This design comes from an exercise in tuning for small area on the open sky130 flow, not from production work. At most, simulation tests tie the RTL to the original design; equivalence was not proved. Not every run is shown, and edits may drop behaviour that the tests do not exercise. No functional check of the RTL was part of runs 1, 3 and 7.

### M2 wires, run 1

The bar under the picture is 100 µm long.
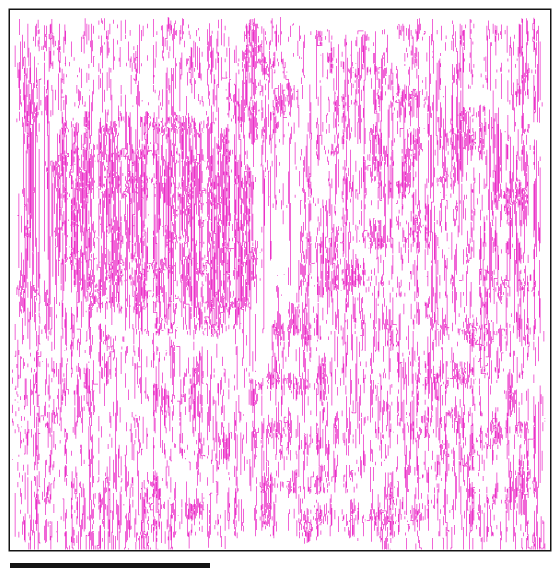
### Port wiring, run 1

The bar under the picture is 100 µm long.
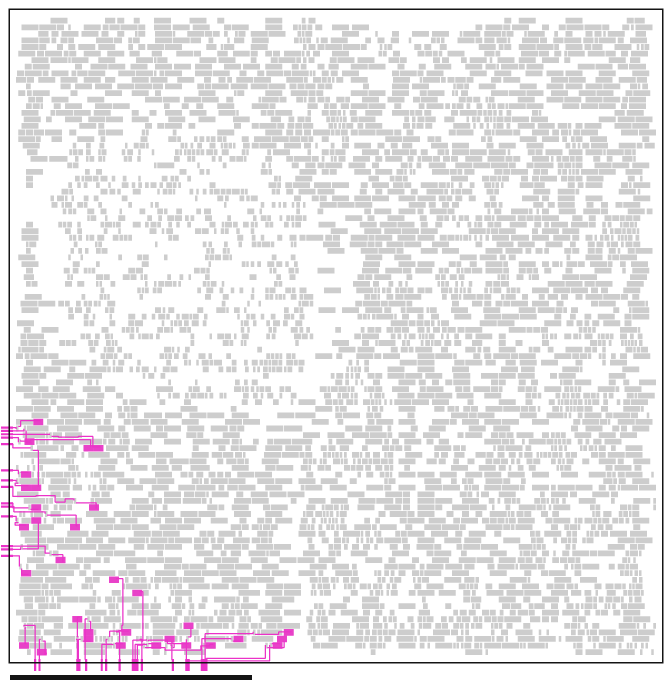
### Pin placement, run 1

Pins as bars across the die edge, other pins in grey.
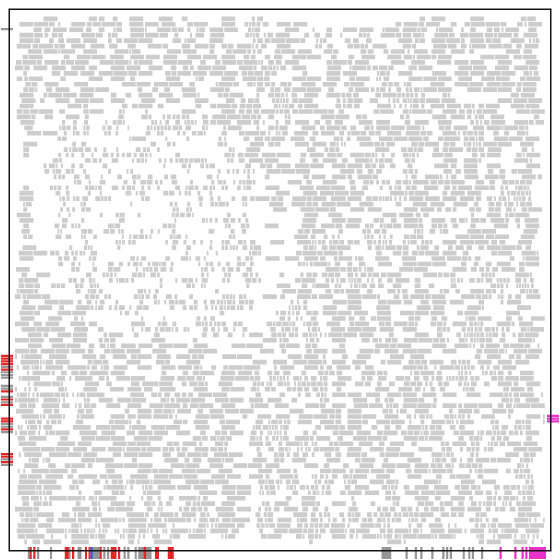
### Clock nets, run 1

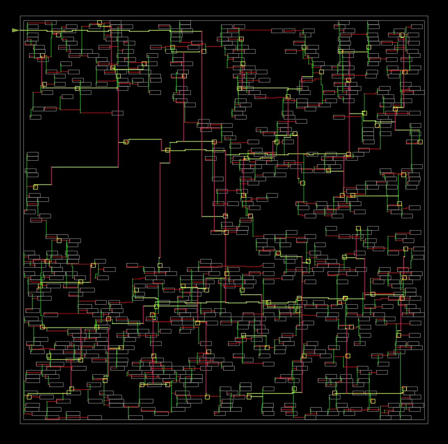
--- flow/design.v: outline only ---
// module cordic_sin_cos: 2062 lines
// module cordic_dds: 173 lines
module cordic_dds (
  input             clk,
  input             rst_n,
  input             cfg_vld,
  input      [31:0] cfg_freq_word,
  input      [31:0] cfg_phase_word,
  output reg        sig_vld_o,
  output     [15:0] sin_o,
  output     [15:0] cos_o
);
  // ...
==> flow/flow/run.sh <==
#!/bin/bash
# Layout flow: the standard ORFS flow (standard.sh), with these changes:
#  - Yosys's synth runs without its internal "abc -fast" (SYNTH_ARGS=-noabc), so the
#    full adders are extracted from the RTL's own ripple-carry structure, without the
#    inverters that the early ABC pass's polarity choices leave around them;
#  - clock tree synthesis uses clkbuf_4 buffers and inserts no dummy loads;
#  - the port buffers are buf_1 cells.
# Everything else (floorplan, power grid, tap cells, placement, routing, repair) is the
# standard flow. The full output of the ORFS run is in standard.log beside this script's
# work folder, and each ORFS step keeps its own log under orfs/logs/.
set -o pipefail
bash standard.sh \
  SYNTH_ARGS=-noabc \
  "CTS_ARGS=-sink_clustering_enable -repair_clock_nets -dont_use_dummy_load -buf_list sky130_fd_sc_hd__clkbuf_4 -sink_clustering_size 10 -sink_clustering_max_diameter 50" \
  "BUFFER_PORTS_ARGS=-buffer_cell sky130_fd_sc_hd__buf_1" \
  finish > standard.log 2>&1
==> flow/standard.sh <==
#!/bin/bash
# synth_recipe.tcl (not shown) runs the flow's synth.tcl, then flattens the netlist and writes it again
# the make line also repeats each setting of config.mk as NAME=value (left out here)
make -C /OpenROAD-flow-scripts/flow DESIGN_CONFIG=/design/flow/config.mk WORK_HOME=/design/flow/orfs CLKGATE_MAP_FILE= SYNTH_SCRIPT=/design/flow/synth_recipe.tcl "${@:-finish}"
==> flow/config.mk <==
export PLATFORM = sky130hd
export DESIGN_NAME = cordic_dds
export DESIGN_NICKNAME = cordic_dds
export VERILOG_FILES = /design/flow/design.v
export SDC_FILE = /design/flow/constraint.sdc
export NUM_CORES = 4
export LEC_CHECK = 0
export CAP_MARGIN = 20
export CORE_MARGIN = 2
export CORE_UTILIZATION = 55
export SLEW_MARGIN = 20
==> flow/constraint.sdc <==
create_clock -name core_clock -period 5.0 [get_ports {clk}]
set_input_delay 1.0000 -clock core_clock [delete_from_list [all_inputs] [get_ports {clk}]]
set_output_delay 1.0000 -clock core_clock [all_outputs]
set_load 0.01 [all_outputs]
==> summary.txt, run 1 <==
status - complete, no violations
nets - 4220
Reg2Reg Depth - 13
Startpoint Class - flop
RSZ-0062 raised after global routing - false
Syn Nets - 4166
yosys warns - 2
crit-path max FO - 6
hold-fix buffer count after cts - 0
Simple-Gate Fraction of Synth Area - 0.114
Post-Route WL - 97.9 mm
Cell variety after synth - 90
Avg Cell Area, Syn - 10.5 µm²
Req. time, crit path - 5800 ps
CTS Buf Count - 96
port buffer count - 99
num rows - 97
largest area contributor in the netlist - dfxtp_1
Final Hold Viols - 0
complex-gate fraction of the synthesized area - 0.105
clock root cell - clkbuf_4
largest net degree at the start of global routing - 84
Die Area - 72700 µm²
vias in the first global route - 27700
FILL cells - 6098
count leader, synth - dfxtp_1
WL per Instance - 20.9 µm
type of the most critical hold path - in2async
vias per cell - 5.79
CTS max path bufs - 3
global route overflow - 0
Placed Instances - 4590
max-cap viol count - 0
Cell Area, Synth - 38800 µm²
number of flops mapped to enable cells by yosys - 0
Finished Layout Cells - 4693
xor/xnor cell area share of the yosys netlist - 0.152
DRC viols - 0
Vias - 27200
Core Box Area - 69900 µm²
WP data arrival - 5590 ps
Synth area leaders - dfxtp_1, fa_1, xnor2_1
kind of critical path - reg2reg
first-pass GRT wire length - 155 mm
initial core utilization - 0.555
Yosys reg bits - 746
Worst setup EP type - flop
Area Overhead vs Synth - 5.12%
clk latency of the worst-skew pair - 910 ps
crit share post-route - 0.958
max-slew headroom at the worst pin - 0.236
largest family of logic cells by synthesized area - adder cells
Synth async-reset ratio - 0.0938
Yosys top cell area share - 0.349
# H-tree levels - 3
Ports - 100
final setup vio count - 0
slew at the pin with the worst max-slew slack - 1140 ps
sequential share of the synthesized area - 0.394
Placer Congestion - 0.979
Final ANT Viol Nets - 0
clock transition at the registers of the reported paths - 100 ps
Die X-Extent - 270 µm
Fin Setup TNS - 0 ps
total track usage - 0.270
Post-synth top cells - dfxtp_1, xnor2_1, xor2_1
initial antenna violation count - 2
multi-input logic area - 22500 µm²
Gate Count Post-Synth - 3695
first-pass detailed-route iteration total - 5
adder-cell area share of the yosys netlist - 0.185
DPL Wire Length - 73.6 mm
Setup Skew - 137 ps
Most used DFF post-synth - dfxtp_1
post-synthesis mux area share - 0.0213
clock period minus final worst setup slack - 4790 ps
DRT iter0 DRCs - 2276
Fmax - 209 MHz
Final Util - 0.584
max-slew violations - 0
FF-to-FF setup slack - 210 ps
fraction of layout cells with a size suffix above 1 - 0.0745
sequential cell area - 15300 µm²
die height - 270 µm
CTS tree - built
Notes on 'M2 wires' above:
nets with wire on the layer: 3553
share of all routed wire: 45%

Notes on 'Port wiring' above:
| colour | port | bits | direction | end cells | buffers | wire |
|---|---|---|---|---|---|---|
| magenta | cfg_freq_word | 32 | input | 32 | 32 | 795 µm |

Notes on 'Pin placement' above:
| colour | port | pins | direction | edge |
|---|---|---|---|---|
| red | cfg_freq_word | 32 | input | 18 south, 14 west |
| blue | cfg_vld | 1 | input | south |
| magenta | sin_o | 16 | output | 13 south, 3 east |
all pins by edge: 69 south, 28 west, 3 east

Notes on 'Clock nets' above:
Seq cells: 746
Clock Sinks: 746
CLK BUF: 96

-- run 1: critical path, cell delays in order (launching register included) --
cell and delay (ps):
dfxtp_2 350, xor2_1 170, fa_1 460, fa_1 430, fa_1 420, fa_1 430
fa_1 460, and3_1 220, a41o_1 290, fa_2 420, or4_1 560, o21ai_4 200
o21ai_0 140, xnor2_1 150
-- run 1: per-stage QoR --
stage               setup slack [ps]  hold WS [ps]  cell area [µm²]
floorplan                       5.06           310            38800
global placement                 214           313            40000
detailed placement              85.6           312            40000
CTS                             81.0           212            40700
global route                    24.9           210            40800
finish                           212           305            40800
-- run 1: metal layers --
| layer | track usage | share of wire | vias to the layer above |
|---|---|---|---|
| li1 | - | - | 12800 |
| met1 | 0.376 | 0.45 | 13200 |
| met2 | 0.421 | 0.45 | 957 |
| met3 | 0.0422 | 0.055 | 227 |
| met4 | 0.111 | 0.042 | 0 |
| met5 | 0 | 0 | - |
-- run 1: cell type report --
cell class                 instances  share of cell area
clock buffer                      96              0.0177
multi-input combinational       2679               0.551
inverter                          73             0.00672
sequential                       746               0.375
timing repair buffer             153              0.0200
antenna                            6            0.000368
tap                              940              0.0288
-- run 1: what timing repair did --
item,in CTS,in global routing
endpoints found under the setup margin,0,10
gates resized for setup,0,11
buffers inserted,0,1
hold endpoints to repair,0,0
-- run 1: cells in the final DEF, fill, tap and decap left out, drive strengths merged, types with 20 or more instances in the layout --
cell and count:
nor2 165, o21ai 185, a21oi 168, and2 25, xor2 302, nand3 100, clkbuf 97, ha 121
a221oi 20, and4 22, dfxtp 676, or3 24, nor4 29, nand2b 33, xnor2 372, inv 72
nor3 76, mux2 50, nand2 229, dfrtp 59, o22ai 40, and3 51, mux2i 26, nand4 45
fa 283, o211ai 29, or2 22, a31oi 39, buf 152
## Run 2: large edit since run 1, in outline
flow/design.v: 2235 -> 2255 lines; modules unchanged: 1
  cordic_sin_cos: edited, 2062 -> 2082 lines
==> summary.txt, run 2 <==
status - complete, no violations
WL per Instance - 20.5 µm (-2.0%)
final setup vio count - 0 (unchanged)
Yosys top cell area share - 0.354 (+0.00507)
Setup Skew - 129 ps (-8.92 ps)
largest net degree at the start of global routing - 99 (+18%)
CTS tree - built
DRC viols - 0 (unchanged)
clock period minus final worst setup slack - 4750 ps (-36.6 ps)
Startpoint Class - flop
crit share post-route - 0.950 (-0.00733)
Post-Route WL - 94.9 mm (-3.0%)
vias per cell - 5.72 (-1.3%)
vias in the first global route - 27300 (-1.5%)
placed inst area - 40000 µm² (about the same)
hold-fix buffer count after cts - 0 (unchanged)
Clock Sinks - 756 (+1.3%)
Most used DFF post-synth - dfxtp_1
num rows - 97 (unchanged)
clk latency of the worst-skew pair - 890 ps (-20 ps)
Die Area - 72700 µm² (about the same)
wire length on met1 - 42.3 mm (-4.3%)
CTS max path bufs - 3 (unchanged)
Ports - 100 (unchanged)
RSZ-0062 raised after global routing - false
uppermost routed layer - met5
CTS Buf Count - 97 (+1.0%)
die height - 270 µm (about the same)
largest area contributor in the netlist - dfxtp_1
most common cell after layout, fill and taps aside - dfxtp_1
post-route cell area - 40700 µm² (-0.18%)
Cell variety after synth - 90 (unchanged)
max-cap viol count - 0 (unchanged)
Vias - 26500 (-2.4%)
WP data arrival - 5510 ps (-80 ps)
kind of critical path - reg2reg
slowest CP cell - fa_1
Avg Cell Area, Syn - 10.6 µm² (+1.2%)
Buf/Inv on CP - 0 (unchanged)
Fin Setup TNS - 0 ps (unchanged)
Yosys reg bits - 756 (+1.3%)
Reg2Reg Depth - 13 (unchanged)
count leader, synth - dfxtp_1
# H-tree levels - 3 (unchanged)
DPL Wire Length - 71.0 mm (-3.5%)
nets - 4170 (-1.2%)
first-pass GRT wire length - 152 mm (-2.2%)
Area Overhead vs Synth - 4.91%
Fmax - 210 MHz (+0.77%)
Final ANT Viol Nets - 0 (unchanged)
Gate Count Post-Synth - 3651 (-1.2%)
slew at the pin with the worst max-slew slack - 1230 ps (+86.7 ps)
type of the most critical hold path - in2async
Synth area leaders - dfxtp_1, fa_1, xor2_1
Final Hold Viols - 0 (unchanged)
global route overflow - 0 (unchanged)
first-pass detailed-route iteration total - 7 (+2)
number of flops mapped to enable cells by yosys - 0 (unchanged)
initial antenna violation count - 6 (+4)
crit-path max cell delay - 480 ps (-80 ps)
max-slew violations - 0 (unchanged)
most frequent cells in the layout - dfxtp_1, xor2_1, fa_1, xnor2_1, nand2_1
yosys warns - 2 (unchanged)
crit-path max FO - 4 (-2)
Worst setup EP type - flop
Syn Nets - 4122 (-1.1%)
clock transition at the registers of the reported paths - 100 ps (about the same)
Die X-Extent - 270 µm (about the same)
Cell Area, Synth - 38800 µm² (about the same)
logic depth of the worst path, buffers included - 13 (unchanged)
critical path's top delay family - adder cells
max-slew headroom at the worst pin - 0.178 (-0.0580)
Post-synth top cells - dfxtp_1, xor2_1, fa_1
fraction of layout cells with a size suffix above 1 - 0.0757 (+0.00128)
clock root cell - clkbuf_4
FF-to-FF setup slack - 250 ps (+40 ps)
crit-path cells - xor2_1 > fa_1 > fa_1 > fa_1 > fa_1 > fa_1 > and3_1 > a41o_1 > fa_1 > or2_2 > o22ai_1 > o21ai_0 > xnor2_1
Placer Congestion - 1.00 (+2.2%)
metal2 WL - 42.2 mm (-4.4%)
met3 WL - 6.00 mm (+11%)
Crit path top cell by count - fa_1
Req. time, crit path - 5760 ps (-40 ps)
Synth async-reset ratio - 0.0926 (-0.00124)
Core Box Area - 69900 µm² (unchanged)
initial core utilization - 0.555 (about the same)
total track usage - 0.263 (-0.00694)
DRT iter0 DRCs - 2160 (-5.1%)
port buffer count - 99 (unchanged)
sequential share of the synthesized area - 0.399 (+0.00506)
run 2: final cells by class:
cell class                      count  area, µm²
Antenna cell                        5       12.5
Clock buffer                       97        728
Fill cell                        6064      29200
Inverter                           49        184
Multi-Input combinational cell   2639      22300
Sequential cell                   756      15500
Tap cell                          940       1180
Timing Repair Buffer              156        815
run 2: per-layer routing:
layer | track usage | vias to the layer above
met5 | 0.00526 | -
met4 | 0.118 | 2
met3 | 0.0472 | 248
met2 | 0.402 | 898
met1 | 0.365 | 12800
li1 | - | 12600
run 2: cell families after synthesis:
logic type                 share of synthesized area
adders and majority gates                      0.185
muxes                                         0.0216
xor gates and xnor gates                       0.155
DFF                                            0.399
AOI/OAI and AO/OA                              0.101
and+or+nand+nor                                0.112
buffers and inverters                         0.0269
run 2: per-stage QoR:
| stage | hold WS, ps | std cells | setup slack (ps) | util |
|---|---|---|---|---|
| floorplan | 310 | 3651 | 22.1 | - |
| global placement | 313 | 4540 | 233 | 0.572 |
| detailed placement | 312 | 4540 | 150 | 0.572 |
| CTS | 98.6 | 4637 | 130 | 0.582 |
| global route | 150 | 4641 | 1.34 | 0.582 |
| finish | 189 | 4642 | 249 | 0.582 |
run 2: timing repair:
action                                  4_1_cts  5_1_grt
buffers inserted                              0        0
endpoints found under the hold margin         0        0
endpoints found under the setup margin        0        2
resized for setup                             0        3
### M2 wires, run 2

The bar under the picture is 100 µm long.
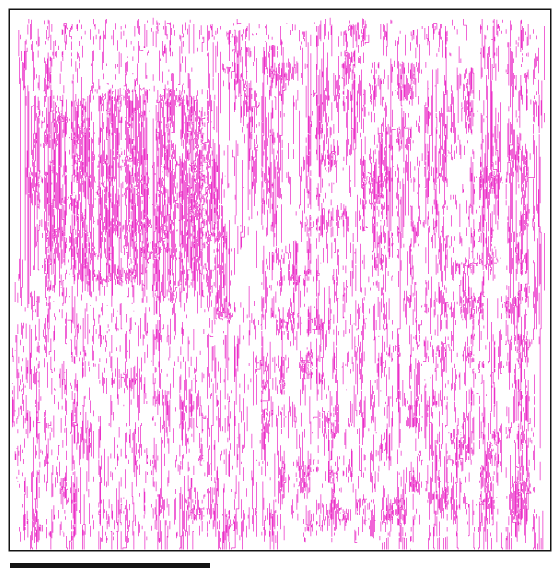
nets with wire on the layer: 3513
longest straight run: 111 µm
wire length on this layer: 42.2 mm
share of all routed wire: 44%
main direction: vertical

### Placed cells, one colour a class, run 2

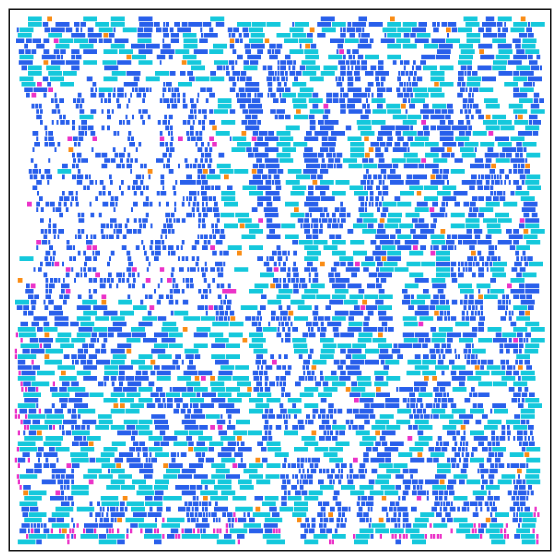
| colour | class | cells | share of their area |
|---|---|---|---|
| blue | all other logic | 2688 | 57% |
| magenta | other buffers and delay cells | 156 | 2.1% |
| orange | cells driving clock nets | 97 | 1.8% |
| cyan | flip-flops | 756 | 39% |

--- run 3: outline of the changes from run 2 ---
flow/design.v: 2255 -> 2589 lines; modules unchanged: 1
  cordic_sin_cos: edited, 2082 -> 2416 lines
==> summary.txt, run 3 <==
Core Box Area - 69700 µm² (-0.35%)
WP data arrival - 5600 ps (+90 ps)
Crit path top cell by count - fa_1
type of the most critical hold path - in2async
sequential share of the synthesized area - 0.402 (+0.00306)
Fin Setup TNS - 0 ps (unchanged)
crit-path cells - xor2_1 > fa_1 > fa_1 > fa_1 > fa_1 > fa_1 > fa_1 > or4_1 > a22oi_2 > nand2b_1 > a21oi_1 > xor2_1
Worst setup EP type - flop
logic depth of the worst path, buffers included - 12 (-1)
Post-synth top cells - dfxtp_1, xor2_1, xnor2_1
initial core utilization - 0.553 (-0.00230)
Clock Sinks - 756 (unchanged)
final hold slack - 167 ps (-21.9 ps)
FF-to-FF setup slack - 230 ps (-20 ps)
Placed Instances - 4475 (-1.4%)
critical path's top delay family - adder cells
Die Area - 72200 µm² (-0.75%)
post-route cell area - 40600 µm² (-0.39%)
Synth async-reset ratio - 0.0926 (unchanged)
clk latency of the worst-skew pair - 890 ps (about the same)
fraction of layout cells with a size suffix above 1 - 0.0776 (+0.00191)
Req. time, crit path - 5830 ps (+70 ps)
global route overflow - 0 (unchanged)
Most used DFF post-synth - dfxtp_1
final setup vio count - 0 (unchanged)
first-pass detailed-route iteration total - 8 (+1)
die height - 269 µm (-0.38%)
pre-CTS WS - 54.0 ps (-95.9 ps)
Reg2Reg Depth - 12 (-1)
most frequent cells in the layout - dfxtp_1, xor2_1, xnor2_1, fa_1, nand2_1
slowest CP cell - or4_1
slew at the pin with the worst max-slew slack - 1100 ps (-132 ps)
WL per Instance - 20.6 µm (+0.97%)
vias in the first global route - 26900 (-1.3%)
yosys warns - 2 (unchanged)
Synth area leaders - dfxtp_1, fa_1, xor2_1
DPL Wire Length - 71.4 mm (+0.48%)
crit share post-route - 0.954 (+0.00370)
status - complete, no violations
Cell variety after synth - 88 (-2.2%)
Final WS setup - 231 ps (-18.5 ps)
CTS tree - built
total track usage - 0.266 (+0.00288)
met2 Use GR - 0.452 (+0.0506)
largest net degree at the start of global routing - 125 (+26%)
count leader, synth - dfxtp_1
nets - 4105 (-1.6%)
max-slew headroom at the worst pin - 0.268 (+0.0895)
initial antenna violation count - 2 (-4)
number of flops mapped to enable cells by yosys - 0 (unchanged)
Finished Layout Cells - 4577 (-1.4%)
Cell Area, Synth - 38500 µm² (-0.76%)
Yosys reg bits - 756 (unchanged)
clock root cell - clkbuf_4
crit-path max FO - 6 (+2)
CTS max path bufs - 3 (unchanged)
first-pass GRT wire length - 148 mm (-2.2%)
Fmax - 210 MHz (-0.39%)
vias per cell - 5.68 (-0.62%)
largest area contributor in the netlist - dfxtp_1
Gate Count Post-Synth - 3578 (-2.0%)
clock transition at the registers of the reported paths - 110 ps (about the same)
placed inst area - 39800 µm² (-0.51%)
Final Util - 0.582 (about the same)
Avg Cell Area, Syn - 10.8 µm² (+1.3%)
num rows - 97 (unchanged)
# H-tree levels - 3 (unchanged)
Startpoint Class - flop
Buf/Inv on CP - 0 (unchanged)
DRT iter0 DRCs - 1701 (-21%)
clock period minus final worst setup slack - 4770 ps (+18.5 ps)
crit-path max cell delay - 590 ps (+110 ps)
GRT Max-Usage Layer - met2
Final Hold Viols - 0 (unchanged)
DRC viols - 0 (unchanged)
Placer Congestion - 0.940 (-6.1%)
Yosys top cell area share - 0.357 (+0.00271)
GR Util met1 - 0.334 (-0.0317)
Post-Route WL - 94.5 mm (-0.44%)
max-cap viol count - 0 (unchanged)
kind of critical path - reg2reg
Setup Skew - 97.4 ps (-31.1 ps)
port buffer count - 99 (unchanged)
Vias - 26000 (-2.0%)
Die X-Extent - 269 µm (-0.38%)
max-slew violations - 0 (unchanged)
Area Overhead vs Synth - 5.30%
most common cell after layout, fill and taps aside - dfxtp_1
Final ANT Viol Nets - 0 (unchanged)
Syn Nets - 4049 (-1.8%)
Ports - 100 (unchanged)
M3 GR Usage - 0.0428 (-0.00437)
CTS Buf Count - 94 (-3.1%)
==> run 3: changes by cell type in the layout (fill, tap and decap cells not counted), moves of 7 or more <==
cell,delta
a22oi_1,-9
nand2_1,-16
o22ai_1,-10
nor4_1,+8
buf_4,+11
or3_1,-19
nor3_1,-7
nand3_1,-18
o21ai_0,-21
xor2_1,-22
xnor2_1,+41
or2_2,-12
and4_1,+12
==> run 3: area by class of cell <==
class / instances / area [µm²]
flip-flops and latches: 756 / 15500
inverters: 50 / 188
multi-input cells: 2564 / 22000
diodes: 5 / 12.5
fillers: 5973 / 29100
well taps: 940 / 1180
clock buffers: 94 / 706
repair buffers: 168 / 917
==> run 3: metal layers <==
layer	routed length (µm)	vias up
met4	4340	0
met2	45800	678
met5	0	-
met3	4500	226
li1	-	12300
met1	39900	12800
==> run 3: logic make-up (layout without fill, tap and decap cells) <==
family                     count (synthesis)  in the layout  synth area share
and+or+nand+nor                          800            800             0.108
other                                      0              5                 0
AOI/OAI and AO/OA                        592            592            0.0968
muxes                                     69             69            0.0195
adders and majority gates                404            404             0.186
buffers and inverters                    258            312            0.0267
DFF                                      756            756             0.402
xor gates and xnor gates                 699            699             0.160
==> run 3: repair_timing <==
item / CTS / global route
setup endpoints to repair: 0 / 21
hold buffers: 0 / 0
gates resized for setup: 0 / 9
setup buffers: 0 / 3
==> run 3: worst register-to-register path, cell delays in order (launching register included) <==
cell and delay (ps):
dfxtp_1 460, xor2_1 130, fa_1 460, fa_1 450, fa_1 430, fa_1 430
fa_1 430, fa_1 480, or4_1 590, a22oi_2 340, nand2b_1 180, a21oi_1 180
xor2_1 170
### Port wiring, run 3

The bar under the picture is 100 µm long.
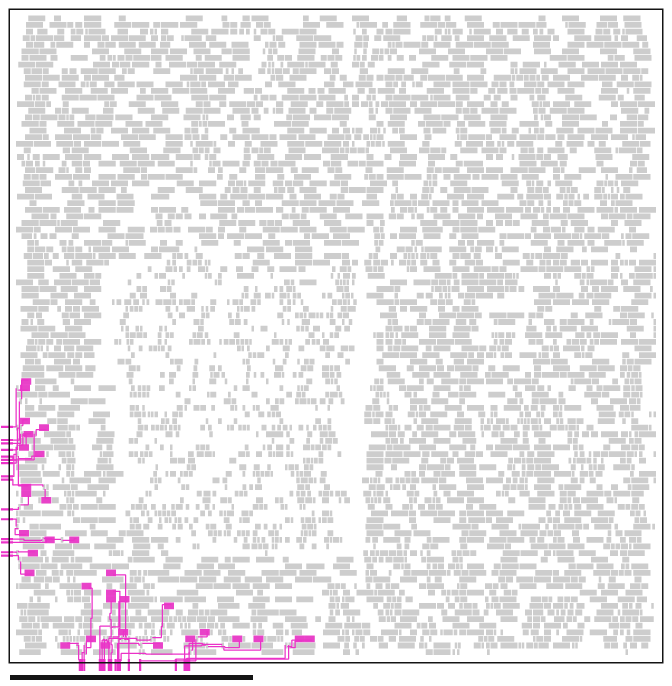
| colour | port | bits | direction | end cells | buffers | wire |
|---|---|---|---|---|---|---|
| magenta | cfg_freq_word | 32 | input | 32 | 32 | 852 µm |

### M2 wires, run 3

The bar under the picture is 100 µm long.
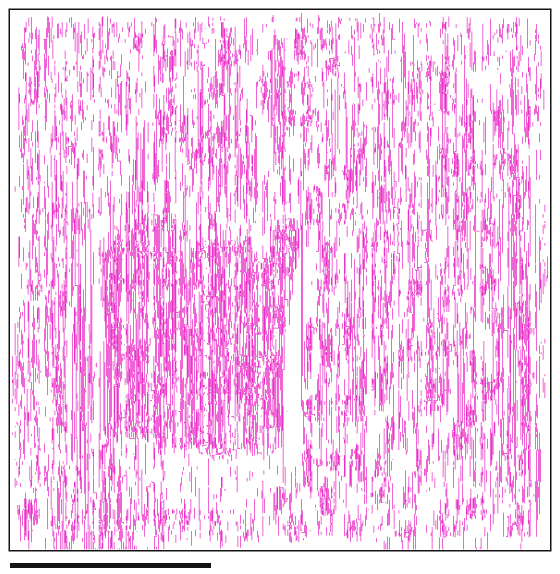
nets with wire on the layer: 3500
wire length on this layer: 45.8 mm

--- run 4: outline of the changes from run 3 ---
flow/design.v: 2589 -> 2569 lines; modules unchanged: 1
  cordic_sin_cos: edited, 2416 -> 2396 lines
==> summary.txt, run 4 <==
status - complete, no violations
Worst setup EP type - flop
max-slew headroom at the worst pin - 0.185 (-0.0831)
initial antenna violation count - 4 (+2)
Reg2Reg Depth - 15 (+3)
# H-tree levels - 3 (unchanged)
count leader, synth - dfxtp_1
Die X-Extent - 266 µm (-0.90%)
Final Hold Viols - 0 (unchanged)
Yosys top cell area share - 0.358 (+0.00131)
DRT iter0 DRCs - 2119 (+25%)
slowest CP cell - fa_1
most common cell after layout, fill and taps aside - dfxtp_1
num rows - 96 (-1.0%)
sequential share of the synthesized area - 0.405 (+0.00216)
type of the most critical hold path - in2async
Vias - 25600 (-1.6%)
Synth async-reset ratio - 0.0938 (+0.00124)
Placer Congestion - 0.995 (+5.8%)
first-pass GRT wire length - 145 mm (-2.3%)
yosys warns - 2 (unchanged)
Post-Route WL - 92.0 mm (-2.7%)
max-slew violations - 0 (unchanged)
Fmax - 210 MHz (+0.33%)
crit share post-route - 0.951 (-0.00315)
clk latency of the worst-skew pair - 870 ps (-20 ps)
CTS tree - built
Gate Count Post-Synth - 3532 (-1.3%)
number of flops mapped to enable cells by yosys - 0 (unchanged)
DPL Wire Length - 69.6 mm (-2.5%)
Startpoint Class - flop
vias in the first global route - 26100 (-3.2%)
Fin Setup TNS - 0 ps (unchanged)
fraction of layout cells with a size suffix above 1 - 0.0792 (+0.00160)
final setup vio count - 0 (unchanged)
most frequent cells in the layout - dfxtp_1, xnor2_1, xor2_1, fa_1, nand2_1
CTS max path bufs - 3 (unchanged)
Yosys reg bits - 746 (-1.3%)
WL per Instance - 20.5 µm (-0.87%)
Setup Skew - 88.2 ps (-9.24 ps)
crit-path max cell delay - 510 ps (-80 ps)
Syn Nets - 4003 (-1.1%)
DRC viols - 0 (unchanged)
critical path's top delay family - adder cells
vias per cell - 5.69 (+0.20%)
clock transition at the registers of the reported paths - 100 ps (about the same)
clock root cell - clkbuf_4
Die Area - 70900 µm² (-1.8%)
nets - 4082 (-0.56%)
Synth area leaders - dfxtp_1, fa_1, xnor2_1
kind of critical path - reg2reg
Ports - 100 (unchanged)
Cell Area, Synth - 37800 µm² (-1.8%)
total track usage - 0.262 (-0.00354)
first-pass detailed-route iteration total - 7 (-1)
Avg Cell Area, Syn - 10.7 µm² (-0.54%)
Cell variety after synth - 86 (-2.3%)
Area Overhead vs Synth - 5.40% (about the same)
global route overflow - 0 (unchanged)
max-cap viol count - 0 (unchanged)
crit-path cells - buf_6 > xor2_1 > ha_1 > fa_1 > fa_1 > fa_1 > fa_1 > a41o_1 > fa_2 > or4_1 > nor3_1 > a31oi_1 > a21o_1 > nor3b_2 > xor2_1
## run 4: changes by cell type after synthesis, sizes merged, moves of 10 or more
cell / change
buf: -12
xor2: -71
a22oi: -12
nor3: -12
dfxtp: -10
xnor2: +70
a21oi: +16
nand2b: -11
nand2: +35
clkbuf: -14
inv: +21
## run 4: final cells by class
type                            instances  area, µm²
Antenna cell                            2       5.00
Clock buffer                           94        706
Fill cell                            5828      28500
Inverter                               71        267
Multi-Input combinational cell       2533      21600
Sequential cell                       746      15300
Tap cell                              882       1100
Timing Repair Buffer                  165        873
## run 4: cells by family (layout without fill, tap and decap cells)
logic type,count (synthesis),in the layout,synth area share
buf+inv,253,330,0.0261
other cells,0,2,0
fa+ha+maj,404,404,0.190
compound gates,576,576,0.0948
simple gates,792,792,0.104
xor+xnor,698,698,0.162
flops,746,746,0.405
mux,63,63,0.0183
## run 4: per-stage QoR
stage	hold WS, ps	setup slack [ps]	area, µm²	std cells
6_report	188	246	39900	4493
3_5_place_dp	312	53.7	39100	4396
2_1_floorplan	310	1.86	37900	3532
5_1_grt	159	30.9	39900	4493
3_3_place_gp	312	188	39100	4396
4_1_cts	90.8	86.5	39800	4490
## run 4: worst register-to-register path, cell delays in order, from the launching register on
cell and delay [ps]:
dfxtp_2 360, buf_6 170, xor2_1 180, ha_1 220, fa_1 410, fa_1 430, fa_1 440, fa_1 510
a41o_1 290, fa_2 390, or4_1 510, nor3_1 140, a31oi_1 100, a21o_1 240, nor3b_2 190, xor2_1 150
## run 4: timing repair
item | CTS | global route
resized for setup | 1 | 11
setup endpoints to repair | 2 | 14
buffers inserted | 0 | 1
hold buffers | 0 | 0
## run 4: per-layer routing
layer	vias to the layer above	share of wire	global-route usage
met5	-	0	0
met4	0	0.038	0.0978
met3	199	0.056	0.0394
met2	775	0.46	0.416
met1	12500	0.45	0.364
li1	12100	-	-
### Pin placement, run 4

Pins as bars across the die edge, other pins in grey.
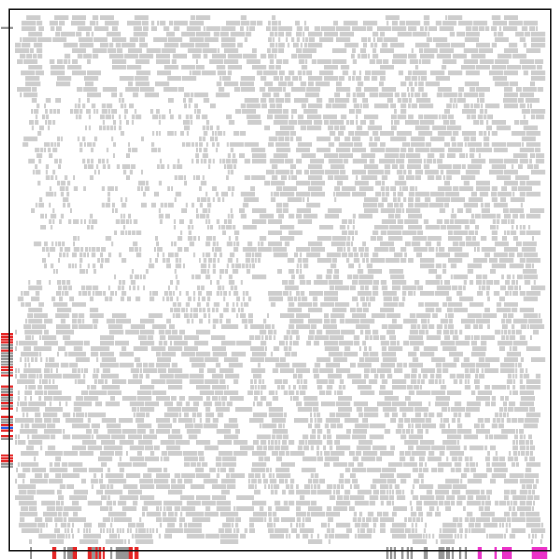
| colour | port | pins | direction | edge |
|---|---|---|---|---|
| magenta | sin_o | 16 | output | south |
| red | cfg_freq_word | 32 | input | 19 west, 13 south |
| blue | cfg_vld | 1 | input | west |
all pins by edge: 61 south, 39 west

### Port wiring, run 4

The bar under the picture is 100 µm long.
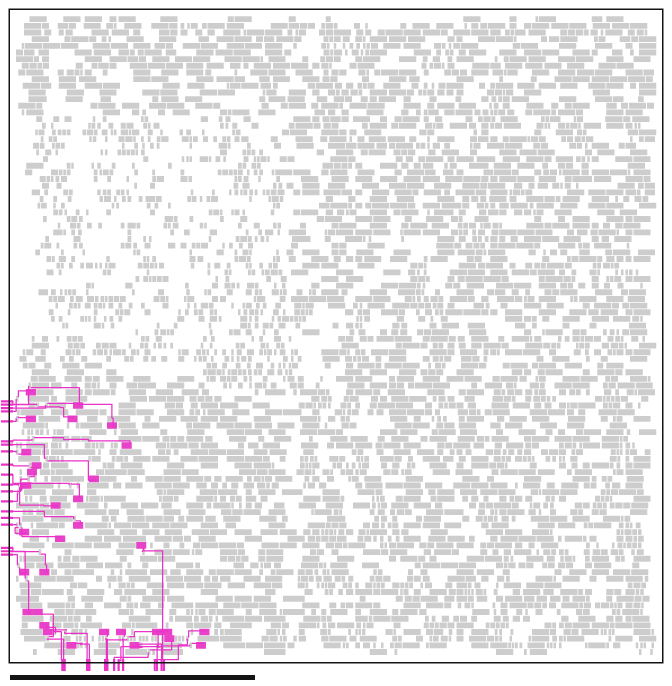
| colour | port | bits | direction | end cells | buffers | wire |
|---|---|---|---|---|---|---|
| magenta | cfg_freq_word | 32 | input | 32 | 32 | 845 µm |

==> inputs of run 5 (changes only) <==
--- a/flow/config.mk
+++ b/flow/config.mk
@@ -5,7 +5,8 @@
 export SDC_FILE = /design/flow/constraint.sdc
 export NUM_CORES = 4
 export LEC_CHECK = 0
+export ABC_AREA = 1
 export CAP_MARGIN = 20
 export CORE_MARGIN = 2
-export CORE_UTILIZATION = 55
+export CORE_UTILIZATION = 65
 export SLEW_MARGIN = 20
==> summary.txt, run 5 <==
status - complete, no violations
Startpoint Class - flop
initial core utilization - 0.657
Core Box Area - 56400 µm²
crit share post-route - 0.934 (-0.0171)
Clock Sinks - 746
complex-gate fraction of the synthesized area - 0.0463 (-0.0485)
clock transition at the registers of the reported paths - 100 ps (about the same)
Yosys top cell area share - 0.365 (+0.00733)
CTS tree - built
most common cell after layout, fill and taps aside - dfxtp_1
FF-to-FF setup slack - 330 ps
Ports - 100 (unchanged)
Gate Count Post-Synth - 3736 (+5.8%)
Placed Instances - 4539 (+3.3%)
slew at the pin with the worst max-slew slack - 994 ps
num rows - 87 (-9.4%)
Placer Congestion - 0.976 (-1.8%)
Final ANT Viol Nets - 0
total track usage - 0.275 (+0.0132)
largest family of logic cells by synthesized area - adder cells
max-slew violations - 0 (unchanged)
Simple-Gate Fraction of Synth Area - 0.131 (+0.0270)
placed inst area - 38200 µm² (-2.2%)
DPL Wire Length - 61.7 mm (-11%)
Post-Route WL - 78.2 mm (-15%)
DRT iter0 DRCs - 1180 (-44%)
Synth async-reset ratio - 0.0938 (unchanged)
xor/xnor cell area share of the yosys netlist - 0.165 (+0.00254)
Final Hold Viols - 0 (unchanged)
Yosys reg bits - 746 (unchanged)
Reg2Reg Depth - 17 (+2)
Worst setup EP type - flop
die height - 243 µm
first-pass detailed-route iteration total - 5 (-2)
number of flops mapped to enable cells by yosys - 0 (unchanged)
vias per cell - 5.26 (-7.6%)
max-cap viol count - 0 (unchanged)
largest area contributor in the netlist - dfxtp_1
max-slew headroom at the worst pin - 0.334 (+0.150)
Post-CTS Setup Bufs - 0 (unchanged)
Finished Layout Cells - 4629 (+3.0%)
Cell Area, Synth - 37100 µm² (-2.0%)
most frequent cells in the layout - dfxtp_1, nand2_1, xor2_1, inv_1, fa_1
fraction of layout cells with a size suffix above 1 - 0.0573 (-0.0219)
nets - 4344 (+6.4%)
Die X-Extent - 243 µm (-8.8%)
Synth area leaders - dfxtp_1, fa_1, xor2_1
adder-cell area share of the yosys netlist - 0.194 (+0.00389)
first-pass GRT wire length - 131 mm (-9.9%)
post-route cell area - 38900 µm² (-2.4%)
Final WS setup - 332 ps (+85.6 ps)
sequential share of the synthesized area - 0.413 (+0.00829)
pre-CTS WS - 272 ps (+219 ps)
port buffer count - 99
Req. time, crit path - 5740 ps
# H-tree levels - 3 (unchanged)
Post-synth top cells - dfxtp_1, nand2_1, xor2_1
Die Area - 58900 µm² (-17%)
yosys warns - 2 (unchanged)
clock root cell - clkbuf_4
Most used DFF post-synth - dfxtp_1
Cell variety after synth - 65 (-24%)
kind of critical path - reg2reg
vias in the first global route - 25900 (-0.82%)
Fmax - 214 MHz (+1.8%)
post-cts resize count - 0 (-1)
clock period minus final worst setup slack - 4670 ps
DRC viols - 0 (unchanged)
WL per Instance - 16.9 µm (-17%)
hold-fix buffer count after cts - 0 (unchanged)
CTS max path bufs - 3 (unchanged)
largest net degree at the start of global routing - 77
final setup vio count - 0 (unchanged)
Avg Cell Area, Syn - 9.92 µm² (-7.4%)
type of the most critical hold path - in2async
post-synthesis mux area share - 0.00169 (-0.0166)
Area Overhead vs Synth - 5.00%
count leader, synth - dfxtp_1
crit-path max FO - 4
RSZ-0062 raised after global routing - false
Vias - 24400 (-4.8%)
WP data arrival - 5410 ps
global route overflow - 0 (unchanged)
Syn Nets - 4207 (+5.1%)
Fin Setup TNS - 0 ps (unchanged)
initial antenna violation count - 2 (-2)
-- run 5: changes by cell type in the layout (fill, tap and decap cells not counted), sizes merged, moves of 30 or more --
cell   before  now
and3       61    5
or3        30    0
xor2      314  490
xnor2     384  197
mux2       49    2
inv        70  384
a21oi     178   66
buf       164  128
nor2      170  212
nand3      83  169
nand2     215  659
-- run 5: cell families after synthesis --
kind of cell               count (synthesis)
DFF                                      746
adders and majority gates                404
xor gates and xnor gates                 687
muxes                                      6
buffers and inverters                    469
AOI/OAI and AO/OA                        293
and+or+nand+nor                         1131
-- run 5: area by class of cell --
cell class                      instances  area, µm²
Timing Repair Buffer                  129        612
Multi-Input combinational cell       2521      19900
Sequential cell                       746      15300
Antenna cell                            2       5.00
Tap cell                              756        946
Clock buffer                           88        661
Inverter                              387       1460
Fill cell                            4353      17500
-- run 5: layer usage --
layer	part of all wire	track usage	wire, µm	up-vias
met2	0.51	0.493	40200	541
met5	0.00017	0	13	-
li1	-	-	-	11900
met4	0.035	0.110	2710	2
met3	0.037	0.0354	2860	176
met1	0.41	0.337	32400	11700
-- run 5: worst max-delay path: stages, from the launching register on --
cell,delay (ps)
dfxtp_1,460
xor2_1,140
fa_1,460
fa_1,420
fa_1,420
fa_1,430
fa_1,440
nand3_1,120
nor2_1,70
nand2_1,90
o21bai_1,90
fa_1,420
xnor2_1,180
nor3_1,300
nand2_1,150
nor2_1,180
nand2_1,90
xnor2_1,130
-- run 5: metrics by stage --
stage / utilization / hold slack, ps
after global placement: 0.678 / 310
after CTS: 0.690 / 158
after detailed placement: 0.678 / 312
after global routing: 0.690 / 217
final: 0.690 / 218
after floorplan: - / 310
### Clock nets, run 5

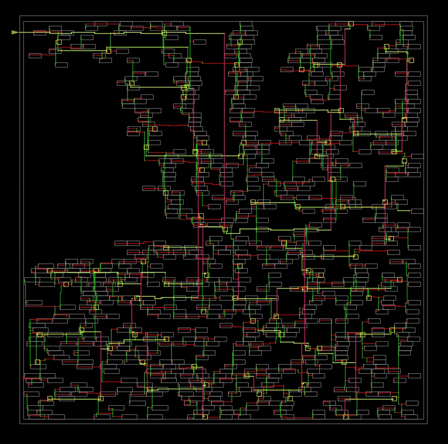
Setup Skew: 123 ps
CTS Buf Count: 88
clk latency of the worst-skew pair: 860 ps

### Pin placement, run 5

Pins as bars across the die edge, other pins in grey.
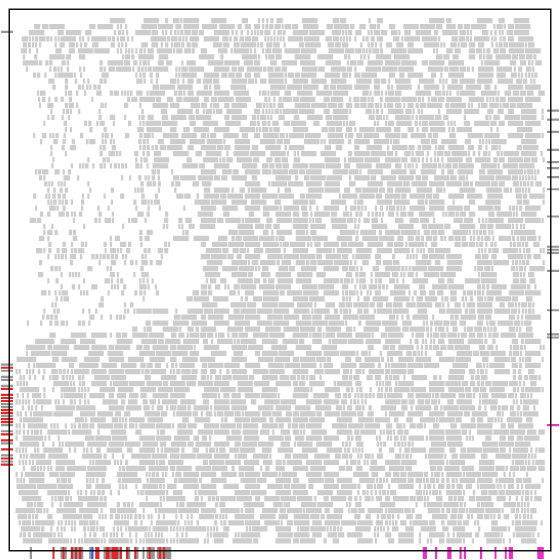
| colour | port | pins | direction | edge |
|---|---|---|---|---|
| red | cfg_freq_word | 32 | input | 18 south, 14 west |
| magenta | sin_o | 16 | output | 15 south, 1 east |
| blue | cfg_vld | 1 | input | south |

==> inputs of run 6 (changes only) <==
--- a/flow/config.mk
+++ b/flow/config.mk
@@ -5,7 +5,6 @@
 export SDC_FILE = /design/flow/constraint.sdc
 export NUM_CORES = 4
 export LEC_CHECK = 0
-export ABC_AREA = 1
 export CAP_MARGIN = 20
 export CORE_MARGIN = 2
 export CORE_UTILIZATION = 65
==> summary.txt, run 6 <==
status - complete, no violations
number of flops mapped to enable cells by yosys - 0 (unchanged)
Crit path top cell by count - fa_2
Most used DFF post-synth - dfxtp_1
max-slew violations - 0 (unchanged)
Die Area - 60100 µm² (+2.0%)
crit-path max cell delay - 510 ps (+50 ps)
Syn Nets - 4003 (-4.8%)
Final Util - 0.688 (-0.00189)
Ports - 100 (unchanged)
first-pass GRT wire length - 145 mm (+11%)
Post-CTS Setup Bufs - 0 (unchanged)
Reg2Reg Depth - 15 (-2)
Final Hold Viols - 0 (unchanged)
Final ANT Viol Nets - 0 (unchanged)
slowest CP cell - or4_1
Startpoint Class - flop
most common cell after layout, fill and taps aside - dfxtp_1
slew at the pin with the worst max-slew slack - 1070 ps (+78.0 ps)
Finished Layout Cells - 4367 (-5.7%)
CTS tree - built
complex-gate fraction of the synthesized area - 0.0948 (+0.0485)
WL per Instance - 20.8 µm (+23%)
xor/xnor cell area share of the yosys netlist - 0.162 (-0.00254)
logic depth of the worst path, buffers included - 15 (-2)
max-cap viol count - 0 (unchanged)
Setup Skew - 92.2 ps (-30.6 ps)
total track usage - 0.308 (+0.0327)
FF-to-FF setup slack - 230 ps (-100 ps)
Gate Count Post-Synth - 3532 (-5.5%)
WP data arrival - 5570 ps (+160 ps)
DRT iter0 DRCs - 1988 (+68%)
count leader, synth - dfxtp_1
clock period minus final worst setup slack - 4770 ps (+101 ps)
Req. time, crit path - 5800 ps (+60 ps)
Buf/Inv on CP - 0 (unchanged)
Yosys top cell area share - 0.358 (-0.00733)
Synth async-reset ratio - 0.0938 (unchanged)
hold-fix buffer count after cts - 0 (unchanged)
Placer Congestion - 0.983 (+0.74%)
Post-Route WL - 90.8 mm (+16%)
nets - 4071 (-6.3%)
post-route cell area - 39600 µm² (+1.8%)
most frequent cells in the layout - dfxtp_1, xnor2_1, xor2_1, fa_1, nand2_1
type of the most critical hold path - in2async
final hold slack - 191 ps (-27.3 ps)
largest net degree at the start of global routing - 78 (+1.3%)
clock transition at the registers of the reported paths - 110 ps (about the same)
Avg Cell Area, Syn - 10.7 µm² (+7.9%)
Synth area leaders - dfxtp_1, fa_1, xnor2_1
Die X-Extent - 245 µm (+1.0%)
crit share post-route - 0.954 (+0.0202)
Cell Area, Synth - 37800 µm² (+2.0%)
Core Box Area - 57600 µm² (+2.1%)
yosys warns - 2 (unchanged)
Fmax - 210 MHz (-2.1%)
initial core utilization - 0.657 (about the same)
DRC viols - 0 (unchanged)
Final WS setup - 231 ps (-101 ps)
largest area contributor in the netlist - dfxtp_1
CTS max path bufs - 3 (unchanged)
pre-CTS WS - -0.122 ps (-272 ps)
final setup vio count - 0 (unchanged)
vias in the first global route - 26700 (+3.3%)
adder-cell area share of the yosys netlist - 0.190 (-0.00389)
CTS Buf Count - 87 (-1.1%)
crit-path cells - xor2_1 > fa_2 > fa_2 > fa_2 > fa_2 > fa_1 > and3_4 > a41o_1 > fa_2 > or4_1 > nor3_1 > a31oi_1 > a21o_1 > nor3b_2 > xor2_1
num rows - 88 (+1.1%)
Simple-Gate Fraction of Synth Area - 0.104 (-0.0270)
Yosys reg bits - 746 (unchanged)
RSZ-0062 raised after global routing - false
placed inst area - 38900 µm² (+1.8%)
largest family of logic cells by synthesized area - adder cells
kind of critical path - reg2reg
global route overflow - 0 (unchanged)
DPL Wire Length - 68.9 mm (+12%)
sequential share of the synthesized area - 0.405 (-0.00829)
vias per cell - 5.92 (+12%)
Vias - 25800 (+6.1%)
Area Overhead vs Synth - 4.79%
Clock Sinks - 746 (unchanged)
first-pass detailed-route iteration total - 6 (+1)
Post-synth top cells - dfxtp_1, xnor2_1, xor2_1
clk latency of the worst-skew pair - 870 ps (about the same)
die height - 245 µm (+1.0%)
port buffer count - 99 (unchanged)
max-slew headroom at the worst pin - 0.276 (-0.0581)
initial antenna violation count - 5 (+3)
Cell variety after synth - 86 (+32%)
# H-tree levels - 3 (unchanged)
crit-path max FO - 8 (+4)
fraction of layout cells with a size suffix above 1 - 0.0759 (+0.0185)
Worst setup EP type - flop
critical path's top delay family - adder cells
clock root cell - clkbuf_4
post-synthesis mux area share - 0.0183 (+0.0166)
Placed Instances - 4276 (-5.8%)
## run 6: cell types whose count changed after synthesis, moves of 32 or more
cell / before / now
xnor2_1: 192 / 383
and3_1: 5 / 61
o21ai_0: 125 / 157
buf_1: 16 / 48
nand3_1: 166 / 82
nand2_1: 638 / 215
a21oi_1: 66 / 176
clkbuf_1: 47 / 112
mux2_2: 2 / 49
inv_1: 374 / 69
nor3_1: 20 / 53
xor2_1: 487 / 313
## run 6: cell families after synthesis
family                     after synthesis
xor gates and xnor gates               698
and+or+nand+nor                        792
muxes                                   63
DFF                                    746
adders and majority gates              404
AOI/OAI and AO/OA                      576
buffers and inverters                  253
## run 6: area by class of cell
class	count	area, µm²
clock buffers	87	653
multi-input cells	2533	21600
inverters	71	267
well taps	765	957
repair buffers	161	843
fillers	4345	18000
diodes	4	10.0
flip-flops and latches	746	15300
## run 6: repair_timing
item | CTS | global route
cloned | 0 | 0
hold endpoints to repair | 0 | 0
setup endpoints to repair | 1 | 16
resized for setup | 1 | 9
## run 6: metal layers
| layer | wire length (µm) | share of wire | up-vias | track usage |
|---|---|---|---|---|
| met5 | 0 | 0 | - | 0 |
| met4 | 3810 | 0.042 | 0 | 0.120 |
| met3 | 5490 | 0.060 | 213 | 0.0551 |
| met2 | 42000 | 0.46 | 842 | 0.493 |
| met1 | 39500 | 0.44 | 12700 | 0.418 |
| li1 | - | - | 12100 | - |
## run 6: metrics by stage
stage	setup TNS [ps]
2_1_floorplan	0
5_1_grt	0
6_report	0
3_5_place_dp	-0.122
4_1_cts	0
3_3_place_gp	0
### Pin placement, run 6

Pins as bars across the die edge, other pins in grey.
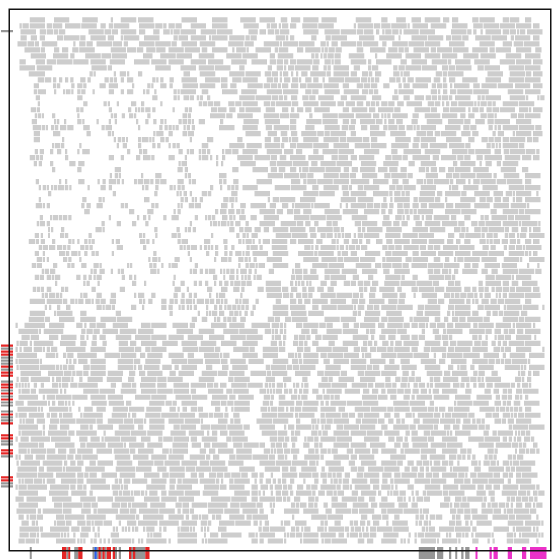
| colour | port | pins | direction | edge |
|---|---|---|---|---|
| red | cfg_freq_word | 32 | input | 18 west, 14 south |
| magenta | sin_o | 16 | output | south |
| blue | cfg_vld | 1 | input | south |

### Port wiring, run 6

The bar under the picture is 50 µm long.
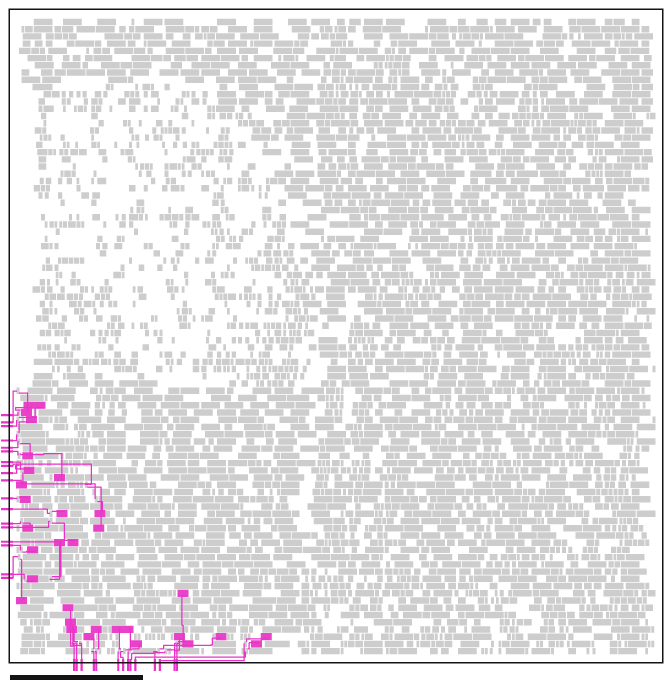
| colour | port | bits | direction | end cells | buffers | wire |
|---|---|---|---|---|---|---|
| magenta | cfg_freq_word | 32 | input | 32 | 32 | 718 µm |

==> run 7: too many edits to list; what changed since run 6 <==
flow/design.v: 2569 -> 2485 lines; modules unchanged: 1
  cordic_sin_cos: edited, 2396 -> 2312 lines
--- a/flow/config.mk
+++ b/flow/config.mk
@@ -6,4 +6,5 @@
 export NUM_CORES = 4
 export LEC_CHECK = 0
+export ABC_AREA = 1
 export CAP_MARGIN = 20
 export CORE_MARGIN = 2
==> summary.txt, run 7 <==
global route overflow - 0 (unchanged)
type of the most critical hold path - reg2reg
hold-fix buffer count after cts - 0 (unchanged)
complex-gate fraction of the synthesized area - 0.0561 (-0.0387)
Most used DFF post-synth - dfxtp_1
critical path's top delay family - adder cells
Setup Skew - 117 ps (+24.9 ps)
initial core utilization - 0.654 (-0.00246)
# H-tree levels - 3 (unchanged)
most frequent cells in the layout - dfxtp_1, nand2_1, xor2_1, inv_1, fa_1
Crit path top cell by count - fa_1
Die X-Extent - 242 µm (-1.5%)
first-pass GRT wire length - 123 mm (-15%)
largest area contributor in the netlist - dfxtp_1
Post-synth top cells - dfxtp_1, nand2_1, xor2_1
max-slew headroom at the worst pin - 0.452 (+0.176)
Final ANT Viol Nets - 0 (unchanged)
clock root cell - clkbuf_4
vias in the first global route - 25100 (-6.0%)
Fmax - 212 MHz (+1.0%)
Final Hold Viols - 0 (unchanged)
CTS tree - built
adder-cell area share of the yosys netlist - 0.196 (+0.00590)
largest net degree at the start of global routing - 61 (-22%)
Clock Sinks - 746 (unchanged)
count leader, synth - dfxtp_1
Final WS setup - 278 ps (+47.2 ps)
WL per Instance - 16.1 µm (-23%)
total track usage - 0.261 (-0.0469)
Core Box Area - 56100 µm² (-2.6%)
first-pass detailed-route iteration total - 7 (+1)
slew at the pin with the worst max-slew slack - 821 ps (-250 ps)
clk latency of the worst-skew pair - 840 ps (-30 ps)
clock transition at the registers of the reported paths - 100 ps (about the same)
FF-to-FF setup slack - 280 ps (+50 ps)
vias per cell - 5.19 (-12%)
Syn Nets - 4130 (+3.2%)
max-cap viol count - 0 (unchanged)
status - complete, no violations
crit-path cells - xor2_2 > fa_1 > inv_1 > fa_1 > fa_1 > fa_1 > fa_1 > nand3_1 > nor2_1 > nand2_1 > o21bai_1 > fa_1 > or2_1 > o21ai_4 > nand3_2 > a21oi_2 > nand2_1 > a21oi_2 > nand2_1 > xor2_1
die height - 242 µm (-1.5%)
Placer Congestion - 0.961 (-2.3%)
pre-CTS WS - 167 ps (+167 ps)
xor/xnor cell area share of the yosys netlist - 0.151 (-0.0109)
fraction of layout cells with a size suffix above 1 - 0.0773 (+0.00141)
most common cell after layout, fill and taps aside - dfxtp_1
Vias - 23700 (-8.3%)
Synth async-reset ratio - 0.0938 (unchanged)
Fin Setup TNS - 0 ps (unchanged)
Cell Area, Synth - 36700 µm² (-3.0%)
hold-critical path depth - 0
Yosys top cell area share - 0.369 (+0.0111)
final setup vio count - 0 (unchanged)
Post-CTS Setup Bufs - 0 (unchanged)
Worst setup EP type - flop
DRC viols - 0 (unchanged)
Post-Route WL - 73.3 mm (-19%)
crit share post-route - 0.944 (-0.00943)
Gate Count Post-Synth - 3659 (+3.6%)
port buffer count - 99 (unchanged)
kind of critical path - reg2reg
Req. time, crit path - 5690 ps (-110 ps)
crit-path max FO - 4 (-4)
DPL Wire Length - 58.3 mm (-15%)
yosys warns - 2 (unchanged)
sequential share of the synthesized area - 0.417 (+0.0126)
initial antenna violation count - 4 (-1)
Simple-Gate Fraction of Synth Area - 0.129 (+0.0243)
Yosys reg bits - 746 (unchanged)
Area Overhead vs Synth - 5.34%
number of flops mapped to enable cells by yosys - 0 (unchanged)
largest family of logic cells by synthesized area - adder cells
max-slew violations - 0 (unchanged)
nets - 4277 (+5.1%)
Reg2Reg Depth - 20 (+5)
post-cts resize count - 0 (-1)
DRT iter0 DRCs - 1124 (-43%)
num rows - 87 (-1.1%)
Synth area leaders - dfxtp_1, fa_1, xor2_1
Startpoint Class - flop
slowest CP cell - fa_1
Buf/Inv on CP - 1 (+1)
CTS Buf Count - 88 (+1.1%)
crit-path max cell delay - 440 ps (-70 ps)
logic depth of the worst path, buffers included - 20 (+5)
CTS max path bufs - 3 (unchanged)
Cell variety after synth - 69 (-20%)
post-synthesis mux area share - 0.00416 (-0.0141)
WP data arrival - 5410 ps (-160 ps)
Die Area - 58300 µm² (-3.0%)
clock period minus final worst setup slack - 4720 ps (-47.2 ps)
Avg Cell Area, Syn - 10.0 µm² (-6.4%)
final hold slack - 233 ps (+42.4 ps)
Ports - 100 (unchanged)
==> run 7: cell count changes in the layout (fill, tap and decap cells not counted), moves of 28 or more <==
| cell | previous run | this run |
|---|---|---|
| nand2_1 | 215 | 599 |
| inv_1 | 69 | 342 |
| xnor2_1 | 383 | 155 |
| xor2_1 | 311 | 476 |
| a21oi_1 | 175 | 61 |
| nand3_1 | 82 | 156 |
| and3_1 | 60 | 6 |
| nor3_1 | 53 | 10 |
| mux2_2 | 49 | 10 |
| o22ai_1 | 34 | 3 |
| or3_1 | 30 | 0 |
| nand2_2 | 0 | 28 |
==> run 7: worst reg2reg max path, stage by stage, from the launching register on <==
cell	delay, ps
dfxtp_4	400
xor2_2	160
fa_1	190
inv_1	50
fa_1	430
fa_1	440
fa_1	430
fa_1	430
nand3_1	120
nor2_1	80
nand2_1	90
o21bai_1	90
fa_1	430
or2_1	290
o21ai_4	190
nand3_2	120
a21oi_2	170
nand2_1	120
a21oi_2	150
nand2_1	80
xor2_1	150
==> run 7: cells by family (layout without fill, tap and decap cells) <==
| kind of cell | after synthesis | after routing |
|---|---|---|
| XOR/XNOR | 633 | 633 |
| AND/OR/NAND/NOR | 1085 | 1085 |
| multiplexers | 14 | 14 |
| adder cells (fa/ha/maj) | 404 | 404 |
| flip-flops | 746 | 746 |
| AO/OA/AOI/OAI | 332 | 332 |
| other | 0 | 3 |
| buffers and inverters | 445 | 590 |
==> run 7: metrics by stage <==
stage / cells / util / cell area, µm²
4_1_cts: 4560 / 0.688 / 38600
3_5_place_dp: 4472 / 0.677 / 37900
6_report: 4563 / 0.689 / 38600
5_1_grt: 4563 / 0.689 / 38600
2_1_floorplan: 3659 / - / 36700
3_3_place_gp: 4472 / 0.677 / 37900
==> run 7: final cells by class <==
cell class              instances  area [µm²]
flip-flops and latches        746       15300
well taps                     756         946
multi-input cells            2468       19700
diodes                          3        7.51
inverters                     366        1380
clock buffers                  88         661
fillers                      4231       17400
repair buffers                136         663
==> run 7: layer usage <==
metal | vias to the layer above | track usage | wire length [µm]
li1 | 11700 | - | -
met1 | 11300 | 0.308 | 29600
met2 | 539 | 0.471 | 37400
met3 | 170 | 0.0514 | 3760
met4 | 2 | 0.0904 | 2450
met5 | - | 0.0180 | 150
### M2 wires, run 7

The bar under the picture is 50 µm long.
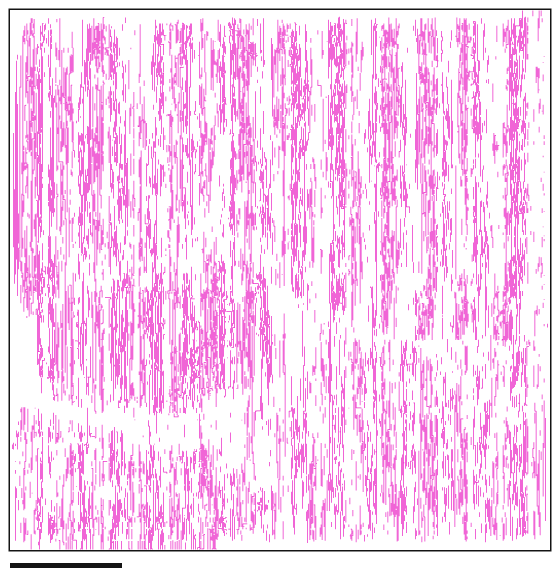
wire length on this layer: 37.4 mm
longest straight run: 88.7 µm
main direction: vertical

### Pin placement, run 7

Pins as bars across the die edge, other pins in grey.
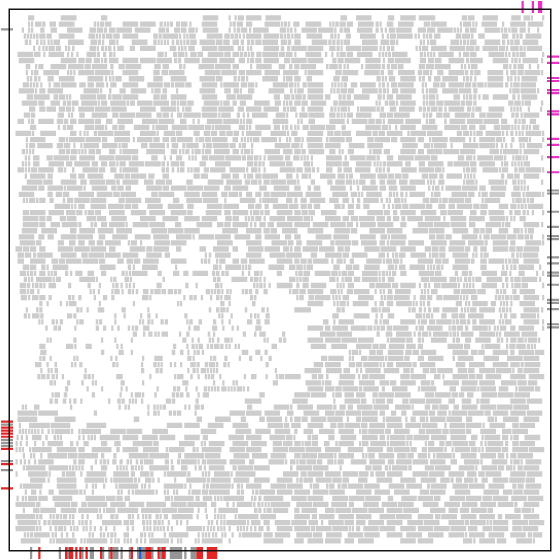
| colour | port | pins | direction | edge |
|---|---|---|---|---|
| magenta | sin_o | 16 | output | 12 east, 4 north |
| blue | cfg_vld | 1 | input | south |
| red | cfg_freq_word | 32 | input | 24 south, 8 west |
all pins by edge: 53 south, 28 east, 15 west, 4 north

## Run 8: large edit since run 7, in outline
flow/design.v: 2485 -> 2405 lines; modules unchanged: 1
  cordic_sin_cos: edited, 2312 -> 2232 lines
==> summary.txt, run 8 <==
Simple-Gate Fraction of Synth Area - 0.129 (+0.000609)
Core Box Area - 55200 µm² (-1.5%)
post-synthesis mux area share - 0.00303 (-0.00113)
Die Area - 57800 µm² (-0.96%)
Gate Count Post-Synth - 3650 (-0.25%)
WL per Instance - 16.5 µm (+2.4%)
Synth area leaders - dfxtp_1, fa_1, xor2_1
Reg2Reg Depth - 20 (unchanged)
Synth async-reset ratio - 0.0938 (unchanged)
first-pass GRT wire length - 123 mm (-0.26%)
complex-gate fraction of the synthesized area - 0.0559 (-0.000173)
final setup vio count - 0 (unchanged)
crit-path max FO - 4 (unchanged)
status - complete, no violations
vias per cell - 5.23 (+0.75%)
largest net degree at the start of global routing - 75 (+23%)
port buffer count - 99 (unchanged)
Startpoint Class - flop
initial core utilization - 0.658 (+0.00373)
fraction of layout cells with a size suffix above 1 - 0.0772 (about the same)
Cell Area, Synth - 36300 µm² (-0.97%)
largest family of logic cells by synthesized area - adder cells
initial antenna violation count - 3 (-1)
max-slew violations - 0 (unchanged)
most common cell after layout, fill and taps aside - dfxtp_1
type of the most critical hold path - reg2reg
pre-CTS WS - -28.1 ps (-195 ps)
Ports - 100 (unchanged)
Vias - 23800 (+0.59%)
clock period minus final worst setup slack - 4840 ps (+116 ps)
DPL Wire Length - 59.8 mm (+2.6%)
largest area contributor in the netlist - dfxtp_1
met2 Use GR - 0.494 (+0.0222)
hold-critical path depth - 0 (unchanged)
Area Overhead vs Synth - 5.75%
# H-tree levels - 3 (unchanged)
slew at the pin with the worst max-slew slack - 893 ps (+71.4 ps)
DRT iter0 DRCs - 1254 (+12%)
Post-CTS Setup Bufs - 0 (unchanged)
total track usage - 0.271 (+0.00983)
Req. time, crit path - 5690 ps (about the same)
global route overflow - 0 (unchanged)
clock root cell - clkbuf_4
DRC viols - 0 (unchanged)
Most used DFF post-synth - dfxtp_1
WP data arrival - 5530 ps (+120 ps)
GRT Max-Usage Layer - met2
M3 GR Usage - 0.0394 (-0.0120)
RSZ-0062 raised after global routing - true
Fmax - 207 MHz (-2.4%)
count leader, synth - dfxtp_1
Final WS setup - 163 ps (-116 ps)
number of flops mapped to enable cells by yosys - 0 (unchanged)
num rows - 86 (-1.1%)
CTS max path bufs - 3 (unchanged)
Post-Route WL - 75.0 mm (+2.3%)
first-pass detailed-route iteration total - 5 (-2)
vias in the first global route - 24900 (-0.98%)
clock transition at the registers of the reported paths - 110 ps (about the same)
max-slew headroom at the worst pin - 0.404 (-0.0485)
die height - 240 µm (-0.48%)
CTS tree - built
xor/xnor cell area share of the yosys netlist - 0.147 (-0.00454)
yosys warns - 2 (unchanged)
Final ANT Viol Nets - 0 (unchanged)
final hold slack - 246 ps (+12.2 ps)
Avg Cell Area, Syn - 9.95 µm² (-0.73%)
crit share post-route - 0.967 (+0.0231)
most frequent cells in the layout - dfxtp_1, nand2_1, xor2_1, inv_1, fa_1
FF-to-FF setup slack - 160 ps (-120 ps)
sequential share of the synthesized area - 0.421 (+0.00409)
Cell variety after synth - 65 (-5.8%)
Final Hold Viols - 0 (unchanged)
Post-synth top cells - dfxtp_1, nand2_1, xor2_1
GR Util met1 - 0.325 (+0.0164)
adder-cell area share of the yosys netlist - 0.197 (+0.000819)
max-cap viol count - 0 (unchanged)
Syn Nets - 4113 (-0.41%)
Placer Congestion - 0.957 (-0.42%)
nets - 4271 (-0.14%)
Final Util - 0.696 (+0.00661)
Worst setup EP type - flop
Die X-Extent - 240 µm (-0.48%)
Yosys top cell area share - 0.373 (+0.00362)
Yosys reg bits - 746 (unchanged)
kind of critical path - reg2reg
hold-fix buffer count after cts - 0 (unchanged)
Clock Sinks - 746 (unchanged)
==> run 8: cell count changes in the layout (fill, tap and decap cells not counted), moves of 13 or more <==
cell	delta
o21ai_0	+24
nor2_1	+13
nand3_1	-20
buf_4	+16
ha_1	-16
xor2_1	-35
nand2_1	+43
==> run 8: metrics by stage <==
| step | area, µm² | std cells | TNS, ps |
|---|---|---|---|
| global route | 38400 | 4556 | -149 |
| finish | 38400 | 4556 | 0 |
| floorplan | 36300 | 3650 | -5.84 |
| CTS | 38300 | 4554 | 0 |
| global placement | 37700 | 4468 | 0 |
| detailed placement | 37700 | 4468 | -38.0 |
==> run 8: metal layers <==
metal	up-vias	wire, µm
met1	11400	30700
met4	2	2620
met2	560	38400
li1	11700	-
met3	174	3250
met5	-	11
==> run 8: cells by family (layout without fill, tap and decap cells) <==
family	count (synthesis)	after routing
AOI/OAI and AO/OA	345	345
xor gates and xnor gates	608	608
adders and majority gates	396	396
buffers and inverters	443	599
DFF	746	746
muxes	10	10
other	0	2
and+or+nand+nor	1102	1102
==> run 8: repair_timing <==
item,in CTS,in global routing
gates resized for setup,2,25
pin swaps,0,1
endpoints found under the setup margin,1,20
==> run 8: area by class of cell <==
cell class / count / area [µm²]
antenna: 2 / 5.00
clock buffer: 86 / 646
fill: 4262 / 16800
inverter: 361 / 1360
multi-input combinational: 2461 / 19400
sequential: 746 / 15300
tap: 748 / 936
timing repair buffer: 152 / 788
==> run 8: worst max-delay path, stage by stage, from the launching register on <==
cell and delay [ps]:
dfxtp_4 400, xor2_2 170, fa_1 200, inv_1 60
fa_1 410, fa_1 430, fa_1 460, fa_1 440
nand3_1 120, nor2_1 70, nand2_1 90, o21bai_1 100
fa_1 440, or2_1 270, o21ai_2 210, nand3_1 170
a21oi_2 190, nand2_1 110, a21oi_2 160, nand2_1 80
xor2_1 140
### Clock nets, run 8

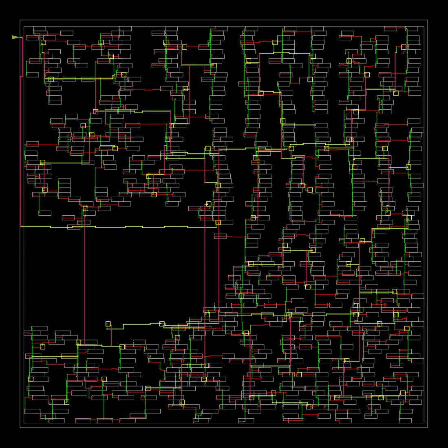
clk latency of the worst-skew pair: 840 ps
CLK BUF: 86
Setup Skew: 99.9 ps
CTS Buf Count: 86

### Placed cells, one colour a class, run 8

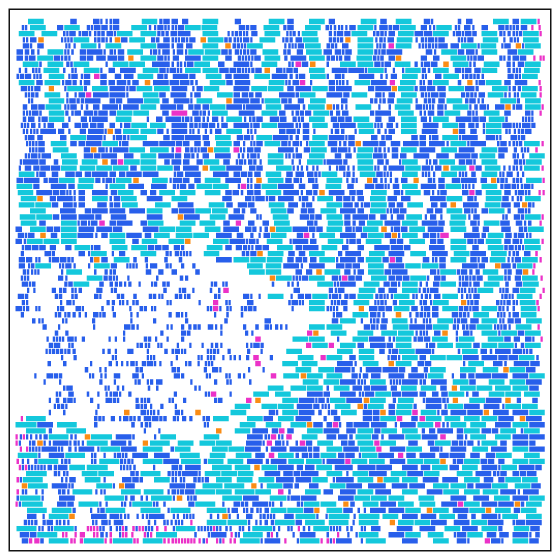
| colour | class | cells | share of their area |
|---|---|---|---|
| blue | all other logic | 2822 | 55% |
| magenta | other buffers and delay cells | 152 | 2.1% |
| cyan | flip-flops | 746 | 41% |
| orange | cells driving clock nets | 86 | 1.7% |

==> inputs of run 9 (changes only) <==
==> flow/flow/run.sh (replaced) <==
#!/bin/bash
# Layout flow: the standard ORFS flow (standard.sh), with these changes:
#  - clock tree synthesis uses clkbuf_4 buffers in clusters of at most 10 sinks within
#    50 um, and inserts no dummy loads;
#  - the port buffers are buf_1 cells.
# Everything else (floorplan, power grid, tap cells, placement, routing, repair) is the
# standard flow. The full output of the ORFS run goes to standard.log in this work
# folder, and each ORFS step keeps its own log under orfs/logs/.
set -o pipefail
bash standard.sh \
  SYNTH_ARGS=-noabc \
  "CTS_ARGS=-sink_clustering_enable -repair_clock_nets -dont_use_dummy_load -buf_list sky130_fd_sc_hd__clkbuf_4 -sink_clustering_size 10 -sink_clustering_max_diameter 50" \
  "BUFFER_PORTS_ARGS=-buffer_cell sky130_fd_sc_hd__buf_1" \
  finish > standard.log 2>&1
--- a/flow/config.mk
+++ b/flow/config.mk
@@ -9,4 +9,5 @@
 export CAP_MARGIN = 20
 export CORE_MARGIN = 2
 export CORE_UTILIZATION = 65
+export GPL_TIMING_DRIVEN = 0
 export SLEW_MARGIN = 20
==> summary.txt, run 9 <==
vias in the first global route - 25600 (+2.7%)
yosys warns - 2 (unchanged)
# H-tree levels - 3 (unchanged)
final hold slack - 159 ps (-86.6 ps)
most common cell after layout, fill and taps aside - dfxtp_1
global route overflow - 0 (unchanged)
Yosys reg bits - 746 (unchanged)
Setup Skew - 89.2 ps (-10.7 ps)
Core Box Area - 55200 µm² (unchanged)
Final Util - 0.707 (+0.0111)
total track usage - 0.282 (+0.0115)
placed inst area - 37700 µm² (about the same)
type of the most critical hold path - in2async
logic depth of the worst path, buffers included - 17 (-15%)
status - complete, no violations
Most used DFF post-synth - dfxtp_1
Cell variety after synth - 65 (unchanged)
clock root cell - clkbuf_4
Post-Route WL - 79.9 mm (+6.6%)
initial antenna violation count - 2 (-1)
Post-synth top cells - dfxtp_1, nand2_1, xor2_1
Synth async-reset ratio - 0.0938 (unchanged)
nets - 4329 (+1.4%)
slowest CP cell - fa_1
CTS max path bufs - 3 (unchanged)
sequential cell area - 15300 µm² (+0.22%)
multi-input logic area - 19600 µm² (+1.2%)
DRT iter0 DRCs - 1245 (-0.72%)
max-cap viol count - 0 (unchanged)
Fmax - 205 MHz (-1.0%)
count leader, synth - dfxtp_1
most frequent cells in the layout - dfxtp_1, nand2_1, xor2_1, inv_1, fa_1
Final Hold Viols - 0 (unchanged)
die height - 240 µm (unchanged)
DRC viols - 0 (unchanged)
post-synthesis mux area share - 0.00303 (unchanged)
largest net degree at the start of global routing - 33 (-56%)
CTS Buf Count - 88 (+2.3%)
fraction of layout cells with a size suffix above 1 - 0.0906 (+0.0133)
Avg Cell Area, Syn - 9.95 µm² (unchanged)
Clock Sinks - 746 (unchanged)
Startpoint Class - flop
Yosys top cell area share - 0.373 (unchanged)
crit-path max FO - 6 (+2)
initial core utilization - 0.658 (unchanged)
clock transition at the registers of the reported paths - 100 ps (about the same)
WL per Instance - 17.3 µm (+5.2%)
Area Overhead vs Synth - 7.44%
largest family of logic cells by synthesized area - adder cells
Worst setup EP type - flop
Syn Nets - 4113 (unchanged)
kind of critical path - reg2reg
number of flops mapped to enable cells by yosys - 0 (unchanged)
Placer Congestion - 0.997 (+4.2%)
clk latency of the worst-skew pair - 870 ps (+30 ps)
vias per cell - 5.31 (+1.4%)
slew at the pin with the worst max-slew slack - 845 ps (-48.0 ps)
Synth area leaders - dfxtp_1, fa_1, xor2_1
DPL Wire Length - 62.6 mm (+4.7%)
crit-path max cell delay - 480 ps (+20 ps)
final setup vio count - 0 (unchanged)
crit-path cells - fa_1 > fa_1 > fa_1 > fa_1 > fa_2 > fa_2 > fa_2 > nand3_1 > nor2_1 > nand2_1 > inv_1 > nand3_1 > o21bai_1 > ha_1 > xor2_2 > xor2_1 > inv_1
Final ANT Viol Nets - 0 (unchanged)
Ports - 100 (unchanged)
clock period minus final worst setup slack - 4890 ps (+48.9 ps)
post-route cell area - 39000 µm² (+1.6%)
max-slew violations - 0 (unchanged)
num rows - 86 (unchanged)
## run 9: cell counts after synthesis
Identical to the previous run, type by type.
## run 9: cells by family (layout without fill, tap and decap cells)
family	Yosys count	count (layout)
and+or+nand+nor	1102	1102
other	0	3
xor gates and xnor gates	608	608
buffers and inverters	443	657
AOI/OAI and AO/OA	345	345
DFF	746	746
adders and majority gates	396	396
muxes	10	10
## run 9: area by class of cell
type                       count  area share
tap                          748      0.0240
antenna                        3    0.000192
multi-input combinational   2461       0.502
timing repair buffer         131      0.0165
clock buffer                  88      0.0169
inverter                     361      0.0348
sequential                   746       0.393
buffer                        77      0.0122
## run 9: routing by layer
layer / part of all wire / wire (µm) / track usage / vias to the layer above
met2: 0.50 / 40300 / 0.501 / 689
met3: 0.058 / 4650 / 0.0550 / 237
met5: 0 / 0 / 0 / -
met1: 0.39 / 31200 / 0.333 / 11800
met4: 0.047 / 3730 / 0.122 / 0
li1: - / - / - / 11800
## run 9: timing repair
| action | 4_1_cts | 5_1_grt |
|---|---|---|
| endpoints found under the setup margin | 127 | 63 |
| pin swaps | 5 | 10 |
| resized for setup | 70 | 71 |
| setup buffers | 7 | 23 |
| hold buffers | 0 | 0 |
## run 9: through the flow
stage	std cells	setup TNS [ps]
2_1_floorplan	3650	-5.84
3_3_place_gp	4497	-25540
3_5_place_dp	4499	-37890
4_1_cts	4591	-30.1
5_1_grt	4615	-466
6_report	4615	0
### M2 wires, run 9

The bar under the picture is 50 µm long.
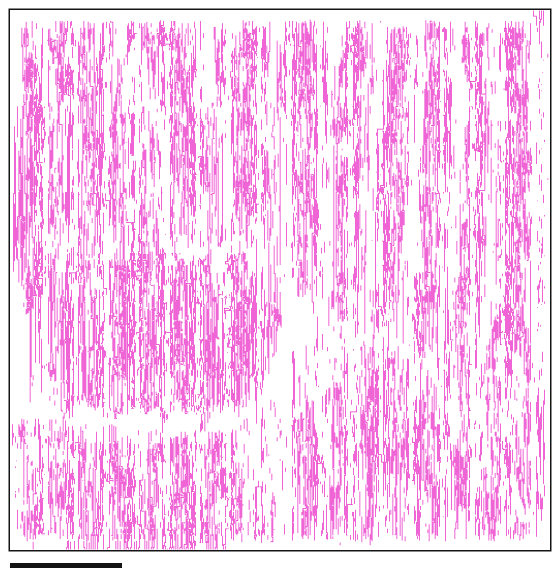
main direction: vertical
share of all routed wire: 50%
wire length on this layer: 40.3 mm

### Port wiring, run 9

The bar under the picture is 50 µm long.
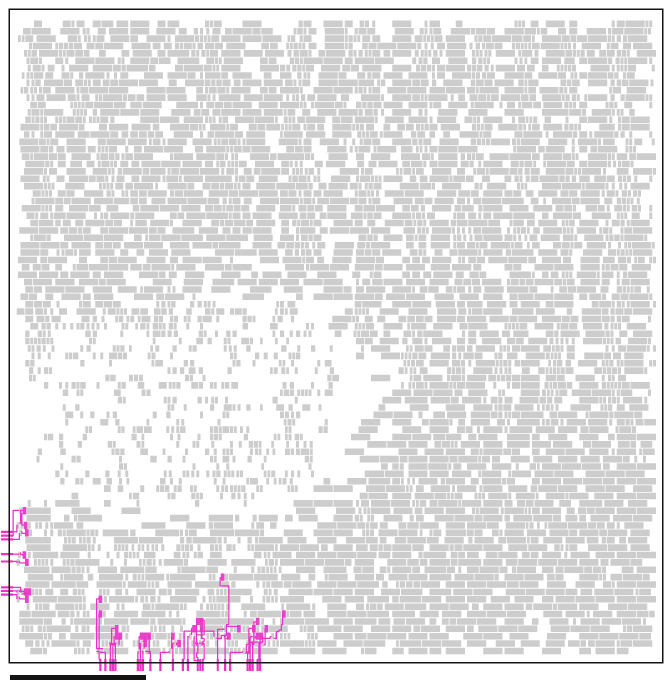
| colour | port | bits | direction | end cells | buffers | wire |
|---|---|---|---|---|---|---|
| magenta | cfg_freq_word | 32 | input | 32 | 32 | 459 µm |

==> inputs of run 10 (changes only) <==
--- a/flow/config.mk
+++ b/flow/config.mk
@@ -9,5 +9,4 @@
 export CAP_MARGIN = 20
 export CORE_MARGIN = 2
 export CORE_UTILIZATION = 65
-export GPL_TIMING_DRIVEN = 0
 export SLEW_MARGIN = 20
==> summary.txt, run 10 <==
clock period minus final worst setup slack - 4840 ps (-48.9 ps)
Syn Nets - 4113 (unchanged)
DPL Wire Length - 59.8 mm (-4.5%)
Worst setup EP type - flop
vias per cell - 5.23 (-1.4%)
initial antenna violation count - 3 (+1)
global route overflow - 0 (unchanged)
hold-fix buffer count after cts - 0 (unchanged)
number of flops mapped to enable cells by yosys - 0 (unchanged)
WL per Instance - 16.5 µm (-4.9%)
slew at the pin with the worst max-slew slack - 893 ps (+48.0 ps)
Core Box Area - 55200 µm² (unchanged)
largest area contributor in the netlist - dfxtp_1
# H-tree levels - 3 (unchanged)
CTS tree - built
num rows - 86 (unchanged)
clock transition at the registers of the reported paths - 110 ps (about the same)
Placed Instances - 4468 (-0.69%)
yosys warns - 2 (unchanged)
Post-CTS Setup Bufs - 0 (-7)
Cell Area, Synth - 36300 µm²
count leader, synth - dfxtp_1
DRC viols - 0 (unchanged)
xor/xnor cell area share of the yosys netlist - 0.147
largest net degree at the start of global routing - 75 (+130%)
first-pass detailed-route iteration total - 5
crit-path cells - xor2_2 > fa_1 > inv_1 > fa_1 > fa_1 > fa_1 > fa_1 > nand3_1 > nor2_1 > nand2_1 > o21bai_1 > fa_1 > or2_1 > o21ai_2 > nand3_1 > a21oi_2 > nand2_1 > a21oi_2 > nand2_1 > xor2_1
complex-gate fraction of the synthesized area - 0.0559
max-cap viol count - 0 (unchanged)
Clock Sinks - 746 (unchanged)
die height - 240 µm (unchanged)
Post-Route WL - 75.0 mm (-6.2%)
CTS Buf Count - 86 (-2.3%)
clock root cell - clkbuf_4
Setup Skew - 99.9 ps (+10.7 ps)
initial core utilization - 0.658 (unchanged)
kind of critical path - reg2reg
FF-to-FF setup slack - 160 ps
post-synthesis mux area share - 0.00303 (unchanged)
sequential cell area - 15300 µm² (-0.22%)
CTS max path bufs - 3 (unchanged)
Simple-Gate Fraction of Synth Area - 0.129
adder-cell area share of the yosys netlist - 0.197
max-slew violations - 0 (unchanged)
total track usage - 0.271 (-0.0115)
Cell variety after synth - 65 (unchanged)
max-slew headroom at the worst pin - 0.404
DRT iter0 DRCs - 1254 (+0.72%)
final setup vio count - 0 (unchanged)
Vias - 23800
Synth area leaders - dfxtp_1, fa_1, xor2_1
Final ANT Viol Nets - 0 (unchanged)
crit-path max FO - 4 (-2)
Startpoint Class - flop
hold-critical path depth - 0
Req. time, crit path - 5690 ps
Yosys top cell area share - 0.373 (unchanged)
crit share post-route - 0.967
most frequent cells in the layout - dfxtp_1, nand2_1, xor2_1, inv_1, fa_1
largest family of logic cells by synthesized area - adder cells
Area Overhead vs Synth - 5.75%
port buffer count - 99
Post-synth top cells - dfxtp_1, nand2_1, xor2_1
Avg Cell Area, Syn - 9.95 µm² (unchanged)
Reg2Reg Depth - 20
fraction of layout cells with a size suffix above 1 - 0.0772 (-0.0133)
nets - 4271 (-1.3%)
first-pass GRT wire length - 123 mm
Placer Congestion - 0.957 (-4.0%)
Synth async-reset ratio - 0.0938 (unchanged)
Fmax - 207 MHz (+1.0%)
crit-path max cell delay - 460 ps (-20 ps)
Most used DFF post-synth - dfxtp_1
Ports - 100 (unchanged)
sequential share of the synthesized area - 0.421
WP data arrival - 5530 ps
slowest CP cell - fa_1
status - complete, no violations
Finished Layout Cells - 4556 (-1.3%)
vias in the first global route - 24900 (-2.6%)
most common cell after layout, fill and taps aside - dfxtp_1
Final Hold Viols - 0 (unchanged)
Die X-Extent - 240 µm
multi-input logic area - 19400 µm² (-1.2%)
FILL cells - 4262
clk latency of the worst-skew pair - 840 ps (-30 ps)
Gate Count Post-Synth - 3650
Crit path top cell by count - fa_1
RSZ-0062 raised after global routing - true
Yosys reg bits - 746 (unchanged)
Die Area - 57800 µm²
type of the most critical hold path - reg2reg
-- run 10: cell counts after synthesis --
No cell type changed its count.
-- run 10: cell type report --
type                       instances  area share
multi-input combinational       2461       0.504
sequential                       746       0.399
inverter                         361      0.0353
tap                              748      0.0244
timing repair buffer             152      0.0205
clock buffer                      86      0.0168
antenna                            2    0.000130
-- run 10: critical path, delay by kind of cell (launching register included) --
family	cells	cell delay, ps
buf+inv	1	60
compound gates	4	660
xor+xnor	2	310
fa+ha+maj	6	2380
simple gates	7	910
flops	1	400
-- run 10: logic make-up (layout without fill, tap and decap cells) --
family                     after synthesis  count (layout)
adders and majority gates              396             396
muxes                                   10              10
AOI/OAI and AO/OA                      345             345
and+or+nand+nor                       1102            1102
buffers and inverters                  443             599
other                                    0               2
xor gates and xnor gates               608             608
DFF                                    746             746
-- run 10: routing by layer --
layer  vias up  share of wire  global-route usage
li1      11700              -                   -
met1     11400           0.41               0.325
met2       560           0.51               0.494
met3       174          0.043              0.0394
met4         2          0.035              0.0994
met5         -        0.00015                   0
-- run 10: what timing repair did --
| action | in CTS | in global routing |
|---|---|---|
| endpoints found under the hold margin | 0 | 0 |
| resized for setup | 2 | 25 |
| endpoints found under the setup margin | 1 | 20 |
| pin swaps | 0 | 1 |
-- run 10: per-stage QoR --
| step | util | setup slack [ps] | TNS (ps) | hold WS, ps | instance area, µm² |
|---|---|---|---|---|---|
| 5_1_grt | 0.696 | -130 | -149 | 262 | 38400 |
| 4_1_cts | 0.694 | 6.93 | 0 | 259 | 38300 |
| 6_report | 0.696 | 163 | 0 | 246 | 38400 |
| 3_3_place_gp | 0.682 | 76.2 | 0 | 311 | 37700 |
| 2_1_floorplan | - | -5.84 | -5.84 | 310 | 36300 |
| 3_5_place_dp | 0.682 | -28.1 | -38.0 | 312 | 37700 |
### Pin placement, run 10

Pins as bars across the die edge, other pins in grey.
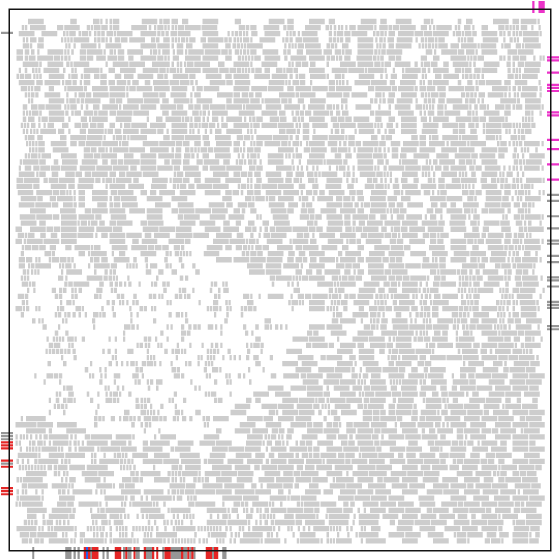
| colour | port | pins | direction | edge |
|---|---|---|---|---|
| red | cfg_freq_word | 32 | input | 24 south, 8 west |
| blue | cfg_vld | 1 | input | south |
| magenta | sin_o | 16 | output | 12 east, 4 north |
all pins by edge: 55 south, 28 east, 13 west, 4 north

### M2 wires, run 10

The bar under the picture is 50 µm long.
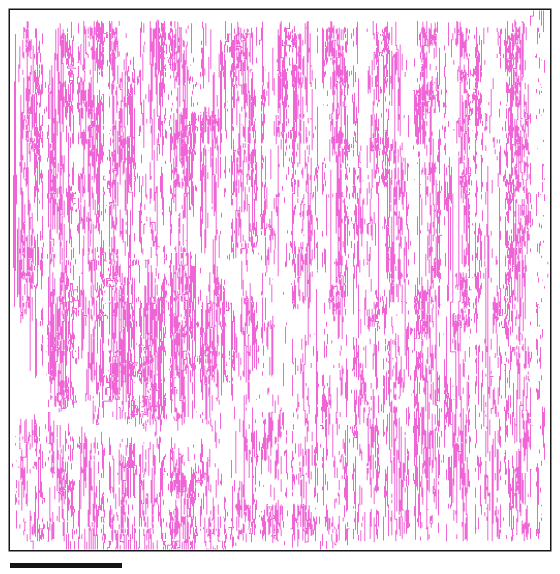
share of all routed wire: 51%
wire length on this layer: 38.4 mm
main direction: vertical
longest straight run: 128 µm

==> inputs of run 11 (changes only) <==
--- a/flow/config.mk
+++ b/flow/config.mk
@@ -8,5 +8,5 @@
 export ABC_AREA = 1
 export CAP_MARGIN = 20
 export CORE_MARGIN = 2
-export CORE_UTILIZATION = 65
+export CORE_UTILIZATION = 60
 export SLEW_MARGIN = 20
==> summary.txt, run 11 <==
total track usage - 0.248 (-0.0226)
count leader, synth - dfxtp_1
Gate Count Post-Synth - 3650 (unchanged)
Final ANT Viol Nets - 0 (unchanged)
Final WS setup - 220 ps (+57.7 ps)
nets - 4270 (-0.023%)
max-slew headroom at the worst pin - 0.393 (-0.0114)
Worst setup EP type - flop
crit share post-route - 0.956 (-0.0115)
most frequent cells in the layout - dfxtp_1, nand2_1, xor2_1, inv_1, fa_1
DPL Wire Length - 59.1 mm (-1.1%)
CTS max path bufs - 3 (unchanged)
Cell variety after synth - 65 (unchanged)
Ports - 100 (unchanged)
yosys warns - 2 (unchanged)
DRT iter0 DRCs - 1238 (-1.3%)
hold-fix buffer count after cts - 0 (unchanged)
initial core utilization - 0.604 (-0.0540)
Die Area - 62500 µm² (+8.2%)
status - complete, no violations
max-cap viol count - 0 (unchanged)
first-pass detailed-route iteration total - 7 (+2)
Final Util - 0.640 (-0.0559)
sequential share of the synthesized area - 0.421 (unchanged)
WL per Instance - 16.2 µm (-1.3%)
initial antenna violation count - 4 (+1)
Clock Sinks - 746 (unchanged)
Synth async-reset ratio - 0.0938 (unchanged)
Area Overhead vs Synth - 5.95%
Req. time, crit path - 5740 ps (+50 ps)
final setup vio count - 0 (unchanged)
max-slew violations - 0 (unchanged)
vias per cell - 5.13 (-1.9%)
Most used DFF post-synth - dfxtp_1
Avg Cell Area, Syn - 9.95 µm² (unchanged)
placed inst area - 37700 µm² (about the same)
Vias - 23600 (-1.2%)
crit-path cells - xor2_1 > fa_1 > fa_1 > fa_1 > fa_1 > fa_1 > nand3_1 > nor2_1 > nand2_1 > o21bai_1 > fa_2 > or2_2 > o21ai_4 > nand3_2 > a21oi_2 > nand4_1 > xor2_1
Post-Route WL - 74.5 mm (-0.59%)
Crit path top cell by count - fa_1
clock transition at the registers of the reported paths - 110 ps (about the same)
most common cell after layout, fill and taps aside - dfxtp_1
post-route cell area - 38500 µm² (+0.19%)
Final Hold Viols - 0 (unchanged)
Post-synth top cells - dfxtp_1, nand2_1, xor2_1
Cell Area, Synth - 36300 µm² (unchanged)
kind of critical path - reg2reg
slowest CP cell - fa_1
Simple-Gate Fraction of Synth Area - 0.129 (unchanged)
WP data arrival - 5510 ps (-20 ps)
Fin Setup TNS - 0 ps (unchanged)
final hold slack - 231 ps (-14.9 ps)
Reg2Reg Depth - 17 (-15%)
adder-cell area share of the yosys netlist - 0.197 (unchanged)
crit-path max FO - 4 (unchanged)
Setup Skew - 128 ps (+27.9 ps)
# H-tree levels - 3 (unchanged)
largest area contributor in the netlist - dfxtp_1
Synth area leaders - dfxtp_1, fa_1, xor2_1
port buffer count - 99 (unchanged)
CTS tree - built
largest net degree at the start of global routing - 75 (unchanged)
post-synthesis mux area share - 0.00303 (unchanged)
Syn Nets - 4113 (unchanged)
xor/xnor cell area share of the yosys netlist - 0.147 (unchanged)
Fmax - 209 MHz (+1.2%)
FF-to-FF setup slack - 220 ps (+60 ps)
type of the most critical hold path - in2async
clock root cell - clkbuf_4
run 11: cell types whose count changed in the layout (fill, tap and decap cells not counted), sizes merged:
cell / previous run / this run
buf: 151 / 145
inv: 359 / 357
clkinv: 2 / 4
clkbuf: 87 / 92
diode: 2 / 1
run 11: critical path, delay by kind of cell, from the launching register on:
| kind | cells | cell delay, ps |
|---|---|---|
| fa+ha+maj | 6 | 2600 |
| flops | 1 | 390 |
| simple gates | 6 | 880 |
| compound gates | 3 | 480 |
| xor+xnor | 2 | 330 |
run 11: per-layer routing:
layer  vias to the layer above  GRT usage  part of all wire
met1                     11300      0.292              0.40
met2                       442      0.448              0.51
met4                         2     0.0903             0.034
met5                         -          0           0.00017
li1                      11700          -                 -
met3                       150     0.0523             0.049
run 11: cell families after synthesis:
family,after synthesis
AND/OR/NAND/NOR,1102
XOR/XNOR,608
flip-flops,746
buffers and inverters,443
adder cells (fa/ha/maj),396
multiplexers,10
AO/OA/AOI/OAI,345
run 11: layout make-up:
type                            count  area [µm²]
Fill cell                        5031       21700
Multi-Input combinational cell   2461       19400
Sequential cell                   746       15300
Inverter                          361        1360
Tap cell                          782         978
Timing Repair Buffer              146         759
Clock buffer                       91         683
Antenna cell                        1        2.50
run 11: what timing repair did:
item,CTS,global route
setup endpoints to repair,5,19
gates resized for setup,4,29
pin swaps,0,0
setup buffers,0,1
run 11: per-stage QoR:
step	std cells
finish	4588
floorplan	3650
global placement	4495
detailed placement	4495
global route	4588
CTS	4586
### Clock nets, run 11

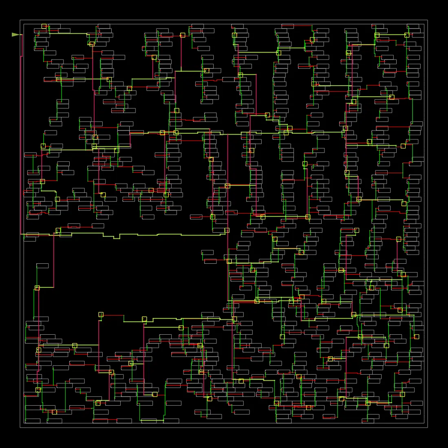
clk latency of the worst-skew pair: 900 ps

### Placed cells, one colour a class, run 11

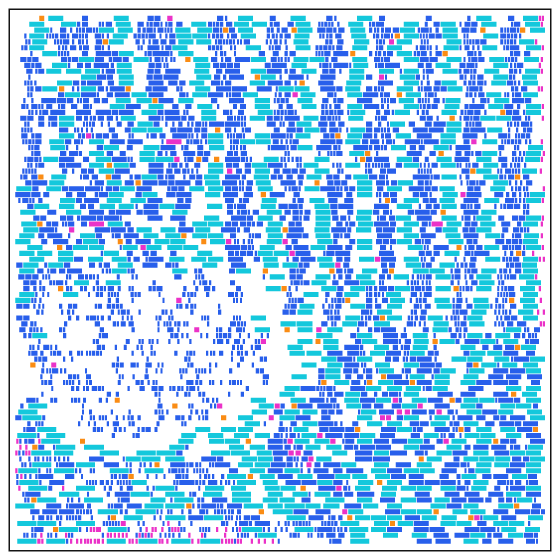
| colour | class | cells | share of their area |
|---|---|---|---|
| cyan | flip-flops | 746 | 41% |
| magenta | other buffers and delay cells | 146 | 2.0% |
| orange | cells driving clock nets | 91 | 1.8% |
| blue | all other logic | 2822 | 55% |

==> inputs of run 12 (changes only) <==
--- a/flow/flow/run.sh
+++ b/flow/flow/run.sh
@@ -9,6 +9,6 @@
 set -o pipefail
 bash standard.sh \
   SYNTH_ARGS=-noabc \
-  "CTS_ARGS=-sink_clustering_enable -repair_clock_nets -dont_use_dummy_load -buf_list sky130_fd_sc_hd__clkbuf_4 -sink_clustering_size 10 -sink_clustering_max_diameter 50" \
+  "CTS_ARGS=-sink_clustering_enable -repair_clock_nets -dont_use_dummy_load -buf_list {sky130_fd_sc_hd__clkbuf_2 sky130_fd_sc_hd__clkbuf_4} -sink_clustering_size 10 -sink_clustering_max_diameter 50" \
   "BUFFER_PORTS_ARGS=-buffer_cell sky130_fd_sc_hd__buf_1" \
   finish > standard.log 2>&1
--- a/flow/config.mk
+++ b/flow/config.mk
@@ -8,5 +8,5 @@
 export ABC_AREA = 1
 export CAP_MARGIN = 20
 export CORE_MARGIN = 2
-export CORE_UTILIZATION = 60
+export CORE_UTILIZATION = 65
 export SLEW_MARGIN = 20
==> summary.txt, run 12 <==
status - complete, no violations
Synth area leaders - dfxtp_1, fa_1, xor2_1
Yosys reg bits - 746
hold-critical path depth - 0
final hold slack - 246 ps (+14.9 ps)
initial antenna violation count - 3 (-1)
type of the most critical hold path - reg2reg
crit share post-route - 0.967 (+0.0115)
Area Overhead vs Synth - 5.75%
kind of critical path - reg2reg
count leader, synth - dfxtp_1
# H-tree levels - 3 (unchanged)
Fmax - 207 MHz (-1.2%)
crit-path max FO - 4 (unchanged)
clk latency of the worst-skew pair - 840 ps (-60 ps)
fraction of layout cells with a size suffix above 1 - 0.0772
yosys warns - 2 (unchanged)
CTS max path bufs - 3 (unchanged)
Cell variety after synth - 65 (unchanged)
max-slew headroom at the worst pin - 0.404 (+0.0114)
DRT iter0 DRCs - 1254 (+1.3%)
final setup vio count - 0 (unchanged)
global route overflow - 0
vias per cell - 5.23 (+1.9%)
max-cap viol count - 0 (unchanged)
Startpoint Class - flop
largest area contributor in the netlist - dfxtp_1
Core Box Area - 55200 µm²
Placer Congestion - 0.957
Final Hold Viols - 0 (unchanged)
total track usage - 0.271 (+0.0226)
Most used DFF post-synth - dfxtp_1
Yosys top cell area share - 0.373
Post-synth top cells - dfxtp_1, nand2_1, xor2_1
vias in the first global route - 24900
sequential share of the synthesized area - 0.421 (unchanged)
CTS Buf Count - 86
port buffer count - 99 (unchanged)
Syn Nets - 4113 (unchanged)
largest net degree at the start of global routing - 75 (unchanged)
first-pass detailed-route iteration total - 5 (-2)
clock period minus final worst setup slack - 4840 ps
Synth async-reset ratio - 0.0938 (unchanged)
max-slew violations - 0 (unchanged)
Post-CTS Setup Bufs - 0 (unchanged)
Post-Route WL - 75.0 mm (+0.59%)
Clock Sinks - 746 (unchanged)
initial core utilization - 0.658 (+0.0540)
Die X-Extent - 240 µm
number of flops mapped to enable cells by yosys - 0
Die Area - 57800 µm² (-7.6%)
Finished Layout Cells - 4556 (-0.70%)
nets - 4271 (+0.023%)
Final ANT Viol Nets - 0 (unchanged)
Reg2Reg Depth - 20 (+3)
Setup Skew - 99.9 ps (-27.9 ps)
Avg Cell Area, Syn - 9.95 µm² (unchanged)
Worst setup EP type - flop
Vias - 23800 (+1.2%)
Req. time, crit path - 5690 ps (-50 ps)
most common cell after layout, fill and taps aside - dfxtp_1
Gate Count Post-Synth - 3650 (unchanged)
DPL Wire Length - 59.8 mm (+1.1%)
Cell Area, Synth - 36300 µm² (unchanged)
RSZ-0062 raised after global routing - true
slew at the pin with the worst max-slew slack - 893 ps
WP data arrival - 5530 ps (+20 ps)
Ports - 100 (unchanged)
first-pass GRT wire length - 123 mm
DRC viols - 0
hold-fix buffer count after cts - 0 (unchanged)
clock transition at the registers of the reported paths - 110 ps (about the same)
WL per Instance - 16.5 µm (+1.3%)
die height - 240 µm
num rows - 86
CTS tree - built
most frequent cells in the layout - dfxtp_1, nand2_1, xor2_1, inv_1, fa_1
FF-to-FF setup slack - 160 ps (-60 ps)
Fin Setup TNS - 0 ps (unchanged)
Placed Instances - 4468 (-0.60%)
FILL cells - 4262 (-15%)
clock root cell - clkbuf_4
==> run 12: cell families after synthesis <==
kind of cell / synth area share
AND/OR/NAND/NOR: 0.129
flip-flops: 0.421
multiplexers: 0.00303
adder cells (fa/ha/maj): 0.197
AO/OA/AOI/OAI: 0.0559
XOR/XNOR: 0.147
buffers and inverters: 0.0474
==> run 12: cell type report <==
cell class                 count  area, µm²  area share
sequential                   746      15300       0.399
clock buffer                  86        646      0.0168
inverter                     361       1360      0.0353
tap                          748        936      0.0244
multi-input combinational   2461      19400       0.504
antenna                        2       5.00    0.000130
timing repair buffer         152        788      0.0205
==> run 12: repair_timing <==
action	in CTS	in global routing
pin swaps	0	1
gates resized for setup	2	25
setup endpoints to repair	1	20
gates cloned	0	0
==> run 12: critical path, cell delays in order, from the launching register on <==
cell and delay, ps:
dfxtp_4 400, xor2_2 170, fa_1 200, inv_1 60
fa_1 410, fa_1 430, fa_1 460, fa_1 440
nand3_1 120, nor2_1 70, nand2_1 90, o21bai_1 100
fa_1 440, or2_1 270, o21ai_2 210, nand3_1 170
a21oi_2 190, nand2_1 110, a21oi_2 160, nand2_1 80
xor2_1 140
==> run 12: per-layer routing <==
metal | up-vias | wire length (µm) | global-route usage
met5 | - | 11 | 0
met4 | 2 | 2620 | 0.0994
met3 | 174 | 3250 | 0.0394
met2 | 560 | 38400 | 0.494
met1 | 11400 | 30700 | 0.325
li1 | 11700 | - | -
==> run 12: metrics by stage <==
stage | area [µm²] | utilization | setup WS [ps]
floorplan | 36300 | - | -5.84
finish | 38400 | 0.696 | 163
detailed placement | 37700 | 0.682 | -28.1
CTS | 38300 | 0.694 | 6.93
global route | 38400 | 0.696 | -130
global placement | 37700 | 0.682 | 76.2
### Port wiring, run 12

The bar under the picture is 50 µm long.
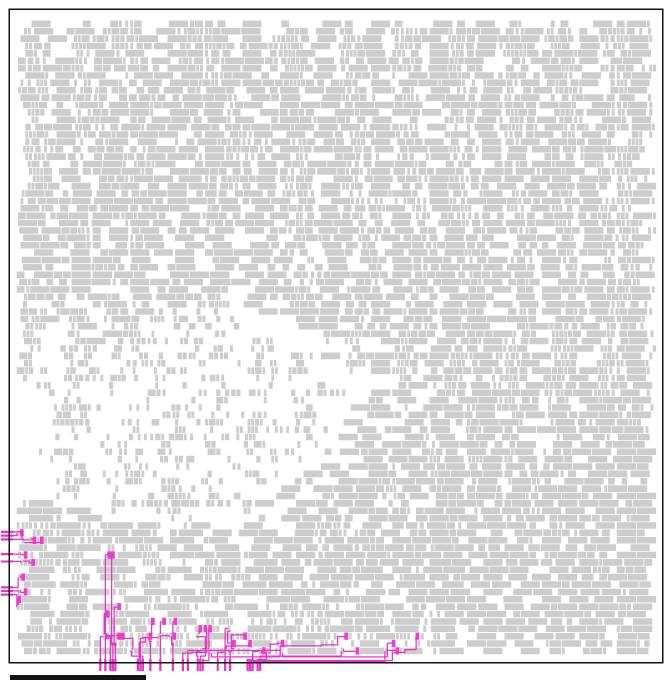
| colour | port | bits | direction | end cells | buffers | wire |
|---|---|---|---|---|---|---|
| magenta | cfg_freq_word | 32 | input | 32 | 32 | 743 µm |

==> inputs of run 13 (changes only) <==
--- a/flow/design.v
+++ b/flow/design.v
@@ -549,102 +549,36 @@
   always @(posedge clk) zp_11 <= ~zn_11[8];
   reg d_11_r12;
   always @(posedge clk) begin z_11 <= zn_11[8:0]; d_11_r12 <= z_10[9]; end
-  wire [7:0] zn_12;
-  wire [7:0] zn_12_k0;
-  wire [6:0] zn_12_s0;
-  assign zn_12_k0[0] = zp_11;
-  assign zn_12_s0[0] = z_11[0] ^ z_11[8] ^ zn_12_k0[0];
-  assign zn_12_k0[1] = (z_11[0] & z_11[8]) | (zn_12_k0[0] & (z_11[0] ^ z_11[8]));
-  assign zn_12_s0[1] = z_11[1] ^ zp_11 ^ zn_12_k0[1];
-  assign zn_12_k0[2] = (z_11[1] & zp_11) | (zn_12_k0[1] & (z_11[1] ^ zp_11));
-  assign zn_12_s0[2] = z_11[2] ^ zp_11 ^ zn_12_k0[2];
-  assign zn_12_k0[3] = (z_11[2] & zp_11) | (zn_12_k0[2] & (z_11[2] ^ zp_11));
-  assign zn_12_s0[3] = z_11[3] ^ zp_11 ^ zn_12_k0[3];
-  assign zn_12_k0[4] = (z_11[3] & zp_11) | (zn_12_k0[3] & (z_11[3] ^ zp_11));
-  assign zn_12_s0[4] = z_11[4] ^ z_11[8] ^ zn_12_k0[4];
-  assign zn_12_k0[5] = (z_11[4] & z_11[8]) | (zn_12_k0[4] & (z_11[4] ^ z_11[8]));
-  assign zn_12_s0[5] = z_11[5] ^ zp_11 ^ zn_12_k0[5];
-  assign zn_12_k0[6] = (z_11[5] & zp_11) | (zn_12_k0[5] & (z_11[5] ^ zp_11));
-  assign zn_12_s0[6] = z_11[6] ^ z_11[8] ^ zn_12_k0[6];
-  assign zn_12_k0[7] = (z_11[6] & z_11[8]) | (zn_12_k0[6] & (z_11[6] ^ z_11[8]));
-  assign zn_12[6:0] = zn_12_s0;
-  wire zn_12_c0 = zn_12_k0[7];
-  wire [1:0] zn_12_k1;
-  wire [0:0] zn_12_s1;
-  assign zn_12_k1[0] = 1'b0;
-  assign zn_12_s1[0] = z_11[7] ^ zp_11 ^ zn_12_k1[0];
-  assign zn_12_k1[1] = (z_11[7] & zp_11) | (zn_12_k1[0] & (z_11[7] ^ zp_11));
-  wire [1:0] zn_12_p1;
-  assign zn_12_p1[0] = 1'b1;
-  assign zn_12_p1[1] = zn_12_p1[0] & zn_12_s1[0];
-  assign zn_12[7:7] = zn_12_s1 ^ (zn_12_p1[0:0] & {1{zn_12_c0}});
-  reg [7:0] z_12;
-  reg zp_12;
-  always @(posedge clk) zp_12 <= ~zn_12[7];
   reg d_12_r13;
-  always @(posedge clk) begin z_12 <= zn_12[7:0]; d_12_r13 <= z_11[8]; end
-  wire [6:0] zn_13;
-  wire [7:0] zn_13_k0;
-  wire [6:0] zn_13_s0;
-  assign zn_13_k0[0] = zp_12;
-  assign zn_13_s0[0] = z_12[0] ^ z_12[7] ^ zn_13_k0[0];
-  assign zn_13_k0[1] = (z_12[0] & z_12[7]) | (zn_13_k0[0] & (z_12[0] ^ z_12[7]));
-  assign zn_13_s0[1] = z_12[1] ^ zp_12 ^ zn_13_k0[1];
-  assign zn_13_k0[2] = (z_12[1] & zp_12) | (zn_13_k0[1] & (z_12[1] ^ zp_12));
-  assign zn_13_s0[2] = z_12[2] ^ zp_12 ^ zn_13_k0[2];
-  assign zn_13_k0[3] = (z_12[2] & zp_12) | (zn_13_k0[2] & (z_12[2] ^ zp_12));
-  assign zn_13_s0[3] = z_12[3] ^ z_12[7] ^ zn_13_k0[3];
-  assign zn_13_k0[4] = (z_12[3] & z_12[7]) | (zn_13_k0[3] & (z_12[3] ^ z_12[7]));
-  assign zn_13_s0[4] = z_12[4] ^ zp_12 ^ zn_13_k0[4];
-  assign zn_13_k0[5] = (z_12[4] & zp_12) | (zn_13_k0[4] & (z_12[4] ^ zp_12));
-  assign zn_13_s0[5] = z_12[5] ^ z_12[7] ^ zn_13_k0[5];
-  assign zn_13_k0[6] = (z_12[5] & z_12[7]) | (zn_13_k0[5] & (z_12[5] ^ z_12[7]));
-  assign zn_13_s0[6] = z_12[6] ^ zp_12 ^ zn_13_k0[6];
-  assign zn_13_k0[7] = (z_12[6] & zp_12) | (zn_13_k0[6] & (z_12[6] ^ zp_12));
-  assign zn_13[6:0] = zn_13_s0;
-  reg [6:1] z_13;
-  reg zp_13;
-  always @(posedge clk) zp_13 <= ~zn_13[6];
+  always @(posedge clk) d_12_r13 <= z_11[8];
+  reg d_13_r13;
+  always @(posedge clk) d_13_r13 <= (z_11[8] ? (z_11[7] ? (z_11[6] ? 1'b0 : (z_11[5] ? (z_11[4] ? 1'b0 : (z_11[3] ? (z_11[2] ? (z_11[1] ? (z_11[0] ? 1'b0 : 1'b1) : 1'b1) : 1'b1) : 1'b1)) : 1'b1)) : 1'b1) : (z_11[7] ? 1'b0 : (z_11[6] ? (z_11[5] ? 1'b0 : (z_11[4] ? (z_11[3] ? 1'b0 : (z_11[2] ? 1'b0 : (z_11[1] ? 1'b0 : (z_11[0] ? 1'b0 : 1'b1)))) : 1'b1)) : 1'b1)));
   reg d_13_r14;
-  always @(posedge clk) begin z_13 <= zn_13[6:1]; d_13_r14 <= z_12[7]; end
-  wire [4:0] zn_14;
-  wire [5:0] zn_14_k0;
-  wire [4:0] zn_14_s0;
-  assign zn_14_k0[0] = zp_13;
-  assign zn_14_s0[0] = z_13[1] ^ zp_13 ^ zn_14_k0[0];
-  assign zn_14_k0[1] = (z_13[1] & zp_13) | (zn_14_k0[0] & (z_13[1] ^ zp_13));
-  assign zn_14_s0[1] = z_13[2] ^ z_13[6] ^ zn_14_k0[1];
-  assign zn_14_k0[2] = (z_13[2] & z_13[6]) | (zn_14_k0[1] & (z_13[2] ^ z_13[6]));
-  assign zn_14_s0[2] = z_13[3] ^ zp_13 ^ zn_14_k0[2];
-  assign zn_14_k0[3] = (z_13[3] & zp_13) | (zn_14_k0[2] & (z_13[3] ^ zp_13));
-  assign zn_14_s0[3] = z_13[4] ^ z_13[6] ^ zn_14_k0[3];
-  assign zn_14_k0[4] = (z_13[4] & z_13[6]) | (zn_14_k0[3] & (z_13[4] ^ z_13[6]));
-  assign zn_14_s0[4] = z_13[5] ^ zp_13 ^ zn_14_k0[4];
-  assign zn_14_k0[5] = (z_13[5] & zp_13) | (zn_14_k0[4] & (z_13[5] ^ zp_13));
-  assign zn_14[4:0] = zn_14_s0;
-  reg [5:1] z_14;
-  reg zp_14;
-  always @(posedge clk) zp_14 <= ~zn_14[4];
+  always @(posedge clk) d_13_r14 <= d_13_r13;
+  reg d_14_r13;
+  always @(posedge clk) d_14_r13 <= (z_11[8] ? (z_11[7] ? (z_11[6] ? (z_11[5] ? 1'b0 : (z_11[4] ? (z_11[3] ? 1'b0 : 1'b1) : 1'b1)) : (z_11[5] ? (z_11[4] ? 1'b1 : (z_11[3] ? (z_11[2] ? (z_11[1] ? (z_11[0] ? 1'b1 : 1'b0) : 1'b0) : 1'b0) : 1'b0)) : (z_11[4] ? 1'b0 : (z_11[3] ? 1'b0 : (z_11[2] ? (z_11[1] ? 1'b0 : 1'b1) : 1'b1))))) : 1'b1) : (z_11[7] ? 1'b0 : (z_11[6] ? (z_11[5] ? (z_11[4] ? (z_11[3] ? (z_11[2] ? 1'b0 : (z_11[1] ? 1'b0 : 1'b1)) : 1'b1) : 1'b1) : (z_11[4] ? (z_11[3] ? 1'b1 : (z_11[2] ? 1'b1 : (z_11[1] ? 1'b1 : (z_11[0] ? 1'b1 : 1'b0)))) : 1'b0)) : (z_11[5] ? (z_11[4] ? 1'b0 : (z_11[3] ? 1'b0 : 1'b1)) : 1'b1))));
+  reg d_14_r14;
+  always @(posedge clk) d_14_r14 <= d_14_r13;
   reg d_14_r15;
-  always @(posedge clk) begin z_14 <= zn_14[4:0]; d_14_r15 <= z_13[6]; end
-  wire [3:0] zn_15;
-  wire [4:0] zn_15_k0;
-  wire [3:0] zn_15_s0;
-  assign zn_15_k0[0] = zp_14;
-  assign zn_15_s0[0] = z_14[1] ^ z_14[5] ^ zn_15_k0[0];
-  assign zn_15_k0[1] = (z_14[1] & z_14[5]) | (zn_15_k0[0] & (z_14[1] ^ z_14[5]));
-  assign zn_15_s0[1] = z_14[2] ^ zp_14 ^ zn_15_k0[1];
-  assign zn_15_k0[2] = (z_14[2] & zp_14) | (zn_15_k0[1] & (z_14[2] ^ zp_14));
-  assign zn_15_s0[2] = z_14[3] ^ z_14[5] ^ zn_15_k0[2];
-  assign zn_15_k0[3] = (z_14[3] & z_14[5]) | (zn_15_k0[2] & (z_14[3] ^ z_14[5]));
-  assign zn_15_s0[3] = z_14[4] ^ zp_14 ^ zn_15_k0[3];
-  assign zn_15_k0[4] = (z_14[4] & zp_14) | (zn_15_k0[3] & (z_14[4] ^ zp_14));
-  assign zn_15[3:0] = zn_15_s0;
-  reg [4:4] z_15;
+  always @(posedge clk) d_14_r15 <= d_14_r14;
+  reg d_15_r13;
+  always @(posedge clk) d_15_r13 <= (z_11[8] ? (z_11[7] ? (z_11[6] ? (z_11[5] ? (z_11[4] ? 1'b0 : (z_11[3] ? (z_11[2] ? 1'b0 : 1'b1) : 1'b1)) : (z_11[4] ? (z_11[3] ? 1'b1 : 1'b0) : (z_11[3] ? 1'b0 : (z_11[2] ? 1'b0 : 1'b1)))) : (z_11[5] ? (z_11[4] ? 1'b1 : (z_11[3] ? (z_11[2] ? (z_11[1] ? (z_11[0] ? 1'b1 : 1'b0) : 1'b0) : 1'b0) : 1'b0)) : (z_11[4] ? (z_11[3] ? (z_11[2] ? 1'b0 : (z_11[1] ? 1'b0 : 1'b1)) : 1'b1) : (z_11[3] ? 1'b1 : (z_11[2] ? (z_11[1] ? 1'b1 : 1'b0) : 1'b0))))) : (z_11[6] ? (z_11[5] ? (z_11[4] ? (z_11[3] ? 1'b0 : (z_11[2] ? 1'b0 : (z_11[1] ? 1'b0 : 1'b1))) : 1'b1) : 1'b1) : 1'b1)) : (z_11[7] ? (z_11[6] ? 1'b0 : (z_11[5] ? 1'b0 : (z_11[4] ? 1'b0 : (z_11[3] ? (z_11[2] ? (z_11[1] ? 1'b0 : 1'b1) : 1'b1) : 1'b1)))) : (z_11[6] ? (z_11[5] ? (z_11[4] ? (z_11[3] ? (z_11[2] ? 1'b1 : (z_11[1] ? 1'b1 : 1'b0)) : 1'b0) : (z_11[3] ? 1'b0 : (z_11[2] ? (z_11[1] ? 1'b0 : 1'b1) : 1'b1))) : (z_11[4] ? (z_11[3] ? 1'b1 : (z_11[2] ? 1'b1 : (z_11[1] ? 1'b1 : (z_11[0] ? 1'b1 : 1'b0)))) : 1'b0)) : (z_11[5] ? (z_11[4] ? (z_11[3] ? (z_11[2] ? 1'b0 : 1'b1) : 1'b1) : (z_11[3] ? 1'b1 : 1'b0)) : (z_11[4] ? (z_11[3] ? 1'b0 : (z_11[2] ? 1'b0 : 1'b1)) : 1'b1)))));
+  reg d_15_r14;
+  always @(posedge clk) d_15_r14 <= d_15_r13;
+  reg d_15_r15;
+  always @(posedge clk) d_15_r15 <= d_15_r14;
   reg d_15_r16;
-  always @(posedge clk) begin z_15 <= zn_15[3:3]; d_15_r16 <= z_14[5]; end
+  always @(posedge clk) d_15_r16 <= d_15_r15;
+  reg d_16_r13;
+  always @(posedge clk) d_16_r13 <= (z_11[8] ? (z_11[7] ? (z_11[6] ? (z_11[5] ? (z_11[4] ? (z_11[3] ? 1'b0 : (z_11[2] ? (z_11[1] ? 1'b0 : 1'b1) : 1'b1)) : (z_11[3] ? (z_11[2] ? 1'b1 : 1'b0) : (z_11[2] ? 1'b0 : (z_11[1] ? 1'b0 : 1'b1)))) : (z_11[4] ? (z_11[3] ? 1'b1 : 1'b0) : (z_11[3] ? (z_11[2] ? (z_11[1] ? 1'b0 : 1'b1) : 1'b1) : (z_11[2] ? 1'b1 : 1'b0)))) : (z_11[5] ? (z_11[4] ? (z_11[3] ? (z_11[2] ? 1'b0 : (z_11[1] ? 1'b0 : 1'b1)) : 1'b1) : (z_11[3] ? (z_11[2] ? (z_11[1] ? (z_11[0] ? 1'b1 : 1'b0) : 1'b0) : 1'b0) : (z_11[2] ? 1'b0 : 1'b1))) : (z_11[4] ? (z_11[3] ? (z_11[2] ? 1'b1 : (z_11[1] ? 1'b1 : 1'b0)) : 1'b0) : (z_11[3] ? 1'b1 : (z_11[2] ? (z_11[1] ? 1'b1 : 1'b0) : 1'b0))))) : (z_11[6] ? (z_11[5] ? (z_11[4] ? (z_11[3] ? (z_11[2] ? 1'b0 : 1'b1) : (z_11[2] ? 1'b1 : (z_11[1] ? 1'b1 : 1'b0))) : (z_11[3] ? 1'b0 : 1'b1)) : 1'b1) : 1'b1)) : (z_11[7] ? (z_11[6] ? 1'b0 : (z_11[5] ? 1'b0 : (z_11[4] ? (z_11[3] ? 1'b0 : 1'b1) : (z_11[3] ? (z_11[2] ? (z_11[1] ? 1'b1 : 1'b0) : 1'b0) : (z_11[2] ? 1'b0 : 1'b1))))) : (z_11[6] ? (z_11[5] ? (z_11[4] ? (z_11[3] ? (z_11[2] ? 1'b1 : (z_11[1] ? 1'b1 : 1'b0)) : 1'b0) : (z_11[3] ? 1'b1 : (z_11[2] ? (z_11[1] ? 1'b1 : 1'b0) : 1'b0))) : (z_11[4] ? (z_11[3] ? (z_11[2] ? 1'b0 : 1'b1) : (z_11[2] ? 1'b1 : (z_11[1] ? 1'b1 : (z_11[0] ? 1'b1 : 1'b0)))) : (z_11[3] ? 1'b0 : (z_11[2] ? (z_11[1] ? 1'b0 : 1'b1) : 1'b1)))) : (z_11[5] ? (z_11[4] ? (z_11[3] ? (z_11[2] ? 1'b1 : 1'b0) : (z_11[2] ? 1'b0 : (z_11[1] ? 1'b0 : 1'b1))) : (z_11[3] ? 1'b1 : 1'b0)) : (z_11[4] ? (z_11[3] ? (z_11[2] ? (z_11[1] ? 1'b0 : 1'b1) : 1'b1) : (z_11[2] ? 1'b1 : 1'b0)) : (z_11[3] ? (z_11[2] ? 1'b0 : (z_11[1] ? 1'b0 : 1'b1)) : 1'b1))))));
+  reg d_16_r14;
+  always @(posedge clk) d_16_r14 <= d_16_r13;
+  reg d_16_r15;
+  always @(posedge clk) d_16_r15 <= d_16_r14;
+  reg d_16_r16;
+  always @(posedge clk) d_16_r16 <= d_16_r15;
   reg d_16_r17;
-  always @(posedge clk) d_16_r17 <= z_15[4];
+  always @(posedge clk) d_16_r17 <= d_16_r16;
   reg s_r2;
   always @(posedge clk) s_r2 <= s_r1;
   reg s_r3;
--- a/flow/flow/run.sh
+++ b/flow/flow/run.sh
@@ -9,6 +9,6 @@
 set -o pipefail
 bash standard.sh \
   SYNTH_ARGS=-noabc \
-  "CTS_ARGS=-sink_clustering_enable -repair_clock_nets -dont_use_dummy_load -buf_list {sky130_fd_sc_hd__clkbuf_2 sky130_fd_sc_hd__clkbuf_4} -sink_clustering_size 10 -sink_clustering_max_diameter 50" \
+  "CTS_ARGS=-sink_clustering_enable -repair_clock_nets -dont_use_dummy_load -buf_list sky130_fd_sc_hd__clkbuf_4 -sink_clustering_size 10 -sink_clustering_max_diameter 50" \
   "BUFFER_PORTS_ARGS=-buffer_cell sky130_fd_sc_hd__buf_1" \
   finish > standard.log 2>&1
--- a/flow/config.mk
+++ b/flow/config.mk
@@ -8,5 +8,5 @@
 export ABC_AREA = 1
 export CAP_MARGIN = 20
 export CORE_MARGIN = 2
-export CORE_UTILIZATION = 65
+export CORE_UTILIZATION = 60
 export SLEW_MARGIN = 20
==> summary.txt, run 13 <==
total track usage - 0.250 (-0.0208)
Most used DFF post-synth - dfxtp_1
Startpoint Class - flop
Worst setup EP type - flop
crit share post-route - 0.950 (-0.0176)
global route overflow - 0 (unchanged)
xor/xnor cell area share of the yosys netlist - 0.148 (+0.00132)
placed inst area - 37300 µm² (-0.91%)
Area Overhead vs Synth - 5.98%
WL per Instance - 16.4 µm (-0.38%)
clock root cell - clkbuf_4
largest net degree at the start of global routing - 77 (+2.7%)
clk latency of the worst-skew pair - 860 ps (+20 ps)
count leader, synth - dfxtp_1
status - complete, no violations
Syn Nets - 4092 (-0.51%)
nets - 4253 (-0.42%)
Cell variety after synth - 66 (+1.5%)
yosys warns - 2 (unchanged)
initial antenna violation count - 3 (unchanged)
first-pass detailed-route iteration total - 21 (+16)
largest family of logic cells by synthesized area - adder cells
final hold slack - 163 ps (-82.5 ps)
max-slew headroom at the worst pin - 0.278 (-0.126)
Synth area leaders - dfxtp_1, fa_1, xor2_1
Reg2Reg Depth - 19 (-5.0%)
Final ANT Viol Nets - 0 (unchanged)
port buffer count - 99 (unchanged)
hold-fix buffer count after cts - 0 (unchanged)
type of the most critical hold path - in2async
most common cell after layout, fill and taps aside - dfxtp_1
adder-cell area share of the yosys netlist - 0.188 (-0.00870)
Yosys top cell area share - 0.369 (-0.00383)
-- run 13: area by class of cell --
cell class / count / area (µm²)
clock buffer: 89 / 668
timing repair buffer: 150 / 767
multi-input combinational: 2473 / 19300
tap: 773 / 967
sequential: 732 / 15000
antenna: 4 / 10.0
inverter: 366 / 1380
fill: 4761 / 21000
-- run 13: timing repair --
action | 4_1_cts | 5_1_grt
setup buffers | 0 | 0
endpoints found under the hold margin | 0 | 0
setup endpoints to repair | 3 | 24
gates cloned | 0 | 0
gates resized for setup | 2 | 27
-- run 13: kinds of logic after synthesis --
| kind of cell | Yosys count |
|---|---|
| adder cells (fa/ha/maj) | 374 |
| AO/OA/AOI/OAI | 365 |
| multiplexers | 12 |
| XOR/XNOR | 607 |
| buffers and inverters | 446 |
| flip-flops | 732 |
| AND/OR/NAND/NOR | 1115 |
-- run 13: worst max-delay path: cells and delay by family (launching register included) --
kind,cells,cell delay (ps)
AO/OA/AOI/OAI,3,480
XOR/XNOR,2,310
adder cells (fa/ha/maj),6,2570
flip-flops,1,360
AND/OR/NAND/NOR,8,870
-- run 13: metal layers --
layer,vias up,track usage,wire length (µm)
met1,11300,0.311,31600
met3,167,0.0412,3540
met2,552,0.441,37600
li1,11700,-,-
met4,2,0.0899,2520
met5,-,0,13
-- run 13: metrics by stage --
stage               setup TNS (ps)  worst slack (ps)  instances   util
detailed placement           -40.9             -34.2       4494  0.631
CTS                              0              29.5       4583  0.643
global placement                 0              96.9       4494  0.631
floorplan                        0              17.5       3651      -
global route                     0             0.830       4587  0.644
finish                           0               251       4587  0.644
### Clock nets, run 13

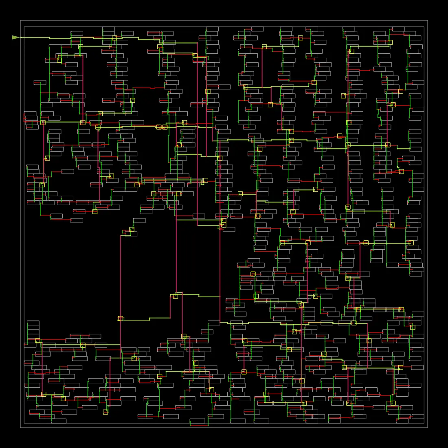
CLK BUF: 89
CTS Buf Count: 89
Setup Skew: 110 ps
Clock Sinks: 732

### M2 wires, run 13

The bar under the picture is 50 µm long.
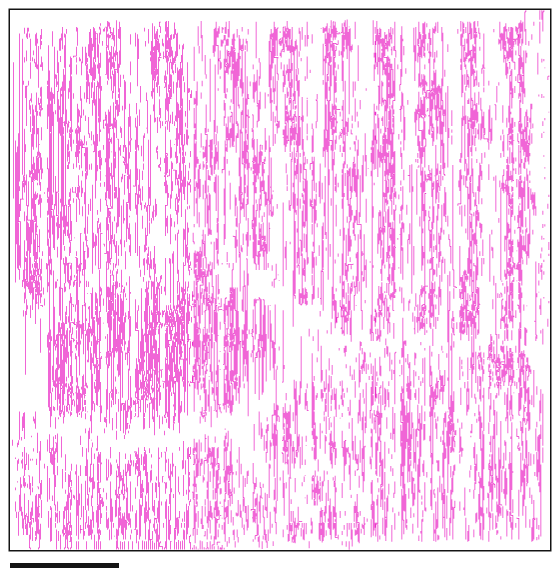
share of all routed wire: 50%
wire length on this layer: 37.6 mm
longest straight run: 88.4 µm


==> notes/layouts.md <==
Pictures saved along the way, in no particular order.

Pin placement.
Pins as bars across the die edge, other pins in grey.
picture 1
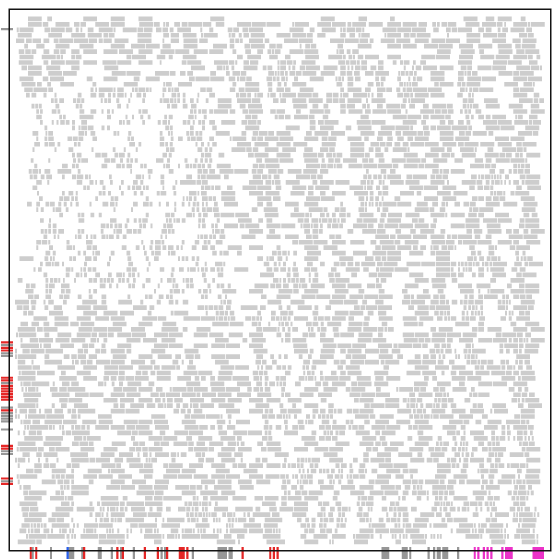
picture 2
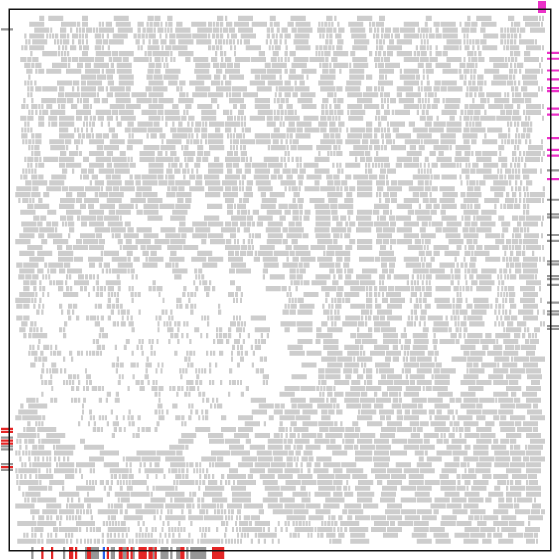
picture 3
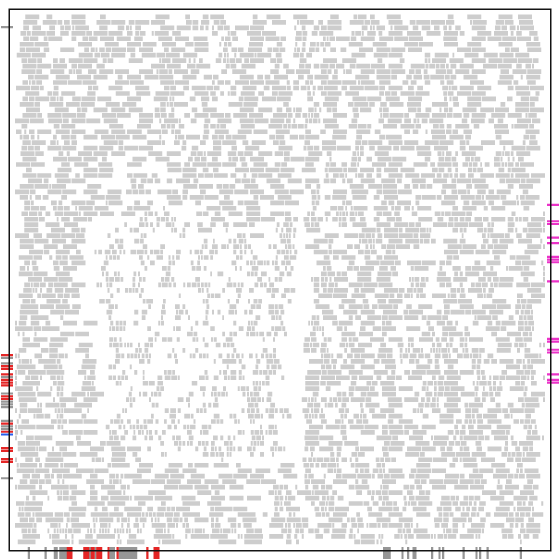
Picture 2 comes from run 11.
Picture 1 comes from run 2.
Picture 3 comes from run 3.


==> screenshots <==
Port wiring.
Plate I
The bar under the picture is 50 µm long.
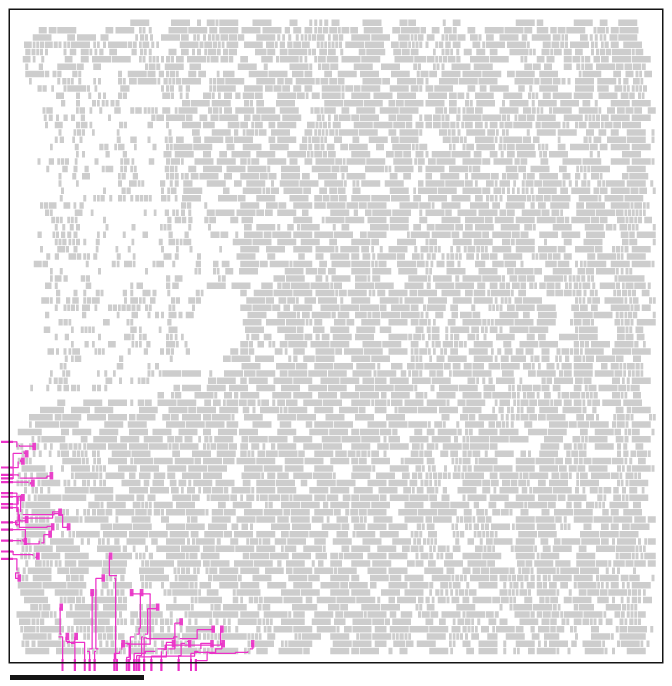
Plate II
The bar under the picture is 100 µm long.
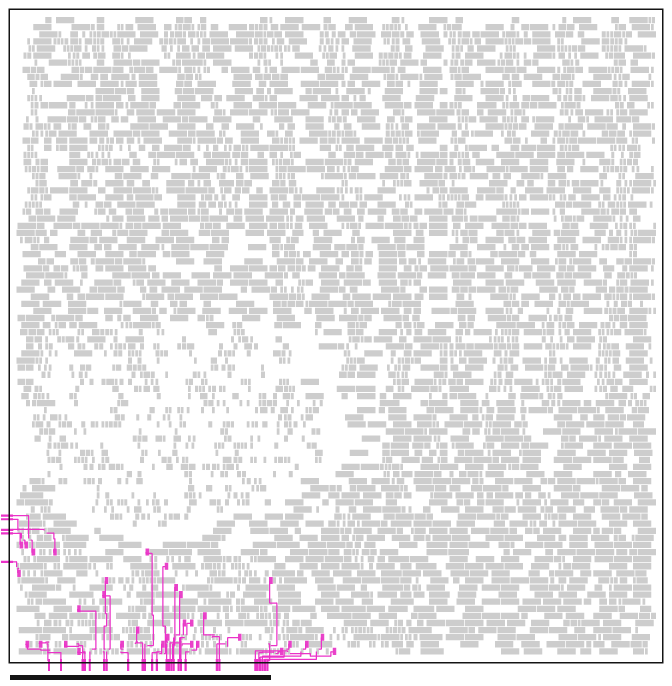
run 11 -> Plate II
run 5 -> Plate I

Key to Plate I:
| colour | port | bits | direction | end cells | buffers | wire |
|---|---|---|---|---|---|---|
| magenta | cfg_freq_word | 32 | input | 32 | 32 | 652 µm |

[port drivers added, routing unchanged]
The flow's constraints put no driver on any port. The routed layouts listed below were extracted and timed again, unchanged, in two steps.
Step 1 (the two cells are an assumption about what drives the block):
set clk [get_ports {clk}]
set_driving_cell -lib_cell sky130_fd_sc_hd__clkbuf_16 $clk
set_driving_cell -lib_cell sky130_fd_sc_hd__buf_2 [delete_from_list [all_inputs] $clk]
Step 2, shift: input delay + t, output delay - t, t = (earliest + latest rising clock arrival at the registers) / 2. This alone moves slack from input paths to output paths.
a / b / c = ideal ports / drivers / drivers and shift; a / b = the first two.
run | shift t [ns] | slack for setup (ns) | worst data-port slew with drivers (ns)
run 1 | 0.911 | 0.212 / 0.212 / 0.212 | 0.06
run 2 | 0.902 | 0.249 / 0.249 / 0.249 | 0.04
run 3 | 0.903 | 0.231 / 0.231 / 0.231 | 0.07
run 4 | 0.877 | 0.246 / 0.246 / 0.246 | 0.06
run 5 | 0.849 | 0.332 / 0.332 / 0.332 | 0.05
run 6 | 0.874 | 0.231 / 0.231 / 0.231 | 0.06
run 7 | 0.847 | 0.278 / 0.278 / 0.278 | 0.04
run 8 | 0.851 | 0.163 / 0.163 / 0.163 | 0.08
run 9 | 0.875 | 0.114 / 0.114 / 0.114 | 0.04
run 10 | 0.851 | 0.163 / 0.163 / 0.163 | 0.08
run 11 | 0.885 | 0.220 / 0.220 / 0.220 | 0.06
run 12 | 0.851 | 0.163 / 0.163 / 0.163 | 0.08
run 13 | 0.861 | 0.251 / 0.251 / 0.251 | 0.08
After both steps setup and hold are still met in every run listed.
